What follows belongs to an exercise in optimizing a design on an open flow for small area; a production flow would make more cautious choices. RTL that was checked went through simulation tests only; none was proved equivalent to the original. The series may have gaps, and a smaller design here may also do less where the tests do not look. Only the layout flow was run in runs 2, 10 and 11; the RTL was not checked for function there.

run_1/util_map.png
The die is cut into 20 by 20 equal tiles; dark purple is low, yellow is high, 0 to 100% covered.
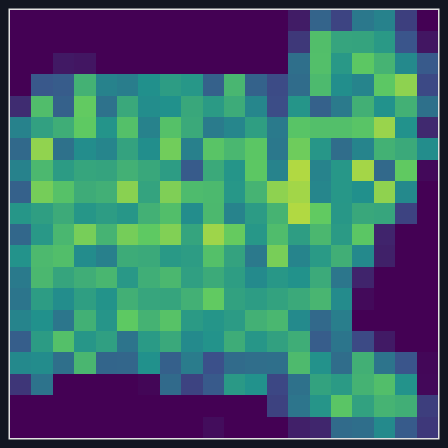
run_1/layers.png
The bar under the picture is 50 um long. Only two layers are drawn.
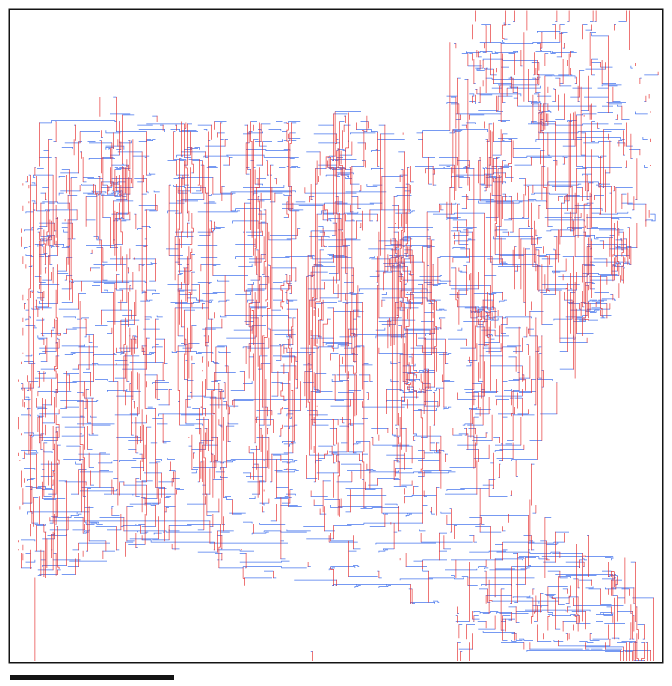
run_1/cts.png
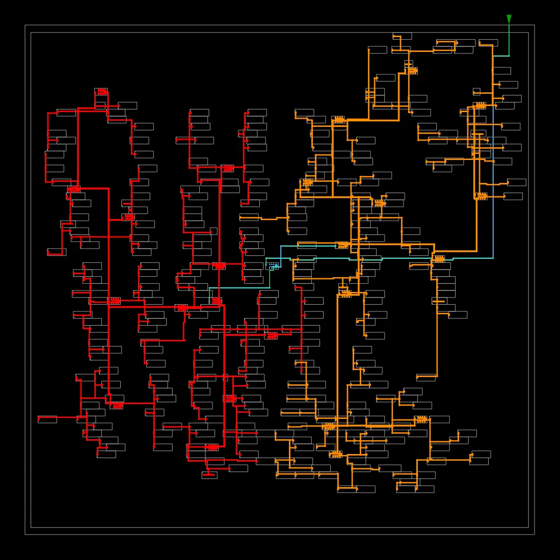
--- flow/design.v: outline only ---
// module Cordic: 1764 lines
module Cordic(input clk, input signed [15:0] Xin, input signed [15:0] Yin, output signed [15:0] norm, output signed [15:0] inclination);
  // ...
==> flow/flow/run.sh <==
#!/bin/bash
# Layout flow: the standard ORFS flow (same config.mk, same synth_recipe.tcl,
# same registers), except that
#  - flow/premap.py first maps the RTL's explicit full/half adders (wires fs/fc,
#    hs/hc) onto sky130 fa_1/ha_1 cells, so Yosys's adder extraction and its
#    generic "abc -fast" pass are not needed (ADDER_MAP_FILE empty,
#    SYNTH_ARGS=-noabc); ABC still maps all the other logic;
#  - the port buffers that ORFS puts on every input and output are buf_1.
# Each tool's output goes to a log file in this folder (and ORFS's own logs
# under orfs/logs).
set -euo pipefail
W=$(pwd)
python3 flow/premap.py design.v premapped.v > premap.log 2>&1
export SYNTH_ARGS=-noabc
export BUFFER_PORTS_ARGS="-buffer_cell sky130_fd_sc_hd__buf_1"
make -C "$FLOW_HOME" DESIGN_CONFIG="$W/config.mk" WORK_HOME="$W/orfs" CLKGATE_MAP_FILE= \
  SYNTH_SCRIPT="$W/synth_recipe.tcl" VERILOG_FILES="$W/premapped.v" ADDER_MAP_FILE= \
  finish > make.log 2>&1
R="$W/orfs/results/$FLOW_PLATFORM/Cordic/base"
: # left out here: write the final layout as DEF
==> flow/flow/premap.py <==
#!/usr/bin/env python3
"""Replace the full/half adders of the generated RTL (wires fs<n>/fc<n> and
hs<n>/hc<n> with the same operands) by sky130 fa_1/ha_1 cell instances, so that
synthesis keeps them as written.  Everything else, including every register, is
left as it is.  Usage: premap.py design.v out.v"""
import re, sys
src = open(sys.argv[1]).read()
pat = re.compile(r'^\s*wire\s+(f[sc]|h[sc])(\d+)\s*=\s*(.*?);\s*$', re.M)
fa_s, fa_c, ha_s, ha_c = {}, {}, {}, {}
for m in pat.finditer(src):
    kind, num, e = m.group(1), m.group(2), m.group(3)
    name = kind + num
    if kind == 'fs':
        ops = [x.strip() for x in e.split('^')]
        assert len(ops) == 3, e
        fa_s[tuple(sorted(ops))] = (name, ops)
    elif kind == 'fc':
        mm = re.match(r'\((\S+) & (\S+)\) \| \((\S+) & \((\S+) \^ (\S+)\)\)$', e)
        assert mm, e
        ops = [mm.group(1), mm.group(2), mm.group(3)]
        fa_c[tuple(sorted(ops))] = (name, ops)
    elif kind == 'hs':
        ops = [x.strip() for x in e.split('^')]
        ha_s[tuple(sorted(ops))] = (name, ops)
    else:
        ops = [x.strip() for x in e.split('&')]
        ha_c[tuple(sorted(ops))] = (name, ops)
mapped = set(); cells = []
k = 0
for key, (sn, ops) in fa_s.items():
    if key in fa_c:
        cn = fa_c[key][0]
        mapped |= {sn, cn}
        cells.append('  sky130_fd_sc_hd__fa_1 pfa%d (.A(%s), .B(%s), .CIN(%s), .SUM(%s), .COUT(%s));' % (k, ops[0], ops[1], ops[2], sn, cn))
        k += 1
for key, (sn, ops) in ha_s.items():
    if key in ha_c:
        cn = ha_c[key][0]
        mapped |= {sn, cn}
        cells.append('  sky130_fd_sc_hd__ha_1 pha%d (.A(%s), .B(%s), .SUM(%s), .COUT(%s));' % (k, ops[0], ops[1], sn, cn))
        k += 1
def repl(m):
    name = m.group(1) + m.group(2)
    if name in mapped: return '  wire %s;' % name
    return m.group(0)
out = pat.sub(repl, src)
out = out.replace('endmodule', '\n'.join(cells) + '\nendmodule', 1)
open(sys.argv[2], 'w').write(out)
print('premap: %d cells, %d wires' % (k, len(mapped)))
==> flow/standard.sh <==
#!/bin/bash
# synth_recipe.tcl (not shown) runs the flow's synth.tcl, then flattens the netlist and writes it again
# the make line also repeats each setting of config.mk as NAME=value (left out here)
make -C /OpenROAD-flow-scripts/flow DESIGN_CONFIG=/design/flow/config.mk WORK_HOME=/design/flow/orfs CLKGATE_MAP_FILE= SYNTH_SCRIPT=/design/flow/synth_recipe.tcl "${@:-finish}"
==> flow/config.mk <==
export PLATFORM = sky130hd
export DESIGN_NAME = Cordic
export DESIGN_NICKNAME = Cordic
export VERILOG_FILES = /design/flow/design.v
export SDC_FILE = /design/flow/constraint.sdc
export NUM_CORES = 4
export LEC_CHECK = 0
export CAP_MARGIN = 20
export CORE_MARGIN = 2
export CORE_UTILIZATION = 40
export CTS_BUF_LIST = sky130_fd_sc_hd__clkbuf_8
export CTS_CLUSTER_DIAMETER = 60
export CTS_CLUSTER_SIZE = 20
export SLEW_MARGIN = 20
==> flow/constraint.sdc <==
create_clock -name core_clock -period 7.0 [get_ports {clk}]
set_input_delay 1.4000 -clock core_clock [delete_from_list [all_inputs] [get_ports {clk}]]
set_output_delay 1.4000 -clock core_clock [all_outputs]
set_load 0.01 [all_outputs]
==> results.cfg, run 1 <==
[status]
run_status = no timing/DRC/antenna violations

[logic_synthesis]
synth_async_sr_flop_share_pct = 0
yosysWarningCount = 1
yosysSeqAreaShare_pct = 41.0
synth_seq_cells = 311

[die]
core-area_um2 = 37500
die_w_um = 199
dieArea_um2 = 39500

[worst_setup_path]
worstSetupPathDepth = 18
r2r_slack_ps = 410
timing.critical_path.arrival_ps = 5240
timing.critical_path.from_type = register
cp_common_cell = fa_1
worst_ep_required_time_ps = 5600
crit_path_cell_trace = xor2_4 > inv_1 > fa_1 > or3_1 > fa_1 > fa_2 > nor2_2 > fa_2 > nand2b_1 > fa_1 > fa_2 > nor2_1 > ha_1 > ha_1 > inv_1 > fa_1 > xor2_1 > clkbuf_2
worst-setup-path-type = reg2out

[cells_and_area]
n_antenna_cell = 0
syn_to_final_growth_pct = 8.61
mostFrequentLayoutCells = dfxtp_1, fa_1, inv_1
mostFrequentLayoutCell = dfxtp_1

[timing]
maxSlewViolCount = 0
maximum_clock_frequency_ghz = 0.151
finalHoldViolations = 0
timing.slew.headroom_pct = 52.7
worst_slack_ps = 358

[global_routing]
globalRouteTotalUtil_pct = 11.6
global_route_wire_length_before_repair_um = 36900

[clocking]
tritoncts_clock_tree = built
cts.reportedPaths.clkPinSlew_ps = 110
hold_buffers = 0
post_cts_buffers = 0

[detailed_routing]
post_drt_wl_per_cell_um = 12.4
detail_route.first_pass.iterations = 4
detailedRoute.firstIterationViolations = 126

[placement]
dp_hpwl_um = 17500
dp_slack_ps = -129
About util_map.png:
tiles over 75% full: 6.0%
mean over tiles: 40%
nearly empty tiles: 22%
fullest tile: 88%

About layers.png:
| colour | layer | wire length |
|---|---|---|
| red | M2 | 11,700 um |
| blue | M1 | 7,940 um |

About cts.png:
number of sequential cells: 311
TritonCTS buffer count: 25
root buffer selected by CTS: clkbuf_8
CTS Sinks: 311

## run 1: logic make-up (layout without fill, tap and decap cells)
| logic type | after synthesis | after routing | synth area share, % |
|---|---|---|---|
| fa+ha+maj | 319 | 319 | 38.6 |
| flops | 311 | 311 | 41.0 |
| xor+xnor | 191 | 191 | 11.2 |
| buf+inv | 156 | 237 | 4.67 |
| simple gates | 67 | 67 | 2.32 |
| compound gates | 32 | 32 | 1.62 |
| mux | 4 | 4 | 0.511 |
| other cells | 1 | 1 | 0.0247 |
## run 1: synthesized netlist by cell type, drive strengths merged, types with 2 or more instances
master | n | area [um2]
xor2 | 97 | 857
and2 | 3 | 18.8
inv | 123 | 462
clkbuf | 2 | 7.51
o211ai | 3 | 22.5
or2 | 3 | 18.8
fa | 251 | 5020
ha | 62 | 776
dfxtp | 311 | 6230
nor2 | 9 | 33.8
a22oi | 8 | 65.1
xnor2 | 94 | 842
o21ai | 8 | 40.0
nand2 | 20 | 77.6
nand2b | 7 | 43.8
or4 | 3 | 26.3
buf | 31 | 239
or3 | 2 | 12.5
mux2i | 4 | 77.6
nor3 | 5 | 25.0
nand4 | 3 | 18.8
a21oi | 2 | 10.0
maj3 | 6 | 62.6
nor2b | 8 | 50.1
o22ai | 6 | 57.6
## run 1: per-layer routing
layer	part of all wire, %	routed length [um]	track usage (%)
met2	56	11700	23.2
met1	38	7940	12.4
met5	0	0	0
met4	3.0	619	3.57
met3	2.6	551	1.70
## run 1: layout make-up
class                      instances  area [um2]
clock inverter                    15         165
fill                            3521       21000
multi-input combinational        614        8300
clock buffer                      26         358
tap                              511         639
inverter                         123         462
sequential                       311        6240
timing repair buffer              73         325
## run 1: per-stage QoR
step	instance area [um2]	hold WS [ps]	instances
final	16500	311	1673
after global routing	16500	309	1673
after CTS	16400	305	1673
after detailed placement	15900	312	1632
after global placement	15900	313	1632
after floorplan	15200	310	1081
## run 1: repair_timing
| item | in CTS | in global routing |
|---|---|---|
| gates resized for setup | 1 | 12 |
| pin swaps | 0 | 1 |
| endpoints found under the setup margin | 2 | 2 |
## Run 2: large edit since run 1, in outline
flow/design.v: 1764 -> 1758 lines; modules unchanged: 0
  Cordic: edited, 1764 -> 1758 lines
--- a/flow/config.mk
+++ b/flow/config.mk
@@ -10,5 +10,5 @@
 export CORE_UTILIZATION = 40
 export CTS_BUF_LIST = sky130_fd_sc_hd__clkbuf_8
-export CTS_CLUSTER_DIAMETER = 60
-export CTS_CLUSTER_SIZE = 20
+export CTS_CLUSTER_DIAMETER = 100
+export CTS_CLUSTER_SIZE = 16
 export SLEW_MARGIN = 20
==> run 2 against run 1 <==
Compared with the run above: sequential share of layout area is 0.077 points lower; clock skew grew 2.6 ps; via count rose by 1.3%; area after synthesis fell by 0.20%; design area decreased by 0.66%; critical path depth is 2 lower; utilization down 0.29 points; fmax fell by 0.82%; critical path type is now reg2reg.
==> results.cfg, run 2 <==
[clocking]
cts.htree.levels = 1
cts-buffers-inserted = 23
cts.reportedPaths.clkPinSlew_ps = 100
clkLatencyLatePin_ps = 550
tritoncts_clock_tree = built
clock-root-buffer = clkbuf_8
hold_buffers = 0
cts_sinks = 308

[die]
core-area_um2 = 37500
initial_standard_cell_utilization_of_the_core_pct = 40.4
std_cell_rows = 71
die_w_um = 199
io-pin-count = 65
dieArea_um2 = 39400

[cells_and_area]
mostFrequentLayoutCells = dfxtp_1, fa_1, inv_1
num-fill-cells = 3482
finish.net_count = 1514
register_area_um2 = 6180
post_route_non_filler_standard_cell_count = 1679
syn_to_final_growth_pct = 8.11
mostFrequentLayoutCell = dfxtp_1
n_antenna_cell = 0
drive_gt1_share_pct = 7.28
multi_input_area_um2 = 8340

[timing]
finalHoldViolations = 0
finalCritPeriodShare_pct = 95.7
min_period_ps = 6700
maximum_clock_frequency_ghz = 0.149
setup_viol = 0
maxSlewViolCount = 0
timing.slew.headroom_pct = 51.8
clock-skew-final_ps = 24.3
finalSetupTns_ps = 0

[detailed_routing]
post_drt_wl_per_cell_um = 12.5
detail_route.first_pass.iterations = 4
remaining_drc_errors = 0
ant_nets = 0
detailedRoute.firstIterationViolations = 143
viasPerCell = 4.14
finalWirelength_um = 20900

[hold_path]
hold-path-cell-count = 0

[global_routing]
grt_max_degree = 17
use_met1_pct = 12.0
grt-busiest-layer = met2
met2_usage_pct = 23.8
global_route_wire_length_before_repair_um = 36500
grt_antenna_before_repair = 0
globalRouteOverflowTotal = 0
globalRouteTotalUtil_pct = 11.5
grt_util_met3_pct = 1.59
first_global_vias = 7992

[worst_setup_path]
timing.critical_path.arrival_ps = 7130
setup.worst_path.end_class = register
worst-setup-path-type = reg2reg
rr_worst_depth = 16
r2r_slack_ps = 300
worst_ep_required_time_ps = 7440
timing.critical_path.from_type = register

[logic_synthesis]
synth.largest_area_cell = dfxtp_1
synth_largest_type_area_fraction_pct = 40.7
post_synth.cell_area_avg_um2 = 13.9
synth-edff-count = 0
yosysWarningCount = 1
synth.cells.most_frequent = dfxtp_1, fa_1, inv_1
synthesis.area_um2 = 15100
predominant_post_synthesis_flop_cell = dfxtp_1
synth_area_leaders = dfxtp_1, fa_1, xor2_1
synth_seq_cells = 308
synth_async_sr_flop_share_pct = 0
syn-num-nets = 1437
yosysSeqAreaShare_pct = 40.7
synthesis.instances = 1091
yosysUniqueCellTypes = 51
post-synth-top-count-cell = dfxtp_1

[placement]
place.port_buffers = 63
gp_congestion = 0.792
post-place-cells = 1651
dp_hpwl_um = 17700

[status]
run_status = no timing/DRC/antenna violations

[flow_run]
maxCapViolations = 0
-- run 2: repair_timing --
| item | in CTS | in global routing |
|---|---|---|
| setup endpoints to repair | 2 | 5 |
| gates resized for setup | 2 | 16 |
| pin swaps | 0 | 3 |
| setup buffers | 0 | 3 |
-- run 2: cell type report --
cell class              count  share of cell area [%]
multi-input cells         627                    50.9
clock buffers              23                    1.93
inverters                 121                    2.77
clock inverters             2                   0.145
well taps                 511                    3.91
repair buffers             87                    2.55
flip-flops and latches    308                    37.8
-- run 2: routing by layer --
metal,vias up,wire length [um]
met5,-,0
met4,0,399
met3,27,588
met2,75,12000
met1,3393,7980
li1,3451,-
-- run 2: kinds of logic (layout without fill, tap and decap cells) --
group	count (synthesis)	after routing	synth area share (%)
other	1	1	0.0248
and+or+nand+nor	72	72	2.35
muxes	3	3	0.306
xor gates and xnor gates	193	193	11.2
adders and majority gates	321	321	38.8
DFF	308	308	40.7
buffers and inverters	156	233	4.76
AOI/OAI and AO/OA	37	37	1.78
-- run 2: metrics by stage --
step	setup WS [ps]	instance area, um2	utilization (%)	hold WS [ps]
after floorplan	1.22	15200	-	310
after global placement	-121	16000	42.6	314
after detailed placement	-178	16000	42.6	312
after CTS	6.70	16300	43.5	320
after global routing	2.99	16400	43.7	323
final	304	16400	43.7	320
-- run 2: worst max-delay path: stages (launching register included) --
cell and delay [ps]:
dfxtp_1 360, ha_1 200, fa_1 380, fa_1 370
ha_1 220, fa_1 410, fa_1 420, fa_1 420
fa_1 430, fa_2 520, fa_1 430, fa_1 390
fa_1 390, fa_1 390, fa_1 400, fa_1 420
fa_1 420
run_2/util_map.png
The die is cut into 20 by 20 equal tiles; dark purple is low, yellow is high, 0 to 100% covered.
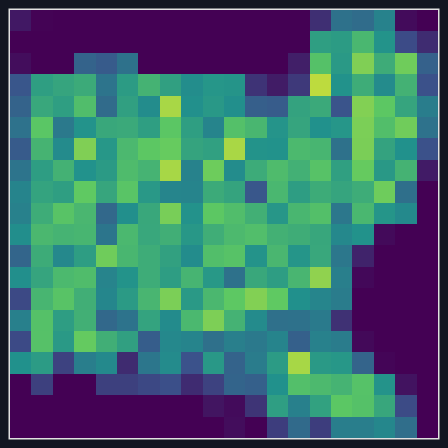
mean over tiles: 40%
tiles over 75% full: 6.2%
fullest tile: 90%
nearly empty tiles: 22%

run_2/layers.png
The bar under the picture is 50 um long. Only two layers are drawn.
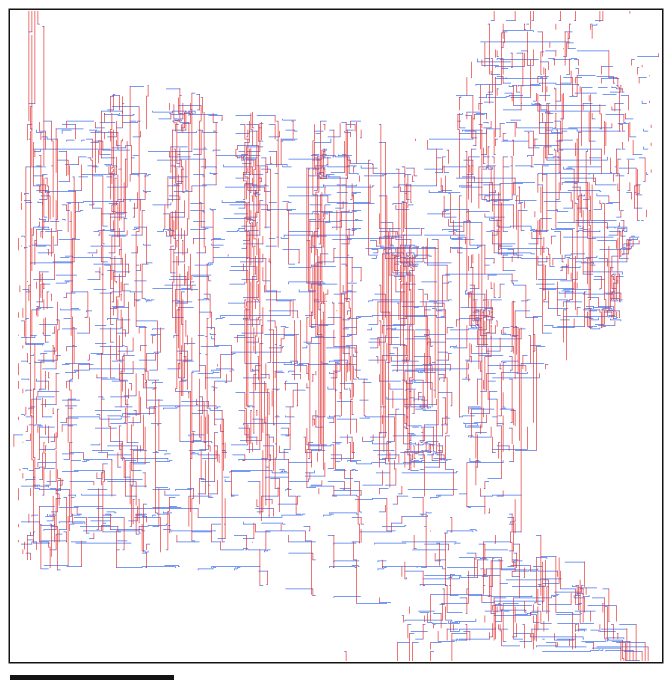
| colour | layer | wire length |
|---|---|---|
| red | M2 | 12,000 um |
| blue | M1 | 7,980 um |

## Run 3: large edit since run 2, in outline
flow/design.v: 1758 -> 1695 lines; modules unchanged: 0
  Cordic: edited, 1758 -> 1695 lines
--- a/flow/config.mk
+++ b/flow/config.mk
@@ -10,5 +10,5 @@
 export CORE_UTILIZATION = 40
 export CTS_BUF_LIST = sky130_fd_sc_hd__clkbuf_8
-export CTS_CLUSTER_DIAMETER = 100
-export CTS_CLUSTER_SIZE = 16
+export CTS_CLUSTER_DIAMETER = 50
+export CTS_CLUSTER_SIZE = 19
 export SLEW_MARGIN = 20
==> run 3 against run 2 <==
Compared with the run above: area after synthesis shrank 3.0%; hold slack gained 8.0 ps; first-iteration DRC count fell by 2.8%; die area fell by 2.9%; sequential share of layout area is 0.24 points lower; design area is 0.61% lower; via count decreased by 2.2%; largest cell class unchanged.
==> results.cfg, run 3 <==
[status]
run_status = no timing/DRC/antenna violations

[logic_synthesis]
synth_async_sr_flop_share_pct = 0
synth.cells.most_frequent = dfxtp_1, fa_1, xnor2_1
predominant_post_synthesis_flop_cell = dfxtp_1
synth.area.mux_share_pct = 0
synth_seq_cells = 305
post-synth-top-count-cell = dfxtp_1
synthesis.area_um2 = 14700
synthesis.instances = 1055
synth_largest_type_area_fraction_pct = 41.6
fraction_of_the_mapped_netlist_area_in_compound_gates_pct = 1.35
synth_area_leaders = dfxtp_1, fa_1, xnor2_1
synth.largest_area_cell = dfxtp_1
yosysWarningCount = 1
post_synth.cell_area_avg_um2 = 13.9
yosys.area_share.adder_pct = 37.9
yosysSeqAreaShare_pct = 41.6
synth-edff-count = 0
syn-num-nets = 1379
yosysUniqueCellTypes = 40
yosys.area_share.simple_pct = 2.61
synth_top_family_by_area = adder cells
post_synth_xor_area_fraction_pct = 12.5

[detailed_routing]
detailedRoute.firstIterationViolations = 139
viasPerCell = 4.17
finalWirelength_um = 20600
remaining_drc_errors = 0
via_count = 6791
post_drt_wl_per_cell_um = 12.6
ant_nets = 0
detail_route.first_pass.iterations = 4

[clocking]
cts_sinks = 305
clk_path_buf_depth = 3
clock-root-buffer = clkbuf_8
tritoncts_clock_tree = built
cts.reportedPaths.clkPinSlew_ps = 90
clkLatencyLatePin_ps = 570
hold_buffers = 0
cts.htree.levels = 1
cts-buffers-inserted = 30

[worst_setup_path]
worst_ep_required_time_ps = 7510
timing.critical_path.from_type = register
setup.worst_path.end_class = register
r2r_slack_ps = 230
rr_worst_depth = 19
worst-setup-path-type = reg2reg
timing.critical_path.arrival_ps = 7280
critical_path_peak_fanout = 4

[die]
core-area_um2 = 36300
height_of_the_die_um = 196
dieArea_um2 = 38300
io-pin-count = 65
std_cell_rows = 70
die_w_um = 196
initial_standard_cell_utilization_of_the_core_pct = 40.4

[global_routing]
first_global_vias = 7698
grt_max_degree = 20
globalRouteOverflowTotal = 0
grt_antenna_before_repair = 0
global_route_wire_length_before_repair_um = 35200
globalRouteTotalUtil_pct = 11.3

[cells_and_area]
mostFrequentLayoutCell = dfxtp_1
num-fill-cells = 3315
mostFrequentLayoutCells = dfxtp_1, fa_1, xnor2_1
syn_to_final_growth_pct = 10.8
drive_gt1_share_pct = 8.61
finish.net_count = 1461
post_route_non_filler_standard_cell_count = 1629
postLayoutCellArea_um2 = 16300
n_antenna_cell = 0

[timing]
timing.slew.headroom_pct = 60.2
finalCritPeriodShare_pct = 96.7
finalHoldViolations = 0
setup_viol = 0
holdWs_ps = 328
min_period_ps = 6770
clock-skew-final_ps = 13.5
maxSlewViolCount = 0
unrepaired_setup_endpoints_after_global_routing = true
worst_slack_ps = 230
maximum_clock_frequency_ghz = 0.148
tightestPinTransition_ps = 592

[flow_run]
maxCapViolations = 0

[placement]
place.port_buffers = 63
post-place-cells = 1567
dp_hpwl_um = 17200
gp_congestion = 0.804
dpl-instance-area_um2 = 15400
dp_slack_ps = -71.0

[hold_path]
hold-path-cell-count = 0
min-delay-path-class = reg2reg
run 3: changes by cell type after synthesis, sizes merged, moves of 4 or more:
cell    before  now
ha          62   46
clkbuf       3    8
xor2       109  102
fa         251  245
xnor2       84  105
nor2b        4   11
nor2        15   11
inv        121  100
o21ai        7   12
run 3: timing repair:
action / CTS / global route
endpoints found under the hold margin: 0 / 0
gates resized for setup: 7 / 7
buffers inserted: 0 / 6
pin swaps: 0 / 3
setup endpoints to repair: 3 / 9
run 3: cell families (layout without fill, tap and decap cells):
family                   count (synthesis)  after routing
flip-flops                             305            305
adder cells (fa/ha/maj)                300            300
XOR/XNOR                               207            207
buffers and inverters                  137            243
AND/OR/NAND/NOR                         74             74
AO/OA/AOI/OAI                           31             31
other                                    1              1
run 3: stage by stage:
step	setup TNS (ps)	utilization [%]
2_1_floorplan	-55.0	-
3_3_place_gp	-86.7	42.4
3_5_place_dp	-83.4	42.4
4_1_cts	0	44.6
5_1_grt	-16.5	44.8
6_report	0	44.8
run 3: worst max-delay path, cell delays in order (launching register included):
cell     delay, ps
dfxtp_1        330
fa_1           440
fa_2           470
xor2_2         180
nand2_1         90
fa_1           390
fa_1           390
fa_1           390
fa_2           360
fa_1           400
fa_2           350
fa_1           390
fa_1           400
fa_1           400
fa_1           400
maj3_1         360
maj3_1         370
maj3_1         370
a21o_1         180
o21ai_0         50
run 3: final cells by class:
cell class	count	area [um2]	share of cell area (%)
clock inverter	23	292	1.79
timing repair buffer	87	418	2.57
tap	468	586	3.60
sequential	305	6110	37.5
inverter	100	375	2.31
clock buffer	33	454	2.79
multi-input combinational	613	8040	49.4
run 3: metal layers:
metal	track usage, %	part of all wire [%]	vias to the layer above
met5	0	0	-
met3	1.91	3.2	37
li1	-	-	3372
met2	22.9	57	78
met4	3.48	2.9	0
met1	11.7	37	3304
run_3/closeup.png
The bar under the picture is 10 um long. Window x 78 to 118, y 78 to 118 um. Cells in grey, sequential cells in the stronger grey; small squares are vias.
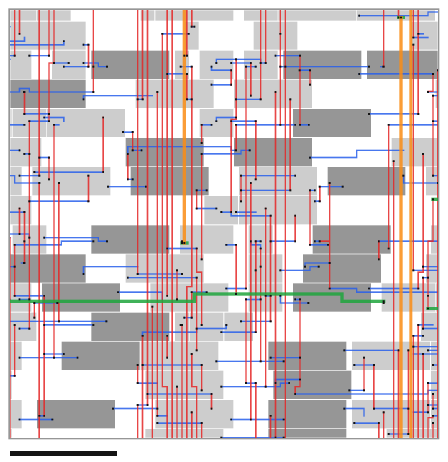
| colour | layer |
|---|---|
| orange | M4 |
| blue | M1 |
| green | M3 |
| red | M2 |
sequential cells in the window: 21
most frequent: dfxtp_1 (21), fa_1 (15), xor2_1 (9)
cells with their middle in the window: 58

run_3/util_map.png
The die is cut into 20 by 20 equal tiles; dark purple is low, yellow is high, 0 to 100% covered.
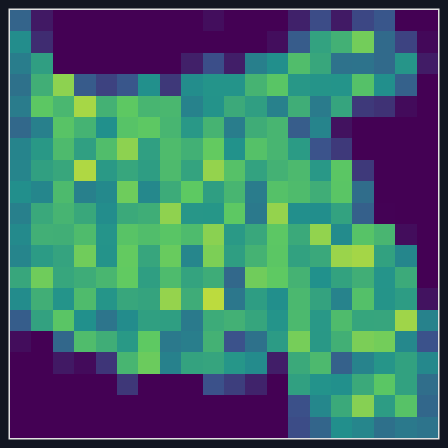
fullest tile: 90%
nearly empty tiles: 22%
emptiest ninth of the die: south-west
tiles over 75% full: 7.2%
mean over tiles: 41%

==> run 3 -> run 4 <==
--- a/flow/config.mk
+++ b/flow/config.mk
@@ -10,5 +10,5 @@
 export CORE_UTILIZATION = 40
 export CTS_BUF_LIST = sky130_fd_sc_hd__clkbuf_8
-export CTS_CLUSTER_DIAMETER = 50
-export CTS_CLUSTER_SIZE = 19
+export CTS_CLUSTER_DIAMETER = 130
+export CTS_CLUSTER_SIZE = 17
 export SLEW_MARGIN = 20
==> run 4 against run 3 <==
Compared with the run above: fmax up 0.37%; area after synthesis unchanged; highest routed layer unchanged; still clean on timing, DRC and antenna.
==> results.cfg, run 4 <==
[status]
run_status = no timing/DRC/antenna violations

[worst_setup_path]
timing.critical_path.arrival_ps = 7210
critical_path_peak_fanout = 4
worst-setup-path-type = reg2reg
rr_worst_depth = 19
worst_ep_required_time_ps = 7460

[hold_path]
hold-path-cell-count = 0
min-delay-path-class = reg2reg

[cells_and_area]
finish.net_count = 1452
postLayoutCellArea_um2 = 15800
drive_gt1_share_pct = 5.86
n_antenna_cell = 0
mostFrequentLayoutCell = dfxtp_1
fin_util_pct = 43.5
syn_to_final_growth_pct = 7.68

[timing]
maximum_clock_frequency_ghz = 0.148
finalCritPeriodShare_pct = 96.3
maxSlewViolCount = 0
tightestPinTransition_ps = 594
clock-skew-final_ps = 11.7
timing.slew.headroom_pct = 60.1
setup_viol = 0

[clocking]
clock-root-buffer = clkbuf_8
cts.htree.levels = 1
hold_buffers = 0
clk_path_buf_depth = 3
cts.reportedPaths.clkPinSlew_ps = 100
cts_sinks = 305

[detailed_routing]
ant_nets = 0
viasPerCell = 4.19
detailedRoute.firstIterationViolations = 164
remaining_drc_errors = 0
via_count = 6686

[global_routing]
first_global_vias = 7606
globalRouteTotalUtil_pct = 11.1
global_route_wire_length_before_repair_um = 34700
globalRouteOverflowTotal = 0

[logic_synthesis]
post_synth_xor_area_fraction_pct = 12.5
yosysWarningCount = 1
synthesis.area_um2 = 14700
syn-num-nets = 1379
yosys.area_share.adder_pct = 37.9
post-synth-top-count-cell = dfxtp_1
post_synth.cell_area_avg_um2 = 13.9
synth.largest_area_cell = dfxtp_1
synthesis.instances = 1055
synth.cells.most_frequent = dfxtp_1, fa_1, xnor2_1
synth_top_family_by_area = adder cells
synth_seq_cells = 305
fraction_of_the_mapped_netlist_area_in_compound_gates_pct = 1.35
yosys.area_share.simple_pct = 2.61
yosysSeqAreaShare_pct = 41.6

[die]
initial_standard_cell_utilization_of_the_core_pct = 40.4
die_w_um = 196
height_of_the_die_um = 196
core-area_um2 = 36300

[flow_run]
maxCapViolations = 0

[placement]
dpl-instance-area_um2 = 15400
place.port_buffers = 63
gp_congestion = 0.804
dp_hpwl_um = 17200
dp_slack_ps = -71.0
==> run 4: repair_timing <==
action / 4_1_cts / 5_1_grt
resized for setup: 7 / 8
pin swaps: 0 / 3
endpoints found under the hold margin: 0 / 0
setup buffers: 0 / 6
setup endpoints to repair: 3 / 10
==> run 4: area by class of cell <==
class	count	area (um2)
Clock buffer	21	289
Inverter	100	375
Fill cell	3334	20500
Clock inverter	1	3.75
Tap cell	468	586
Multi-Input combinational cell	613	8040
Sequential cell	305	6110
Timing Repair Buffer	87	418
==> run 4: logic make-up after synthesis <==
kind of cell | Yosys count
AO/OA/AOI/OAI | 31
XOR/XNOR | 207
adder cells (fa/ha/maj) | 300
buffers and inverters | 137
flip-flops | 305
other | 1
AND/OR/NAND/NOR | 74
==> run 4: per-layer routing <==
| layer | global-route usage (%) | part of all wire [%] | vias up |
|---|---|---|---|
| li1 | - | - | 3321 |
| met1 | 11.7 | 38 | 3264 |
| met2 | 22.6 | 57 | 68 |
| met5 | 0 | 0 | - |
| met3 | 1.74 | 2.8 | 33 |
| met4 | 3.34 | 2.9 | 0 |
==> run 4: worst max-delay path, cell delays in order, from the launching register on <==
cell     delay, ps
dfxtp_1        330
fa_1           440
fa_2           470
xor2_2         170
nand2_1         90
fa_1           380
fa_1           390
fa_1           390
fa_2           360
fa_1           400
fa_2           350
fa_1           390
fa_1           400
fa_1           400
fa_1           400
maj3_1         350
maj3_1         370
maj3_1         370
a21o_1         180
o21ai_0         50
==> run 4: per-stage QoR <==
| step | setup TNS [ps] | instances | hold WS, ps |
|---|---|---|---|
| floorplan | -55.0 | 1055 | 310 |
| global placement | -86.7 | 1567 | 313 |
| detailed placement | -83.4 | 1567 | 312 |
| CTS | 0 | 1589 | 329 |
| global route | 0 | 1595 | 338 |
| finish | 0 | 1595 | 328 |
run_4/closeup.png
The bar under the picture is 10 um long. Window x 78 to 118, y 78 to 118 um. Cells in grey, sequential cells in the stronger grey; small squares are vias.
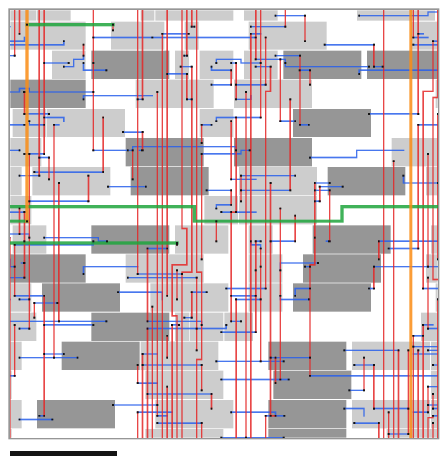
| colour | layer |
|---|---|
| orange | M4 |
| green | M3 |
| blue | M1 |
| red | M2 |
most frequent: dfxtp_1 (21), fa_1 (16), xor2_1 (9)
cells with their middle in the window: 58
sequential cells in the window: 21

run_4/m2.png
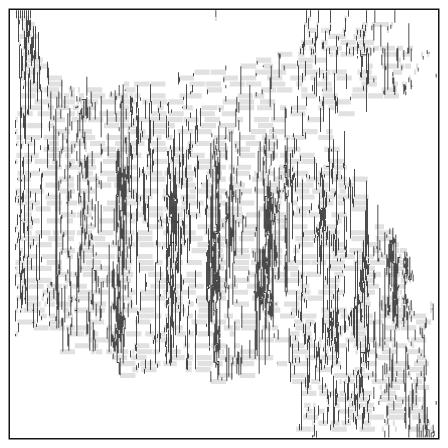
longest straight run: 111 um
wire length on this layer: 11,500 um
main direction: vertical
nets with wire on the layer: 1,197
share of all routed wire: 57%

==> run 4 -> run 5 <==
--- a/flow/config.mk
+++ b/flow/config.mk
@@ -10,5 +10,5 @@
 export CORE_UTILIZATION = 40
 export CTS_BUF_LIST = sky130_fd_sc_hd__clkbuf_8
-export CTS_CLUSTER_DIAMETER = 130
-export CTS_CLUSTER_SIZE = 17
+export CTS_CLUSTER_DIAMETER = 200
+export CTS_CLUSTER_SIZE = 16
 export SLEW_MARGIN = 20
==> run 5 against run 4 <==
Compared with the run above: setup slack worse by 19 ps; clock-buffer cell count increased by 2; critical path depth stayed put; flip-flop and latch count is the same; sequential share of layout area fell by 0.10 points; hold slack gained 3.5 ps; clock skew is 7.6 ps higher; design area increased by 0.26%; utilization is 0.11 points higher; area after synthesis unchanged; first-iteration DRC count is 11% lower; critical endpoint unchanged; largest cell class unchanged; highest routed layer unchanged.
==> results.cfg, run 5 <==
[timing]
finalCritPeriodShare_pct = 96.6
maximum_clock_frequency_ghz = 0.148
maxSlewViolCount = 0
worst_slack_ps = 236
timing.slew.headroom_pct = 60.3
finalHoldViolations = 0
setup_viol = 0
min_period_ps = 6760
finalSetupTns_ps = 0
tightestPinTransition_ps = 591
holdWs_ps = 332
unrepaired_setup_endpoints_after_global_routing = false
clock-skew-final_ps = 19.3

[cells_and_area]
post_route_non_filler_standard_cell_count = 1598
drive_gt1_share_pct = 6.02
finish.net_count = 1454
postLayoutCellArea_um2 = 15900
mostFrequentLayoutCell = dfxtp_1
n_antenna_cell = 0
syn_to_final_growth_pct = 7.96
fin_util_pct = 43.6
mostFrequentLayoutCells = dfxtp_1, fa_1, xnor2_1

[clocking]
clkLatencyLatePin_ps = 550
clock-root-buffer = clkbuf_8
cts.reportedPaths.clkPinSlew_ps = 90
tritoncts_clock_tree = built
clk_path_buf_depth = 3

[worst_setup_path]
worst-setup-path-type = reg2reg
timing.critical_path.from_type = register
setup.worst_path.end_class = register
r2r_slack_ps = 240
timing.critical_path.arrival_ps = 7240
worst_ep_required_time_ps = 7480
rr_worst_depth = 19
critical_path_peak_fanout = 4

[logic_synthesis]
synth_seq_cells = 305
synth-edff-count = 0
syn-num-nets = 1379
post_synth.cell_area_avg_um2 = 13.9
predominant_post_synthesis_flop_cell = dfxtp_1
post-synth-top-count-cell = dfxtp_1
yosysUniqueCellTypes = 40
synth.cells.most_frequent = dfxtp_1, fa_1, xnor2_1
synth_async_sr_flop_share_pct = 0
synthesis.instances = 1055
synth_area_leaders = dfxtp_1, fa_1, xnor2_1
synth_largest_type_area_fraction_pct = 41.6
synth.largest_area_cell = dfxtp_1
yosysSeqAreaShare_pct = 41.6
synthesis.area_um2 = 14700
yosysWarningCount = 1

[hold_path]
min-delay-path-class = reg2reg
hold-path-cell-count = 0

[global_routing]
global_route_wire_length_before_repair_um = 35000
grt_antenna_before_repair = 0
first_global_vias = 7611
globalRouteOverflowTotal = 0
grt_max_degree = 19
globalRouteTotalUtil_pct = 11.2

[detailed_routing]
ant_nets = 0
detail_route.first_pass.iterations = 4
post_drt_wl_per_cell_um = 12.8
remaining_drc_errors = 0
detailedRoute.firstIterationViolations = 146
viasPerCell = 4.20
finalWirelength_um = 20500
via_count = 6718

[flow_run]
maxCapViolations = 0

[placement]
dp_slack_ps = -71.0
dpl-instance-area_um2 = 15400
place.port_buffers = 63
dp_hpwl_um = 17200
gp_congestion = 0.804
post-place-cells = 1567

[die]
initial_standard_cell_utilization_of_the_core_pct = 40.4
std_cell_rows = 70
height_of_the_die_um = 196
dieArea_um2 = 38300
die_w_um = 196
io-pin-count = 65
core-area_um2 = 36300

[status]
run_status = no timing/DRC/antenna violations
run 5: area by class of cell:
| class | count | area, um2 |
|---|---|---|
| Timing Repair Buffer | 87 | 418 |
| Clock inverter | 2 | 20.0 |
| Multi-Input combinational cell | 613 | 8040 |
| Sequential cell | 305 | 6110 |
| Tap cell | 468 | 586 |
| Clock buffer | 23 | 317 |
| Fill cell | 3345 | 20500 |
| Inverter | 100 | 375 |
run 5: worst max-delay path, stage by stage (launching register included):
cell     delay [ps]
dfxtp_1         320
fa_1            440
fa_2            470
xor2_2          170
nand2_1          90
fa_1            380
fa_1            390
fa_1            390
fa_2            360
fa_1            390
fa_1            400
fa_1            390
fa_1            400
fa_1            400
fa_1            400
maj3_1          350
maj3_1          370
maj3_1          370
a21o_1          180
o21ai_0          50
run 5: repair_timing:
item	CTS	global route
hold buffers	0	0
gates resized for setup	6	8
endpoints found under the setup margin	2	10
gates cloned	0	0
setup buffers	0	6
pin swaps	0	3
run 5: routing by layer:
metal	track usage, %	wire (um)
met5	0	0
met4	3.70	673
met3	1.67	529
met2	22.7	11600
met1	11.8	7700
run 5: cell families after synthesis:
kind of cell,count (synthesis),synth area share [%]
AOI/OAI and AO/OA,31,1.35
xor gates and xnor gates,207,12.5
adders and majority gates,300,37.9
buffers and inverters,137,4.06
DFF,305,41.6
other,1,0.0255
and+or+nand+nor,74,2.61
run_5/cts.png
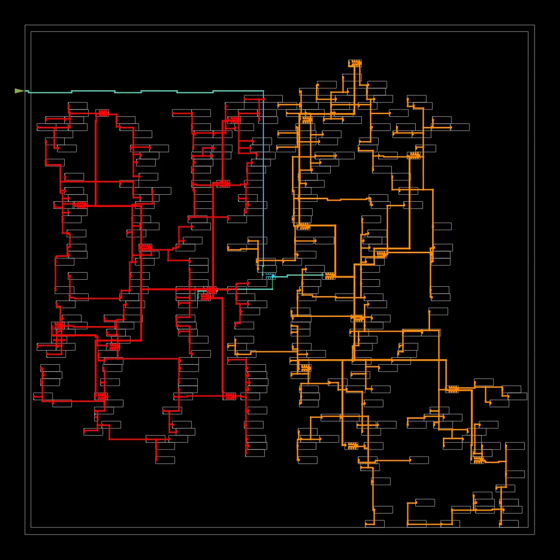
TritonCTS buffer count: 23
CTS Sinks: 305
H-Tree Depth: 1
number of sequential cells: 305

run_5/layers.png
The bar under the picture is 50 um long. Only two layers are drawn.
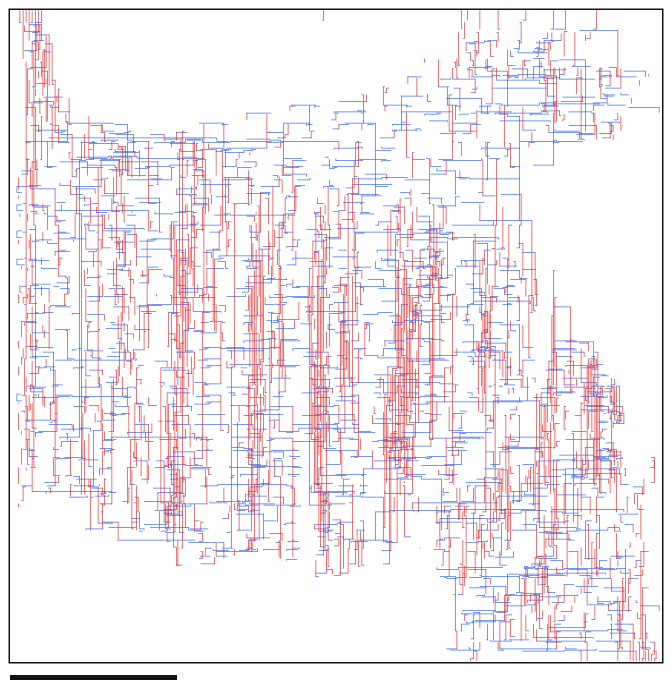
| colour | layer | wire length |
|---|---|---|
| red | M2 | 11,600 um |
| blue | M1 | 7,700 um |

==> run 5 -> run 6 <==
--- a/flow/config.mk
+++ b/flow/config.mk
@@ -10,5 +10,5 @@
 export CORE_UTILIZATION = 40
 export CTS_BUF_LIST = sky130_fd_sc_hd__clkbuf_8
-export CTS_CLUSTER_DIAMETER = 200
+export CTS_CLUSTER_DIAMETER = 100
 export CTS_CLUSTER_SIZE = 16
 export SLEW_MARGIN = 20
==> run 6 against run 5 <==
Compared with the run above: register-to-register slack about the same; setup slack unchanged; non-clock buffer count unchanged; critical path type unchanged; hold slack stayed put; highest routed layer unchanged; fmax unchanged; die area unchanged; synthesized cell count is the same; largest cell class unchanged; utilization stayed put; area after synthesis unchanged; clock-buffer cell count stayed put.
==> results.cfg, run 6 <==
[status]
run_status = no timing/DRC/antenna violations

[worst_setup_path]
r2r_slack_ps = 240
timing.critical_path.from_type = register
rr_worst_depth = 19
critical_path_peak_fanout = 4
worst-setup-path-type = reg2reg
setup.worst_path.end_class = register
worst_ep_required_time_ps = 7480
timing.critical_path.arrival_ps = 7240

[timing]
finalCritPeriodShare_pct = 96.6
finalSetupTns_ps = 0
clock-skew-final_ps = 19.3
maxSlewViolCount = 0
min_period_ps = 6760
timing.slew.headroom_pct = 60.3
finalHoldViolations = 0
worst_slack_ps = 236
unrepaired_setup_endpoints_after_global_routing = false
setup_viol = 0
tightestPinTransition_ps = 591
maximum_clock_frequency_ghz = 0.148

[logic_synthesis]
post-synth-top-count-cell = dfxtp_1
synth.largest_area_cell = dfxtp_1
predominant_post_synthesis_flop_cell = dfxtp_1
synth-edff-count = 0
post_synth.cell_area_avg_um2 = 13.9
synth_seq_cells = 305
yosysUniqueCellTypes = 40
synthesis.area_um2 = 14700
yosysWarningCount = 1
synth_area_leaders = dfxtp_1, fa_1, xnor2_1
synth_largest_type_area_fraction_pct = 41.6
yosysSeqAreaShare_pct = 41.6
synth_async_sr_flop_share_pct = 0
synthesis.instances = 1055
synth.cells.most_frequent = dfxtp_1, fa_1, xnor2_1
syn-num-nets = 1379

[clocking]
cts.reportedPaths.clkPinSlew_ps = 90
cts.htree.levels = 1
cts_sinks = 305
cts-buffers-inserted = 23
clock-root-buffer = clkbuf_8
tritoncts_clock_tree = built
clk_path_buf_depth = 3
clkLatencyLatePin_ps = 550

[placement]
dpl-instance-area_um2 = 15400
dp_hpwl_um = 17200
gp_congestion = 0.804
dp_slack_ps = -71.0
place.port_buffers = 63

[global_routing]
globalRouteTotalUtil_pct = 11.2
global_route_wire_length_before_repair_um = 35000
first_global_vias = 7611
grt_max_degree = 19
globalRouteOverflowTotal = 0
grt_antenna_before_repair = 0

[cells_and_area]
drive_gt1_share_pct = 6.02
syn_to_final_growth_pct = 7.96
mostFrequentLayoutCells = dfxtp_1, fa_1, xnor2_1
mostFrequentLayoutCell = dfxtp_1
n_antenna_cell = 0
finish.net_count = 1454
postLayoutCellArea_um2 = 15900
num-fill-cells = 3345

[die]
height_of_the_die_um = 196
dieArea_um2 = 38300
initial_standard_cell_utilization_of_the_core_pct = 40.4
die_w_um = 196
std_cell_rows = 70
core-area_um2 = 36300
io-pin-count = 65

[detailed_routing]
detail_route.first_pass.iterations = 4
remaining_drc_errors = 0
viasPerCell = 4.20
detailedRoute.firstIterationViolations = 146
post_drt_wl_per_cell_um = 12.8
ant_nets = 0

[hold_path]
min-delay-path-class = reg2reg
hold-path-cell-count = 0

[flow_run]
maxCapViolations = 0
[run 6: cell counts after synthesis]
No cell type changed its count.
[run 6: layout make-up]
class | instances | area, um2 | area share, %
inverter | 100 | 375 | 2.37
timing repair buffer | 87 | 418 | 2.63
tap | 468 | 586 | 3.69
sequential | 305 | 6110 | 38.5
clock buffer | 23 | 317 | 2.00
multi-input combinational | 613 | 8040 | 50.7
clock inverter | 2 | 20.0 | 0.126
[run 6: timing repair]
action | in CTS | in global routing
buffers inserted | 0 | 6
hold buffers | 0 | 0
gates cloned | 0 | 0
gates resized for setup | 6 | 8
endpoints found under the setup margin | 2 | 10
pin swaps | 0 | 3
[run 6: through the flow]
stage                     hold WS [ps]  util [%]  instances
after floorplan                    310         -       1055
after global placement             313      42.4       1567
after detailed placement           312      42.4       1567
after CTS                          327      43.4       1592
after global routing               335      43.6       1598
final                              332      43.6       1598
[run 6: critical path, cell delays in order, from the launching register on]
cell     delay (ps)
dfxtp_1         320
fa_1            440
fa_2            470
xor2_2          170
nand2_1          90
fa_1            380
fa_1            390
fa_1            390
fa_2            360
fa_1            390
fa_1            400
fa_1            390
fa_1            400
fa_1            400
fa_1            400
maj3_1          350
maj3_1          370
maj3_1          370
a21o_1          180
o21ai_0          50
[run 6: logic make-up after synthesis]
family / Yosys count / synth area share, %
buffers and inverters: 137 / 4.06
and+or+nand+nor: 74 / 2.61
adders and majority gates: 300 / 37.9
DFF: 305 / 41.6
other: 1 / 0.0255
AOI/OAI and AO/OA: 31 / 1.35
xor gates and xnor gates: 207 / 12.5
[run 6: layer usage]
| layer | vias to the layer above | wire length (um) | global-route usage (%) |
|---|---|---|---|
| met5 | - | 0 | 0 |
| met4 | 0 | 673 | 3.70 |
| met3 | 40 | 529 | 1.67 |
| met2 | 75 | 11600 | 22.7 |
| met1 | 3278 | 7700 | 11.8 |
| li1 | 3325 | - | - |
run_6/m2.png
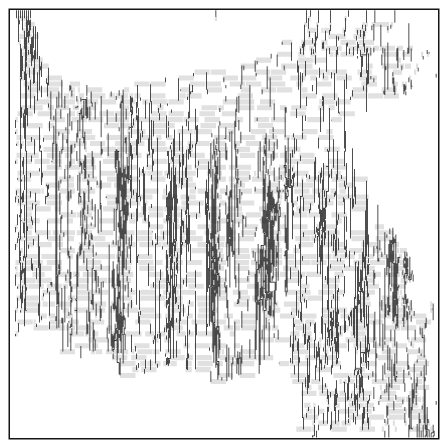
total number of vias: 6,718
met2 global-route usage: 22.7%
sum of routed wire length over all layers: 20,500 um

run_6/util_map.png
The die is cut into 20 by 20 equal tiles; dark purple is low, yellow is high, 0 to 100% covered.
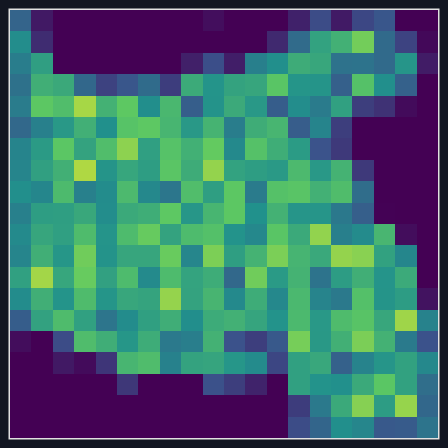
emptiest ninth of the die: south-west
nearly empty tiles: 22%
fullest tile: 88%
tiles over 75% full: 5.8%
mean over tiles: 40%

==> run 6 -> run 7 <==
--- a/flow/config.mk
+++ b/flow/config.mk
@@ -6,5 +6,5 @@
 export NUM_CORES = 4
 export LEC_CHECK = 0
-export CAP_MARGIN = 20
+export CAP_MARGIN = 0
 export CORE_MARGIN = 2
 export CORE_UTILIZATION = 40
@@ -12,3 +12,3 @@
 export CTS_CLUSTER_DIAMETER = 100
 export CTS_CLUSTER_SIZE = 16
-export SLEW_MARGIN = 20
+export SLEW_MARGIN = 0
==> run 7 against run 6 <==
Compared with the run above: critical path depth stayed put; fmax unchanged; clock-buffer cell count stayed put; critical path type unchanged; still clean on timing, DRC and antenna; critical endpoint unchanged; synthesized cell count unchanged.
==> results.cfg, run 7 <==
[timing]
timing.slew.headroom_pct = 60.3
min_period_ps = 6760
unrepaired_setup_endpoints_after_global_routing = false
maxSlewViolCount = 0
holdWs_ps = 332
finalCritPeriodShare_pct = 96.6
worst_slack_ps = 236
tightestPinTransition_ps = 591
setup_viol = 0
finalSetupTns_ps = 0
clock-skew-final_ps = 19.3
maximum_clock_frequency_ghz = 0.148
finalHoldViolations = 0

[global_routing]
grt_antenna_before_repair = 0
globalRouteTotalUtil_pct = 11.2
global_route_wire_length_before_repair_um = 35000
globalRouteOverflowTotal = 0
grt_max_degree = 19
first_global_vias = 7611

[cells_and_area]
postLayoutCellArea_um2 = 15900
syn_to_final_growth_pct = 7.96
mostFrequentLayoutCell = dfxtp_1
num-fill-cells = 3345
multi_input_area_um2 = 8040
drive_gt1_share_pct = 6.02
n_antenna_cell = 0
finish.net_count = 1454
register_area_um2 = 6110
mostFrequentLayoutCells = dfxtp_1, fa_1, xnor2_1

[logic_synthesis]
synth.largest_area_cell = dfxtp_1
yosysWarningCount = 1
synth_async_sr_flop_share_pct = 0
post-synth-top-count-cell = dfxtp_1
synth-edff-count = 0
yosysSeqAreaShare_pct = 41.6
synth.cells.most_frequent = dfxtp_1, fa_1, xnor2_1
synth_largest_type_area_fraction_pct = 41.6
predominant_post_synthesis_flop_cell = dfxtp_1
syn-num-nets = 1379
post_synth.cell_area_avg_um2 = 13.9
synthesis.area_um2 = 14700
synthesis.instances = 1055
synth_area_leaders = dfxtp_1, fa_1, xnor2_1
yosysUniqueCellTypes = 40
synth_seq_cells = 305

[placement]
dp_hpwl_um = 17200
dpl-instance-area_um2 = 15400
gp_congestion = 0.804
dp_slack_ps = -71.0
place.port_buffers = 63

[die]
std_cell_rows = 70
height_of_the_die_um = 196
die_w_um = 196
io-pin-count = 65
dieArea_um2 = 38300
core-area_um2 = 36300
initial_standard_cell_utilization_of_the_core_pct = 40.4

[detailed_routing]
viasPerCell = 4.20
post_drt_wl_per_cell_um = 12.8
via_count = 6718
remaining_drc_errors = 0
ant_nets = 0
detail_route.first_pass.iterations = 4
detailedRoute.firstIterationViolations = 146
finalWirelength_um = 20500

[clocking]
cts-buffers-inserted = 23
clk_path_buf_depth = 3
tritoncts_clock_tree = built
clock-root-buffer = clkbuf_8
cts.reportedPaths.clkPinSlew_ps = 90
clkLatencyLatePin_ps = 550
cts.htree.levels = 1
cts_sinks = 305

[worst_setup_path]
worst_ep_required_time_ps = 7480
critical_path.max_stage_delay_ps = 470
worst-setup-path-type = reg2reg
critical_path_peak_fanout = 4
cp_common_cell = fa_1
rr_worst_depth = 19
timing.critical_path.from_type = register
timing.critical_path.slowest_stage_cell = fa_2
crit_path_cell_trace = fa_1 > fa_2 > xor2_2 > nand2_1 > fa_1 > fa_1 > fa_1 > fa_2 > fa_1 > fa_1 > fa_1 > fa_1 > fa_1 > fa_1 > maj3_1 > maj3_1 > maj3_1 > a21o_1 > o21ai_0
setup.worst_path.end_class = register
timing.critical_path.arrival_ps = 7240
r2r_slack_ps = 240

[hold_path]
min-delay-path-class = reg2reg
hold-path-cell-count = 0

[flow_run]
maxCapViolations = 0

[status]
run_status = no timing/DRC/antenna violations
-- run 7: cells by family after synthesis --
logic type | share of synthesized area [%]
AO/OA/AOI/OAI | 1.35
XOR/XNOR | 12.5
adder cells (fa/ha/maj) | 37.9
buffers and inverters | 4.06
flip-flops | 41.6
other | 0.0255
AND/OR/NAND/NOR | 2.61
-- run 7: layer usage --
layer / up-vias / global-route usage, % / routed length, um
met2: 75 / 22.7 / 11600
met4: 0 / 3.70 / 673
li1: 3325 / - / -
met1: 3278 / 11.8 / 7700
met3: 40 / 1.67 / 529
met5: - / 0 / 0
-- run 7: cell type report --
type,instances,share of cell area [%]
multi-input cells,613,50.7
flip-flops and latches,305,38.5
well taps,468,3.69
repair buffers,87,2.63
inverters,100,2.37
clock buffers,23,2.00
clock inverters,2,0.126
-- run 7: critical path: cells and delay by family, from the launching register on --
family,cells,cell delay (ps)
DFF,1,320
and+or+nand+nor,1,90
AOI/OAI and AO/OA,2,230
adders and majority gates,15,5900
xor gates and xnor gates,1,170
-- run 7: stage by stage --
stage	cells	utilization [%]
6_report	1598	43.6
5_1_grt	1598	43.6
4_1_cts	1592	43.4
3_5_place_dp	1567	42.4
3_3_place_gp	1567	42.4
2_1_floorplan	1055	-
-- run 7: timing repair --
item / in CTS / in global routing
endpoints found under the hold margin: 0 / 0
setup buffers: 0 / 6
hold buffers: 0 / 0
endpoints found under the setup margin: 2 / 10
gates cloned: 0 / 0
pin swaps: 0 / 3
gates resized for setup: 6 / 8
run_7/closeup.png
The bar under the picture is 10 um long. Window x 78 to 118, y 78 to 118 um. Cells in grey, sequential cells in the stronger grey; small squares are vias.
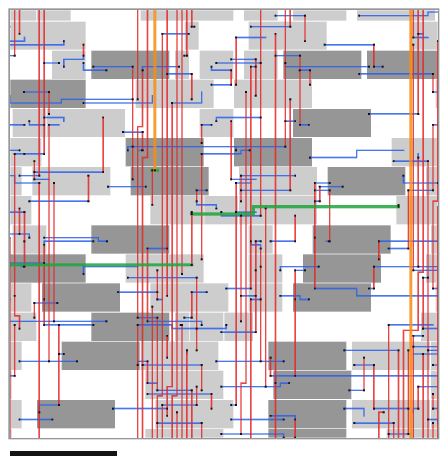

==> run 7 -> run 8 <==
--- a/flow/config.mk
+++ b/flow/config.mk
@@ -6,5 +6,5 @@
 export NUM_CORES = 4
 export LEC_CHECK = 0
-export CAP_MARGIN = 0
+export CAP_MARGIN = 5
 export CORE_MARGIN = 2
 export CORE_UTILIZATION = 40
@@ -12,3 +12,3 @@
 export CTS_CLUSTER_DIAMETER = 100
 export CTS_CLUSTER_SIZE = 16
-export SLEW_MARGIN = 0
+export SLEW_MARGIN = 5
==> run 8 against run 7 <==
Compared with the run above: still clean; global-route usage did not move; sequential share of layout area did not move.
==> results.cfg, run 8 <==
[worst_setup_path]
rr_worst_depth = 19
critical_path_peak_fanout = 4
worst-setup-path-type = reg2reg
r2r_slack_ps = 240
timing.critical_path.from_type = register
timing.critical_path.arrival_ps = 7240

[logic_synthesis]
synth.largest_area_cell = dfxtp_1
synth-edff-count = 0
synth_largest_type_area_fraction_pct = 41.6
syn-num-nets = 1379
synth.cells.most_frequent = dfxtp_1, fa_1, xnor2_1
predominant_post_synthesis_flop_cell = dfxtp_1

[cells_and_area]
post_route_non_filler_standard_cell_count = 1598
drive_gt1_share_pct = 6.02
num-fill-cells = 3345
mostFrequentLayoutCells = dfxtp_1, fa_1, xnor2_1
fin_util_pct = 43.6
syn_to_final_growth_pct = 7.96
finish.net_count = 1454

[die]
dieArea_um2 = 38300
height_of_the_die_um = 196
initial_standard_cell_utilization_of_the_core_pct = 40.4
die_w_um = 196
io-pin-count = 65

[global_routing]
global_route_wire_length_before_repair_um = 35000
grt_antenna_before_repair = 0
globalRouteOverflowTotal = 0
grt_max_degree = 19

[status]
run_status = no timing/DRC/antenna violations

[timing]
timing.slew.headroom_pct = 60.3
tightestPinTransition_ps = 591
finalHoldViolations = 0
setup_viol = 0
finalCritPeriodShare_pct = 96.6
unrepaired_setup_endpoints_after_global_routing = false

[hold_path]
hold-path-cell-count = 0

[detailed_routing]
detail_route.first_pass.iterations = 4
remaining_drc_errors = 0
via_count = 6718

[placement]
gp_congestion = 0.804
place.port_buffers = 63

[clocking]
clock-root-buffer = clkbuf_8
cts.htree.levels = 1
clk_path_buf_depth = 3
tritoncts_clock_tree = built

[flow_run]
maxCapViolations = 0
run 8: cell counts after synthesis:
Identical to the previous run, type by type.
run 8: cell families (layout without fill, tap and decap cells):
| group | count (synthesis) | after routing | share of synthesized area (%) |
|---|---|---|---|
| AND/OR/NAND/NOR | 74 | 74 | 2.61 |
| adder cells (fa/ha/maj) | 300 | 300 | 37.9 |
| XOR/XNOR | 207 | 207 | 12.5 |
| AO/OA/AOI/OAI | 31 | 31 | 1.35 |
| buffers and inverters | 137 | 212 | 4.06 |
| other | 1 | 1 | 0.0255 |
| flip-flops | 305 | 305 | 41.6 |
run 8: metal layers:
metal,track usage (%),wire (um),vias up
met3,1.67,529,40
met4,3.70,673,0
li1,-,-,3325
met2,22.7,11600,75
met1,11.8,7700,3278
met5,0,0,-
run 8: cell type report:
type                            count  area, um2  area share [%]
Clock buffer                       23        317            2.00
Clock inverter                      2       20.0           0.126
Inverter                          100        375            2.37
Multi-Input combinational cell    613       8040            50.7
Sequential cell                   305       6110            38.5
Tap cell                          468        586            3.69
Timing Repair Buffer               87        418            2.63
run 8: critical path, cell delays in order, from the launching register on:
cell and delay [ps]:
dfxtp_1 320, fa_1 440, fa_2 470, xor2_2 170, nand2_1 90, fa_1 380, fa_1 390, fa_1 390
fa_2 360, fa_1 390, fa_1 400, fa_1 390, fa_1 400, fa_1 400, fa_1 400, maj3_1 350
maj3_1 370, maj3_1 370, a21o_1 180, o21ai_0 50
run 8: metrics by stage:
stage / setup WS, ps / instance area (um2) / setup TNS (ps) / hold WS (ps)
after CTS: 19.1 / 15800 / 0 / 327
after detailed placement: -71.0 / 15400 / -83.4 / 312
after floorplan: -55.0 / 14700 / -55.0 / 310
final: 236 / 15900 / 0 / 332
after global placement: -73.8 / 15400 / -86.7 / 313
after global routing: 8.01 / 15900 / 0 / 335
run 8: timing repair:
action | in CTS | in global routing
setup endpoints to repair | 2 | 10
pin swaps | 0 | 3
buffers inserted | 0 | 6
resized for setup | 6 | 8
==> run 8 -> run 9 <==
==> flow/config.mk (replaced) <==
export PLATFORM = sky130hd
export DESIGN_NAME = Cordic
export DESIGN_NICKNAME = Cordic
export VERILOG_FILES = /design/flow/design.v
export SDC_FILE = /design/flow/constraint.sdc
export NUM_CORES = 4
export LEC_CHECK = 0
export CAP_MARGIN = 20
export CORE_MARGIN = 2
export CORE_UTILIZATION = 40
export CTS_BUF_LIST = sky130_fd_sc_hd__clkbuf_16
export CTS_CLUSTER_DIAMETER = 60
export CTS_CLUSTER_SIZE = 30
export SLEW_MARGIN = 20
==> run 9 against run 8 <==
Compared with the run above: still clean on timing, DRC and antenna; area after synthesis stayed put; die area unchanged; global-route usage up 0.088 points; clock skew fell by 1.2 ps; non-clock buffer count did not move; critical path depth did not move; sequential share of layout area down 1.4 points; utilization grew 1.7 points; highest routed layer unchanged.
==> results.cfg, run 9 <==
[die]
die_w_um = 196
initial_standard_cell_utilization_of_the_core_pct = 40.4
dieArea_um2 = 38300
io-pin-count = 65
height_of_the_die_um = 196
std_cell_rows = 70

[clocking]
hold_buffers = 0
clk_path_buf_depth = 3
tritoncts_clock_tree = built
cts.htree.levels = 1

[hold_path]
min-delay-path-class = reg2reg
hold-path-cell-count = 0

[logic_synthesis]
syn-num-nets = 1379
predominant_post_synthesis_flop_cell = dfxtp_1
yosysWarningCount = 1
synth.cells.most_frequent = dfxtp_1, fa_1, xnor2_1
synth.largest_area_cell = dfxtp_1
synth_largest_type_area_fraction_pct = 41.6
synth_seq_cells = 305
synth-edff-count = 0
synth_area_leaders = dfxtp_1, fa_1, xnor2_1

[placement]
place.port_buffers = 63
dpl-instance-area_um2 = 15400
gp_congestion = 0.804

[worst_setup_path]
cell_family_contributing_the_most_delay_on_the_critical_path = adder cells
timing.critical_path.from_type = register
timing.critical_path.slowest_stage_cell = fa_2
timing.critical_path.arrival_ps = 7240
worst-setup-path-type = reg2reg
cp_common_cell = fa_1
critical_path_peak_fanout = 4
rr_worst_depth = 19
critical_path.n_buffers_inverters = 0
r2r_slack_ps = 220
crit_path_cell_trace = fa_1 > fa_2 > xor2_2 > nand2_1 > fa_1 > fa_1 > fa_1 > fa_2 > fa_1 > fa_2 > fa_1 > fa_1 > fa_1 > fa_1 > maj3_1 > maj3_1 > maj3_1 > a21o_1 > o21ai_0
critical_path.max_stage_delay_ps = 470
worstSetupPathDepth = 19

[timing]
setup_viol = 0
finalHoldViolations = 0
finalSetupTns_ps = 0
finalCritPeriodShare_pct = 96.8
unrepaired_setup_endpoints_after_global_routing = false
tightestPinTransition_ps = 594
timing.slew.headroom_pct = 60.1

[cells_and_area]
finish.net_count = 1455
postLayoutCellArea_um2 = 16500
drive_gt1_share_pct = 7.66
syn_to_final_growth_pct = 12.2
post_route_non_filler_standard_cell_count = 1617
fin_util_pct = 45.3
mostFrequentLayoutCells = dfxtp_1, fa_1, xnor2_1

[flow_run]
maxCapViolations = 0

[detailed_routing]
via_count = 6748
detail_route.first_pass.iterations = 4
remaining_drc_errors = 0
viasPerCell = 4.17

[global_routing]
first_global_vias = 7681
globalRouteOverflowTotal = 0
global_route_wire_length_before_repair_um = 35300
grt_antenna_before_repair = 0
grt_max_degree = 31

[status]
run_status = no timing/DRC/antenna violations
run 9: cell counts after synthesis:
Identical to the previous run, type by type.
run 9: area by class of cell:
type	instances	area, um2
clock buffer	25	626
fill	3282	19900
timing repair buffer	87	418
sequential	305	6110
tap	468	586
multi-input combinational	613	8040
inverter	100	375
clock inverter	19	325
run 9: metrics by stage:
step / hold WS [ps] / setup slack, ps
after floorplan: 310 / -55.0
after global placement: 313 / -73.8
after detailed placement: 312 / -71.0
after CTS: 327 / 40.3
after global routing: 338 / 27.0
final: 322 / 224
run 9: what timing repair did:
action	CTS	global route
resized for setup	6	8
gates cloned	0	0
buffers inserted	0	6
pin swaps	0	3
endpoints found under the setup margin	3	9
run 9: worst reg2reg max path: stages (launching register included):
cell	delay (ps)
dfxtp_1	320
fa_1	440
fa_2	470
xor2_2	180
nand2_1	90
fa_1	400
fa_1	400
fa_1	390
fa_2	360
fa_1	400
fa_2	350
fa_1	390
fa_1	400
fa_1	400
fa_1	400
maj3_1	360
maj3_1	370
maj3_1	370
a21o_1	180
o21ai_0	50
run 9: cells by family after synthesis:
kind of cell    after synthesis  share of synthesized area, %
flops                       305                          41.6
fa+ha+maj                   300                          37.9
xor+xnor                    207                          12.5
buf+inv                     137                          4.06
simple gates                 74                          2.61
compound gates               31                          1.35
other cells                   1                        0.0255
run 9: per-layer routing:
metal	wire [um]	up-vias	GRT usage, %
met5	0	-	0
met4	481	0	3.03
met3	611	31	1.77
met2	11900	75	23.3
met1	7630	3287	11.8
li1	-	3355	-
run_9/cts.png
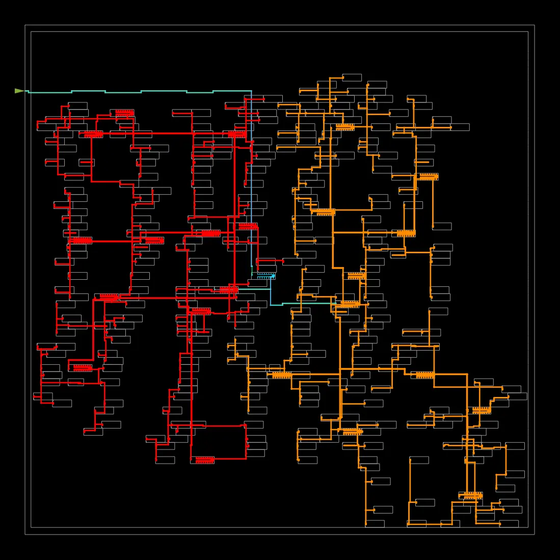
TritonCTS buffer count: 24
root buffer selected by CTS: clkbuf_16

run_9/closeup.png
The bar under the picture is 10 um long. Window x 78 to 118, y 78 to 118 um. Cells in grey, sequential cells in the stronger grey; small squares are vias.
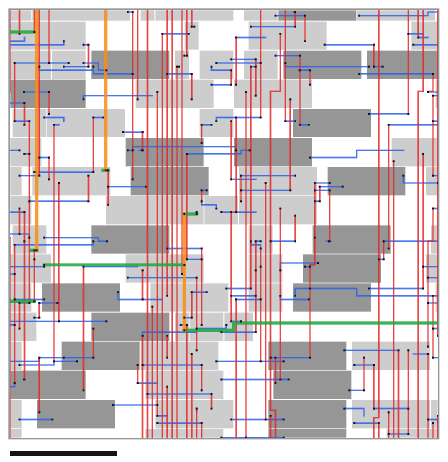
| colour | layer |
|---|---|
| green | M3 |
| red | M2 |
| orange | M4 |
| blue | M1 |
sequential cells in the window: 21
most frequent: dfxtp_1 (21), fa_1 (16), xor2_1 (9)
cells with their middle in the window: 58

==> run 9 -> run 10 <==
--- a/flow/design.v
+++ b/flow/design.v
@@ -96,12 +96,12 @@
   reg r2_249;
   reg r2_267;
-  reg r3_269;
-  reg r4_269;
-  reg r5_269;
-  reg r6_269;
-  reg r7_269;
-  reg r8_269;
   reg r3_285;
   reg r3_286;
+  reg r3_287;
+  reg r4_287;
+  reg r5_287;
+  reg r6_287;
+  reg r7_287;
+  reg r8_287;
   reg r9_287;
   reg r3_290;
@@ -127,5 +127,4 @@
   reg r3_352;
   reg r3_358;
-  reg r3_360;
   reg r3_361;
   reg r3_377;
@@ -135,4 +134,5 @@
   reg r7_377;
   reg r8_377;
+  reg r9_377;
   reg r3_379;
   reg r3_381;
@@ -142,5 +142,5 @@
   reg r3_387;
   reg r3_390;
-  reg r9_395;
+  reg r3_392;
   reg r4_397;
   reg r4_399;
@@ -272,5 +272,4 @@
   reg r8_829;
   reg r8_831;
-  reg r9_833;
   reg r8_944;
   reg r8_948;
@@ -282,8 +281,8 @@
   reg r8_974;
   reg r8_975;
-  reg r8_1032;
-  reg r8_1034;
-  reg r8_1036;
+  reg r8_1040;
+  reg r8_1041;
   reg r9_1041;
+  reg r8_1042;
   reg r8_1043;
   reg r9_1048;
@@ -588,5 +587,5 @@
   wire n285 = fs254 ^ n271;
   wire n286 = fs256 ^ n271;
-  wire n287 = r8_16 ^ r8_269;
+  wire n287 = r2_16 ^ n269;
   wire n288 = r2_163 ~^ n268;
   wire n289 = n288;
@@ -690,8 +689,8 @@
   wire n390 = fs355 ^ n379;
   wire n391 = r3_358 ^ r3_379;
-  wire n392 = r3_360 ^ r3_379;
+  wire n392 = fs360 ^ n379;
   wire n393 = fs362 ^ r3_379;
   wire n394 = fs364 ^ r3_379;
-  wire n395 = r8_16 ^ r8_377;
+  wire n395 = r9_16 ^ r9_377;
   wire n396 = r3_377;
   wire fs397 = r3_290 ^ n383 ^ n396;
@@ -713,6 +712,6 @@
   wire fs413 = r3_306 ^ n391 ^ fc412;
   wire fc414 = (r3_306 & n391) | (fc412 & (r3_306 ^ n391));
-  wire fs415 = r3_308 ^ n392 ^ fc414;
-  wire fc416 = (r3_308 & n392) | (fc414 & (r3_308 ^ n392));
+  wire fs415 = r3_308 ^ r3_392 ^ fc414;
+  wire fc416 = (r3_308 & r3_392) | (fc414 & (r3_308 ^ r3_392));
   wire fs417 = r3_310 ^ n393 ^ fc416;
   wire fc418 = (r3_310 & n393) | (fc416 & (r3_310 ^ n393));
@@ -762,6 +761,6 @@
   wire fc463 = (n391 & fc460) | (n461 & (n391 ^ fc460));
   wire n464 = ~hs322;
-  wire fs465 = n392 ^ fc463 ^ n464;
-  wire fc466 = (n392 & fc463) | (n464 & (n392 ^ fc463));
+  wire fs465 = r3_392 ^ fc463 ^ n464;
+  wire fc466 = (r3_392 & fc463) | (n464 & (r3_392 ^ fc463));
   wire fs467 = n393 ^ n464 ^ fc466;
   wire fc468 = (n393 & n464) | (fc466 & (n393 ^ n464));
@@ -769,6 +768,6 @@
   wire n471 = ~hs319 & n391;
   wire n472 = hs319 & ~n391;
-  wire n473 = (~hs322 & n392) | (n471 & (~hs322 ^ n392));
-  wire n474 = (~hs322 & n392) | (~n472 & (~hs322 ^ n392));
+  wire n473 = (~hs322 & r3_392) | (n471 & (~hs322 ^ r3_392));
+  wire n474 = (~hs322 & r3_392) | (~n472 & (~hs322 ^ r3_392));
   wire n475 = (~hs322 & n393) | (n473 & (~hs322 ^ n393));
   wire n476 = (~hs322 & n393) | (n474 & (~hs322 ^ n393));
@@ -1105,7 +1104,7 @@
   wire hc830 = r7_731 & hc828;
   wire hs831 = r7_733 ^ hc830;
-  wire n833 = r8_16 ~^ r8_482;
-  wire fs834 = r9_287 ^ r9_395 ^ r9_833;
-  wire fc835 = (r9_287 & r9_395) | (r9_833 & (r9_287 ^ r9_395));
+  wire n833 = r9_16 ~^ r9_482;
+  wire fs834 = r9_287 ^ n395 ^ n833;
+  wire fc835 = (r9_287 & n395) | (n833 & (r9_287 ^ n395));
   wire fs836 = r9_601 ^ r9_799 ^ fs834;
   wire fc837 = (r9_601 & r9_799) | (fs834 & (r9_601 ^ r9_799));
@@ -1114,6 +1113,6 @@
   wire n840 = r9_180 ^ r9_287;
   wire n841 = r9_180 & r9_287;
-  wire fs842 = r9_601 ^ r9_833 ^ n840;
-  wire fc843 = (r9_601 & r9_833) | (n840 & (r9_601 ^ r9_833));
+  wire fs842 = r9_601 ^ n833 ^ n840;
+  wire fc843 = (r9_601 & n833) | (n840 & (r9_601 ^ n833));
   wire n844 = fc839 ^ fs842;
   wire n845 = ~fc839 & ~fs842;
@@ -1122,6 +1121,6 @@
   wire hs849 = n845 ^ n848;
   wire hc850 = n845 & n848;
-  wire n851 = r9_395 ^ n499;
-  wire n852 = r9_395 & n499;
+  wire n851 = n395 ^ n499;
+  wire n852 = n395 & n499;
   wire fs853 = r9_799 ^ n847 ^ n851;
   wire fc854 = (r9_799 & n847) | (n851 & (r9_799 ^ n847));
@@ -1145,6 +1144,6 @@
   wire fs873 = fc867 ^ fs870 ^ n872;
   wire fc874 = (fc867 & fs870) | (n872 & (fc867 ^ fs870));
-  wire n876 = ~r9_180 & r9_395;
-  wire n877 = r9_180 ~^ r9_395;
+  wire n876 = ~r9_180 & n395;
+  wire n877 = r9_180 ~^ n395;
   wire fs878 = r9_601 ^ fc871 ^ n877;
   wire fc879 = (r9_601 & fc871) | (n877 & (r9_601 ^ fc871));
@@ -1157,6 +1156,6 @@
   wire n887 = n881 ^ fs885;
   wire n888 = n881 & ~fs885;
-  wire fs889 = r9_180 ^ r9_395 ^ n883;
-  wire fc890 = (r9_180 & r9_395) | (n883 & (r9_180 ^ r9_395));
+  wire fs889 = r9_180 ^ n395 ^ n883;
+  wire fc890 = (r9_180 & n395) | (n883 & (r9_180 ^ n395));
   wire n891 = ~n888;
   wire fs892 = fc886 ^ fs889 ^ n891;
@@ -1291,16 +1290,16 @@
   wire fs1036 = fs920 ^ fs936 ^ n1035;
   wire fc1037 = (fs920 & fs936) | (n1035 & (fs920 ^ fs936));
-  wire n1038 = ~r8_1036;
-  wire fs1039 = r8_952 ^ r8_1032 ^ n1038;
-  wire fc1040 = (r8_952 & r8_1032) | (n1038 & (r8_952 ^ r8_1032));
-  wire n1041 = r8_1034 ^ fs1039;
-  wire n1042 = r8_1034 & ~fs1039;
+  wire n1038 = ~fs1036;
+  wire fs1039 = fs952 ^ fc1032 ^ n1038;
+  wire fc1040 = (fs952 & fc1032) | (n1038 & (fs952 ^ fc1032));
+  wire n1041 = n1034 ^ fs1039;
+  wire n1042 = n1034 & ~fs1039;
   wire fs1043 = fs924 ^ fs940 ^ fc1037;
   wire fc1044 = (fs924 & fs940) | (fc1037 & (fs924 ^ fs940));
-  wire n1045 = ~fc1040;
+  wire n1045 = ~r8_1040;
   wire fs1046 = r8_959 ^ r8_1043 ^ n1045;
   wire fc1047 = (r8_959 & r8_1043) | (n1045 & (r8_959 ^ r8_1043));
-  wire hs1048 = n1042 ^ fs1046;
-  wire hc1049 = n1042 & fs1046;
+  wire hs1048 = r8_1042 ^ fs1046;
+  wire hc1049 = r8_1042 & fs1046;
   wire fs1050 = fs928 ^ fs944 ^ fc1044;
   wire fc1051 = (fs928 & fs944) | (fc1044 & (fs928 ^ fs944));
@@ -1479,13 +1478,13 @@
     r2_249 <= fc249;
     r2_267 <= n267;
-    r3_269 <= n269;
-    r4_269 <= r3_269;
-    r5_269 <= r4_269;
-    r6_269 <= r5_269;
-    r7_269 <= r6_269;
-    r8_269 <= r7_269;
     r3_285 <= n285;
     r3_286 <= n286;
-    r9_287 <= n287;
+    r3_287 <= n287;
+    r4_287 <= r3_287;
+    r5_287 <= r4_287;
+    r6_287 <= r5_287;
+    r7_287 <= r6_287;
+    r8_287 <= r7_287;
+    r9_287 <= r8_287;
     r3_290 <= fs290;
     r3_292 <= fs292;
@@ -1510,5 +1509,4 @@
     r3_352 <= fs352;
     r3_358 <= fs358;
-    r3_360 <= fs360;
     r3_361 <= fc361;
     r3_377 <= n377;
@@ -1518,4 +1516,5 @@
     r7_377 <= r6_377;
     r8_377 <= r7_377;
+    r9_377 <= r8_377;
     r3_379 <= n379;
     r3_381 <= n381;
@@ -1525,5 +1524,5 @@
     r3_387 <= n387;
     r3_390 <= n390;
-    r9_395 <= n395;
+    r3_392 <= n392;
     r4_397 <= fs397;
     r4_399 <= fs399;
@@ -1655,5 +1654,4 @@
     r8_829 <= hs829;
     r8_831 <= hs831;
-    r9_833 <= n833;
     r8_944 <= fs944;
     r8_948 <= fs948;
@@ -1665,8 +1663,8 @@
     r8_974 <= n974;
     r8_975 <= n975;
-    r8_1032 <= fc1032;
-    r8_1034 <= n1034;
-    r8_1036 <= fs1036;
-    r9_1041 <= n1041;
+    r8_1040 <= fc1040;
+    r8_1041 <= n1041;
+    r9_1041 <= r8_1041;
+    r8_1042 <= n1042;
     r8_1043 <= fs1043;
     r9_1048 <= hs1048;
--- a/flow/config.mk
+++ b/flow/config.mk
@@ -9,6 +9,6 @@
 export CORE_MARGIN = 2
 export CORE_UTILIZATION = 40
-export CTS_BUF_LIST = sky130_fd_sc_hd__clkbuf_16
-export CTS_CLUSTER_DIAMETER = 60
-export CTS_CLUSTER_SIZE = 30
+export CTS_BUF_LIST = sky130_fd_sc_hd__clkbuf_8
+export CTS_CLUSTER_DIAMETER = 100
+export CTS_CLUSTER_SIZE = 16
 export SLEW_MARGIN = 20
==> run 10 against run 9 <==
Compared with the run above: die area increased by 0.12%; hold slack improved by 2.2 ps; via count increased by 0.40%; wire length about the same; final cell count decreased by 1.3%; design area decreased by 3.6%; sequential share of layout area increased by 1.3 points; clock-buffer cell count decreased by 3; fmax increased by 0.21%.
==> results.cfg, run 10 <==
[logic_synthesis]
synth_largest_type_area_fraction_pct = 41.4
predominant_post_synthesis_flop_cell = dfxtp_1
syn-num-nets = 1381
yosysWarningCount = 1
synth.largest_area_cell = dfxtp_1
synth.cells.most_frequent = dfxtp_1, fa_1, xnor2_1
synth_area_leaders = dfxtp_1, fa_1, xnor2_1

[worst_setup_path]
worstSetupPathDepth = 19
crit_path_cell_trace = fa_1 > fa_2 > xor2_2 > nand2_1 > fa_1 > fa_1 > fa_2 > fa_1 > fa_1 > fa_2 > fa_1 > fa_1 > fa_1 > fa_1 > maj3_1 > maj3_1 > maj3_2 > a21o_1 > o21ai_0
timing.critical_path.from_type = register
worst-setup-path-type = reg2reg
r2r_slack_ps = 240

[timing]
worst_slack_ps = 238
finalHoldViolations = 0
tightestPinTransition_ps = 500
timing.slew.headroom_pct = 66.5

[die]
std_cell_rows = 70
dieArea_um2 = 38300
height_of_the_die_um = 196
initial_standard_cell_utilization_of_the_core_pct = 40.4
io-pin-count = 65

[cells_and_area]
mostFrequentLayoutCells = dfxtp_1, fa_1, xnor2_1
post_route_non_filler_standard_cell_count = 1596
multi_input_area_um2 = 8110
num-fill-cells = 3403
postLayoutCellArea_um2 = 15900
drive_gt1_share_pct = 6.83
fin_util_pct = 43.6

[status]
run_status = no timing/DRC/antenna violations

[detailed_routing]
via_count = 6775
detail_route.first_pass.iterations = 4
remaining_drc_errors = 0

[global_routing]
first_global_vias = 7687
globalRouteOverflowTotal = 0
grt_antenna_before_repair = 0
global_route_wire_length_before_repair_um = 35000
grt_max_degree = 19

[hold_path]
min-delay-path-class = reg2reg
hold-path-cell-count = 0

[flow_run]
maxCapViolations = 0

[clocking]
tritoncts_clock_tree = built
clk_path_buf_depth = 3

[placement]
gp_congestion = 0.807
dp_slack_ps = -42.5
place.port_buffers = 63
## run 10: cell count changes in the layout (fill, tap and decap cells not counted), sizes merged, moves of 4 or more
cell | before | now
nor2 | 11 | 17
clkinv | 9 | 0
nor3 | 3 | 9
o21a | 0 | 4
xnor2 | 105 | 110
xor2 | 102 | 92
inv | 110 | 101
## run 10: stage by stage
step	hold WS (ps)	TNS (ps)
CTS	321	0
floorplan	310	0
finish	325	0
global placement	313	0
global route	327	-5.39
detailed placement	312	-42.5
## run 10: cell type report
| class | instances | share of cell area [%] |
|---|---|---|
| timing repair buffer | 85 | 2.54 |
| clock buffer | 22 | 1.91 |
| sequential | 304 | 38.4 |
| clock inverter | 1 | 0.0552 |
| inverter | 100 | 2.36 |
| multi-input combinational | 616 | 51.1 |
| tap | 468 | 3.69 |
## run 10: layer usage
layer / wire, um / track usage (%) / up-vias
li1: - / - / 3326
met1: 7630 / 11.5 / 3321
met2: 11600 / 22.8 / 82
met3: 568 / 1.77 / 46
met4: 794 / 4.29 / 0
met5: 0 / 0 / -
## run 10: what timing repair did
action | 4_1_cts | 5_1_grt
setup buffers | 0 | 5
setup endpoints to repair | 3 | 3
hold endpoints to repair | 0 | 0
resized for setup | 12 | 16
hold buffers | 0 | 0
pin swaps | 0 | 8
## run 10: kinds of logic (layout without fill, tap and decap cells)
group / after synthesis / count (layout) / synth area share (%)
AND/OR/NAND/NOR: 78 / 78 / 2.62
multiplexers: 1 / 1 / 0.0935
XOR/XNOR: 202 / 202 / 12.2
other: 1 / 1 / 0.0255
AO/OA/AOI/OAI: 36 / 36 / 1.82
buffers and inverters: 137 / 208 / 4.18
adder cells (fa/ha/maj): 298 / 298 / 37.7
flip-flops: 304 / 304 / 41.4
run_10/util_map.png
The die is cut into 20 by 20 equal tiles; dark purple is low, yellow is high, 0 to 100% covered.
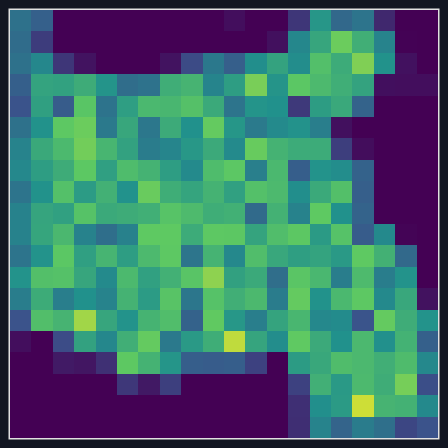
fullest tile: 93%
nearly empty tiles: 23%
emptiest ninth of the die: south-west
tiles over 75% full: 4.8%

run_10/layers.png
The bar under the picture is 50 um long. Only two layers are drawn.
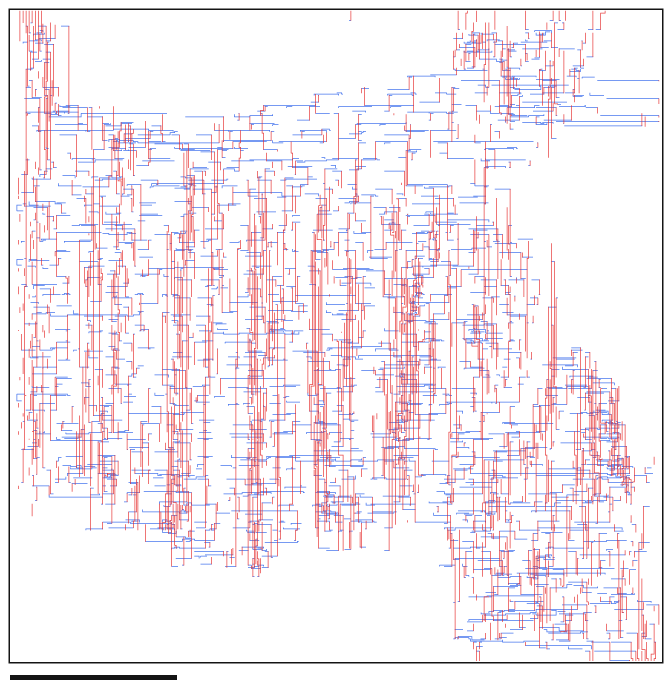
| colour | layer | wire length |
|---|---|---|
| red | M2 | 11,600 um |
| blue | M1 | 7,630 um |

--- run 11: outline of the changes from run 10 ---
flow/design.v: 1693 -> 1695 lines; modules unchanged: 0
  Cordic: edited, 1693 -> 1695 lines
==> run 11 against run 10 <==
Compared with the run above: still clean; global-route usage grew 0.56 points; sequential share of layout area grew 0.15 points; clock-buffer cell count grew 2; final cell count shrank 0.19%; area after synthesis shrank 0.45%; hold slack gained 7.8 ps; first-iteration DRC count shrank 14%; critical endpoint is now inclination[15]; non-clock buffer count is the same; critical path depth shrank 2; fmax grew 0.21%; largest cell class unchanged.
==> results.cfg, run 11 <==
[status]
run_status = no timing/DRC/antenna violations

[detailed_routing]
m1WireLength_um = 7980
ant_nets = 0
detail_route.first_pass.iterations = 4
dr_wl_met2_um = 12000
remaining_drc_errors = 0
highest-signal-layer = met4
met3RoutedLength_um = 520

[cells_and_area]
mostFrequentLayoutCells = dfxtp_1, fa_1, xnor2_1
drive_gt1_share_pct = 6.76
fin_util_pct = 43.6
num-fill-cells = 3334

[flow_run]
maxCapViolations = 0

[global_routing]
grt_antenna_before_repair = 0
globalRouteTotalUtil_pct = 11.8
first_global_vias = 7568
grt_max_degree = 17
global_route_wire_length_before_repair_um = 36100
globalRouteOverflowTotal = 0

[logic_synthesis]
yosysWarningCount = 1
syn-num-nets = 1375
yosysSeqAreaShare_pct = 41.7
synth-edff-count = 0
synth.largest_area_cell = dfxtp_1
synth_largest_type_area_fraction_pct = 41.7
yosysUniqueCellTypes = 43
synthesis.instances = 1051
synth.cells.most_frequent = dfxtp_1, fa_1, xnor2_1
synth_area_leaders = dfxtp_1, fa_1, xnor2_1
predominant_post_synthesis_flop_cell = dfxtp_1
post-synth-top-count-cell = dfxtp_1

[worst_setup_path]
worst-setup-path-type = reg2out
worst_ep_required_time_ps = 5600
timing.critical_path.from_type = register
setup.worst_path.end_class = primary output
r2r_slack_ps = 300

[hold_path]
hold-path-cell-count = 0
min-delay-path-class = reg2reg

[die]
initial_standard_cell_utilization_of_the_core_pct = 40.3
dieArea_um2 = 38200
std_cell_rows = 70
height_of_the_die_um = 195
core-area_um2 = 36300
io-pin-count = 65

[timing]
timing.slew.headroom_pct = 52.4
finalHoldViolations = 0
holdWs_ps = 332
finalCritPeriodShare_pct = 96.4
maxSlewViolCount = 0
tightestPinTransition_ps = 709
min_period_ps = 6750

[clocking]
hold_buffers = 0
cts.htree.levels = 1
cts.reportedPaths.clkPinSlew_ps = 90
clk_path_buf_depth = 3
tritoncts_clock_tree = built
clock-root-buffer = clkbuf_8

[placement]
gp_congestion = 0.778
place.port_buffers = 63
==> run 11: logic make-up after synthesis <==
logic type | count (synthesis) | synth area share (%)
other cells | 1 | 0.0256
flops | 305 | 41.7
fa+ha+maj | 298 | 37.9
mux | 4 | 0.273
compound gates | 27 | 1.29
simple gates | 73 | 2.50
xor+xnor | 202 | 12.1
buf+inv | 141 | 4.17
==> run 11: timing repair <==
| action | CTS | global route |
|---|---|---|
| gates resized for setup | 8 | 16 |
| buffers inserted | 2 | 1 |
| setup endpoints to repair | 2 | 5 |
| pin swaps | 1 | 10 |
==> run 11: metal layers <==
layer / vias to the layer above / GRT usage [%]
met2: 84 / 23.8
met1: 3261 / 12.3
met5: - / 0
li1: 3306 / -
met4: 0 / 4.41
met3: 39 / 1.68
==> run 11: critical path, cell delays in order, from the launching register on <==
cell and delay [ps]:
dfxtp_2 340, xnor2_2 180, inv_2 70, fa_2 370, and3_4 190, fa_2 360, fa_2 360, fa_1 450
or3_4 390, fa_2 390, or3_4 350, fa_2 390, nor2_2 110, ha_1 140, inv_1 40, fa_1 370
xor2_1 160, buf_2 150
==> run 11: cell type report <==
class	instances	area [um2]	share of cell area [%]
Multi-Input combinational cell	605	8000	50.5
Sequential cell	305	6110	38.5
Tap cell	468	586	3.69
Timing Repair Buffer	85	415	2.62
Inverter	105	394	2.49
Clock buffer	24	330	2.08
Clock inverter	1	16.3	0.103
==> run 11: per-stage QoR <==
| stage | instances | instance area (um2) | worst slack, ps | setup TNS, ps |
|---|---|---|---|---|
| floorplan | 1051 | 14700 | -5.14 | -5.14 |
| global placement | 1565 | 15400 | -51.3 | -51.3 |
| detailed placement | 1565 | 15400 | -80.6 | -86.4 |
| CTS | 1592 | 15800 | 2.47 | 0 |
| global route | 1593 | 15900 | 4.36 | 0 |
| finish | 1593 | 15900 | 253 | 0 |
run_11/m2.png
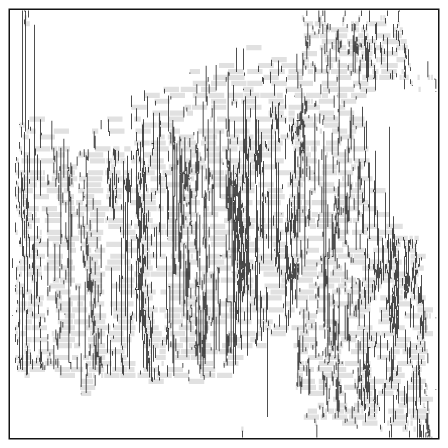
sum of routed wire length over all layers: 21,300 um
total number of vias: 6,690
met2 global-route usage: 23.8%

run_11/util_map.png
The die is cut into 20 by 20 equal tiles; dark purple is low, yellow is high, 0 to 100% covered.
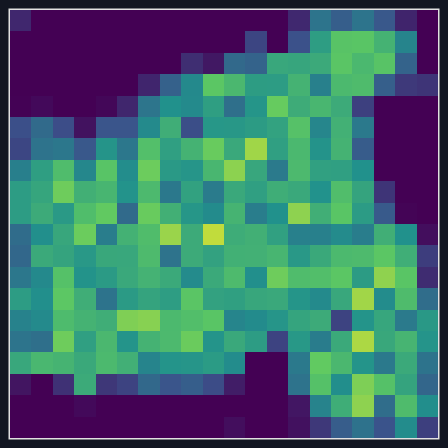
fullest tile: 91%
nearly empty tiles: 23%
emptiest ninth of the die: north-west
tiles over 75% full: 5.8%
mean over tiles: 40%

## port drivers added, routing unchanged
The flow's constraints put no driver on any port. The routed layouts listed below were extracted and timed again, unchanged, in two steps.
Step 1 (the two cells are an assumption about what drives the block):
set clk [get_ports {clk}]
set_driving_cell -lib_cell sky130_fd_sc_hd__clkbuf_16 $clk
set_driving_cell -lib_cell sky130_fd_sc_hd__buf_2 [delete_from_list [all_inputs] $clk]
Step 2 moves the port delays by t, midway between the first and last clock arrival at a register: inputs arrive t later, outputs are due t later. That takes back most of the time a late clock gives input paths.
Three values: ideal ports, drivers, drivers and shift; two values: the first two.
run | shift t [ns] | setup WS [ns] | hold WS [ns] | worst setup path at the end | latest minus earliest clock arrival (ns)
run 1 | 0.610 | 0.358 / 0.309 / -0.145 | 0.311 / 0.311 / 0.311 | input to register | 0.023 / 0.024
run 2 | 0.587 | 0.304 / 0.273 / -0.147 | 0.320 / 0.320 / 0.320 | input to register | 0.025 / 0.025
run 3 | 0.612 | 0.230 / 0.215 / -0.057 | 0.328 / 0.328 / 0.328 | input to register | 0.018 / 0.018
run 4 | 0.568 | 0.256 / 0.256 / -0.053 | 0.328 / 0.328 / 0.328 | input to register | 0.014 / 0.013
run 5 | 0.585 | 0.236 / 0.236 / -0.059 | 0.332 / 0.332 / 0.332 | input to register | 0.031 / 0.031
run 6 | 0.585 | 0.236 / 0.236 / -0.059 | 0.332 / 0.332 / 0.332 | input to register | 0.031 / 0.031
run 7 | 0.585 | 0.236 / 0.236 / -0.059 | 0.332 / 0.332 / 0.332 | input to register | 0.031 / 0.031
run 8 | 0.585 | 0.236 / 0.236 / -0.059 | 0.332 / 0.332 / 0.332 | input to register | 0.031 / 0.031
run 9 | 0.573 | 0.224 / 0.224 / -0.069 | 0.322 / 0.322 / 0.322 | input to register | 0.021 / 0.021
run 10 | 0.587 | 0.238 / 0.209 / -0.006 | 0.325 / 0.325 / 0.325 | input to register | 0.019 / 0.019
run 11 | 0.585 | 0.253 / 0.205 / -0.035 | 0.332 / 0.332 / 0.332 | input to register | 0.026 / 0.026
Met with ideal ports but missed after step 2: setup timing in every run listed. The setup slack of run 1, which loses most, moves by -0.049 ns with the drivers and by -0.503 ns with both steps.
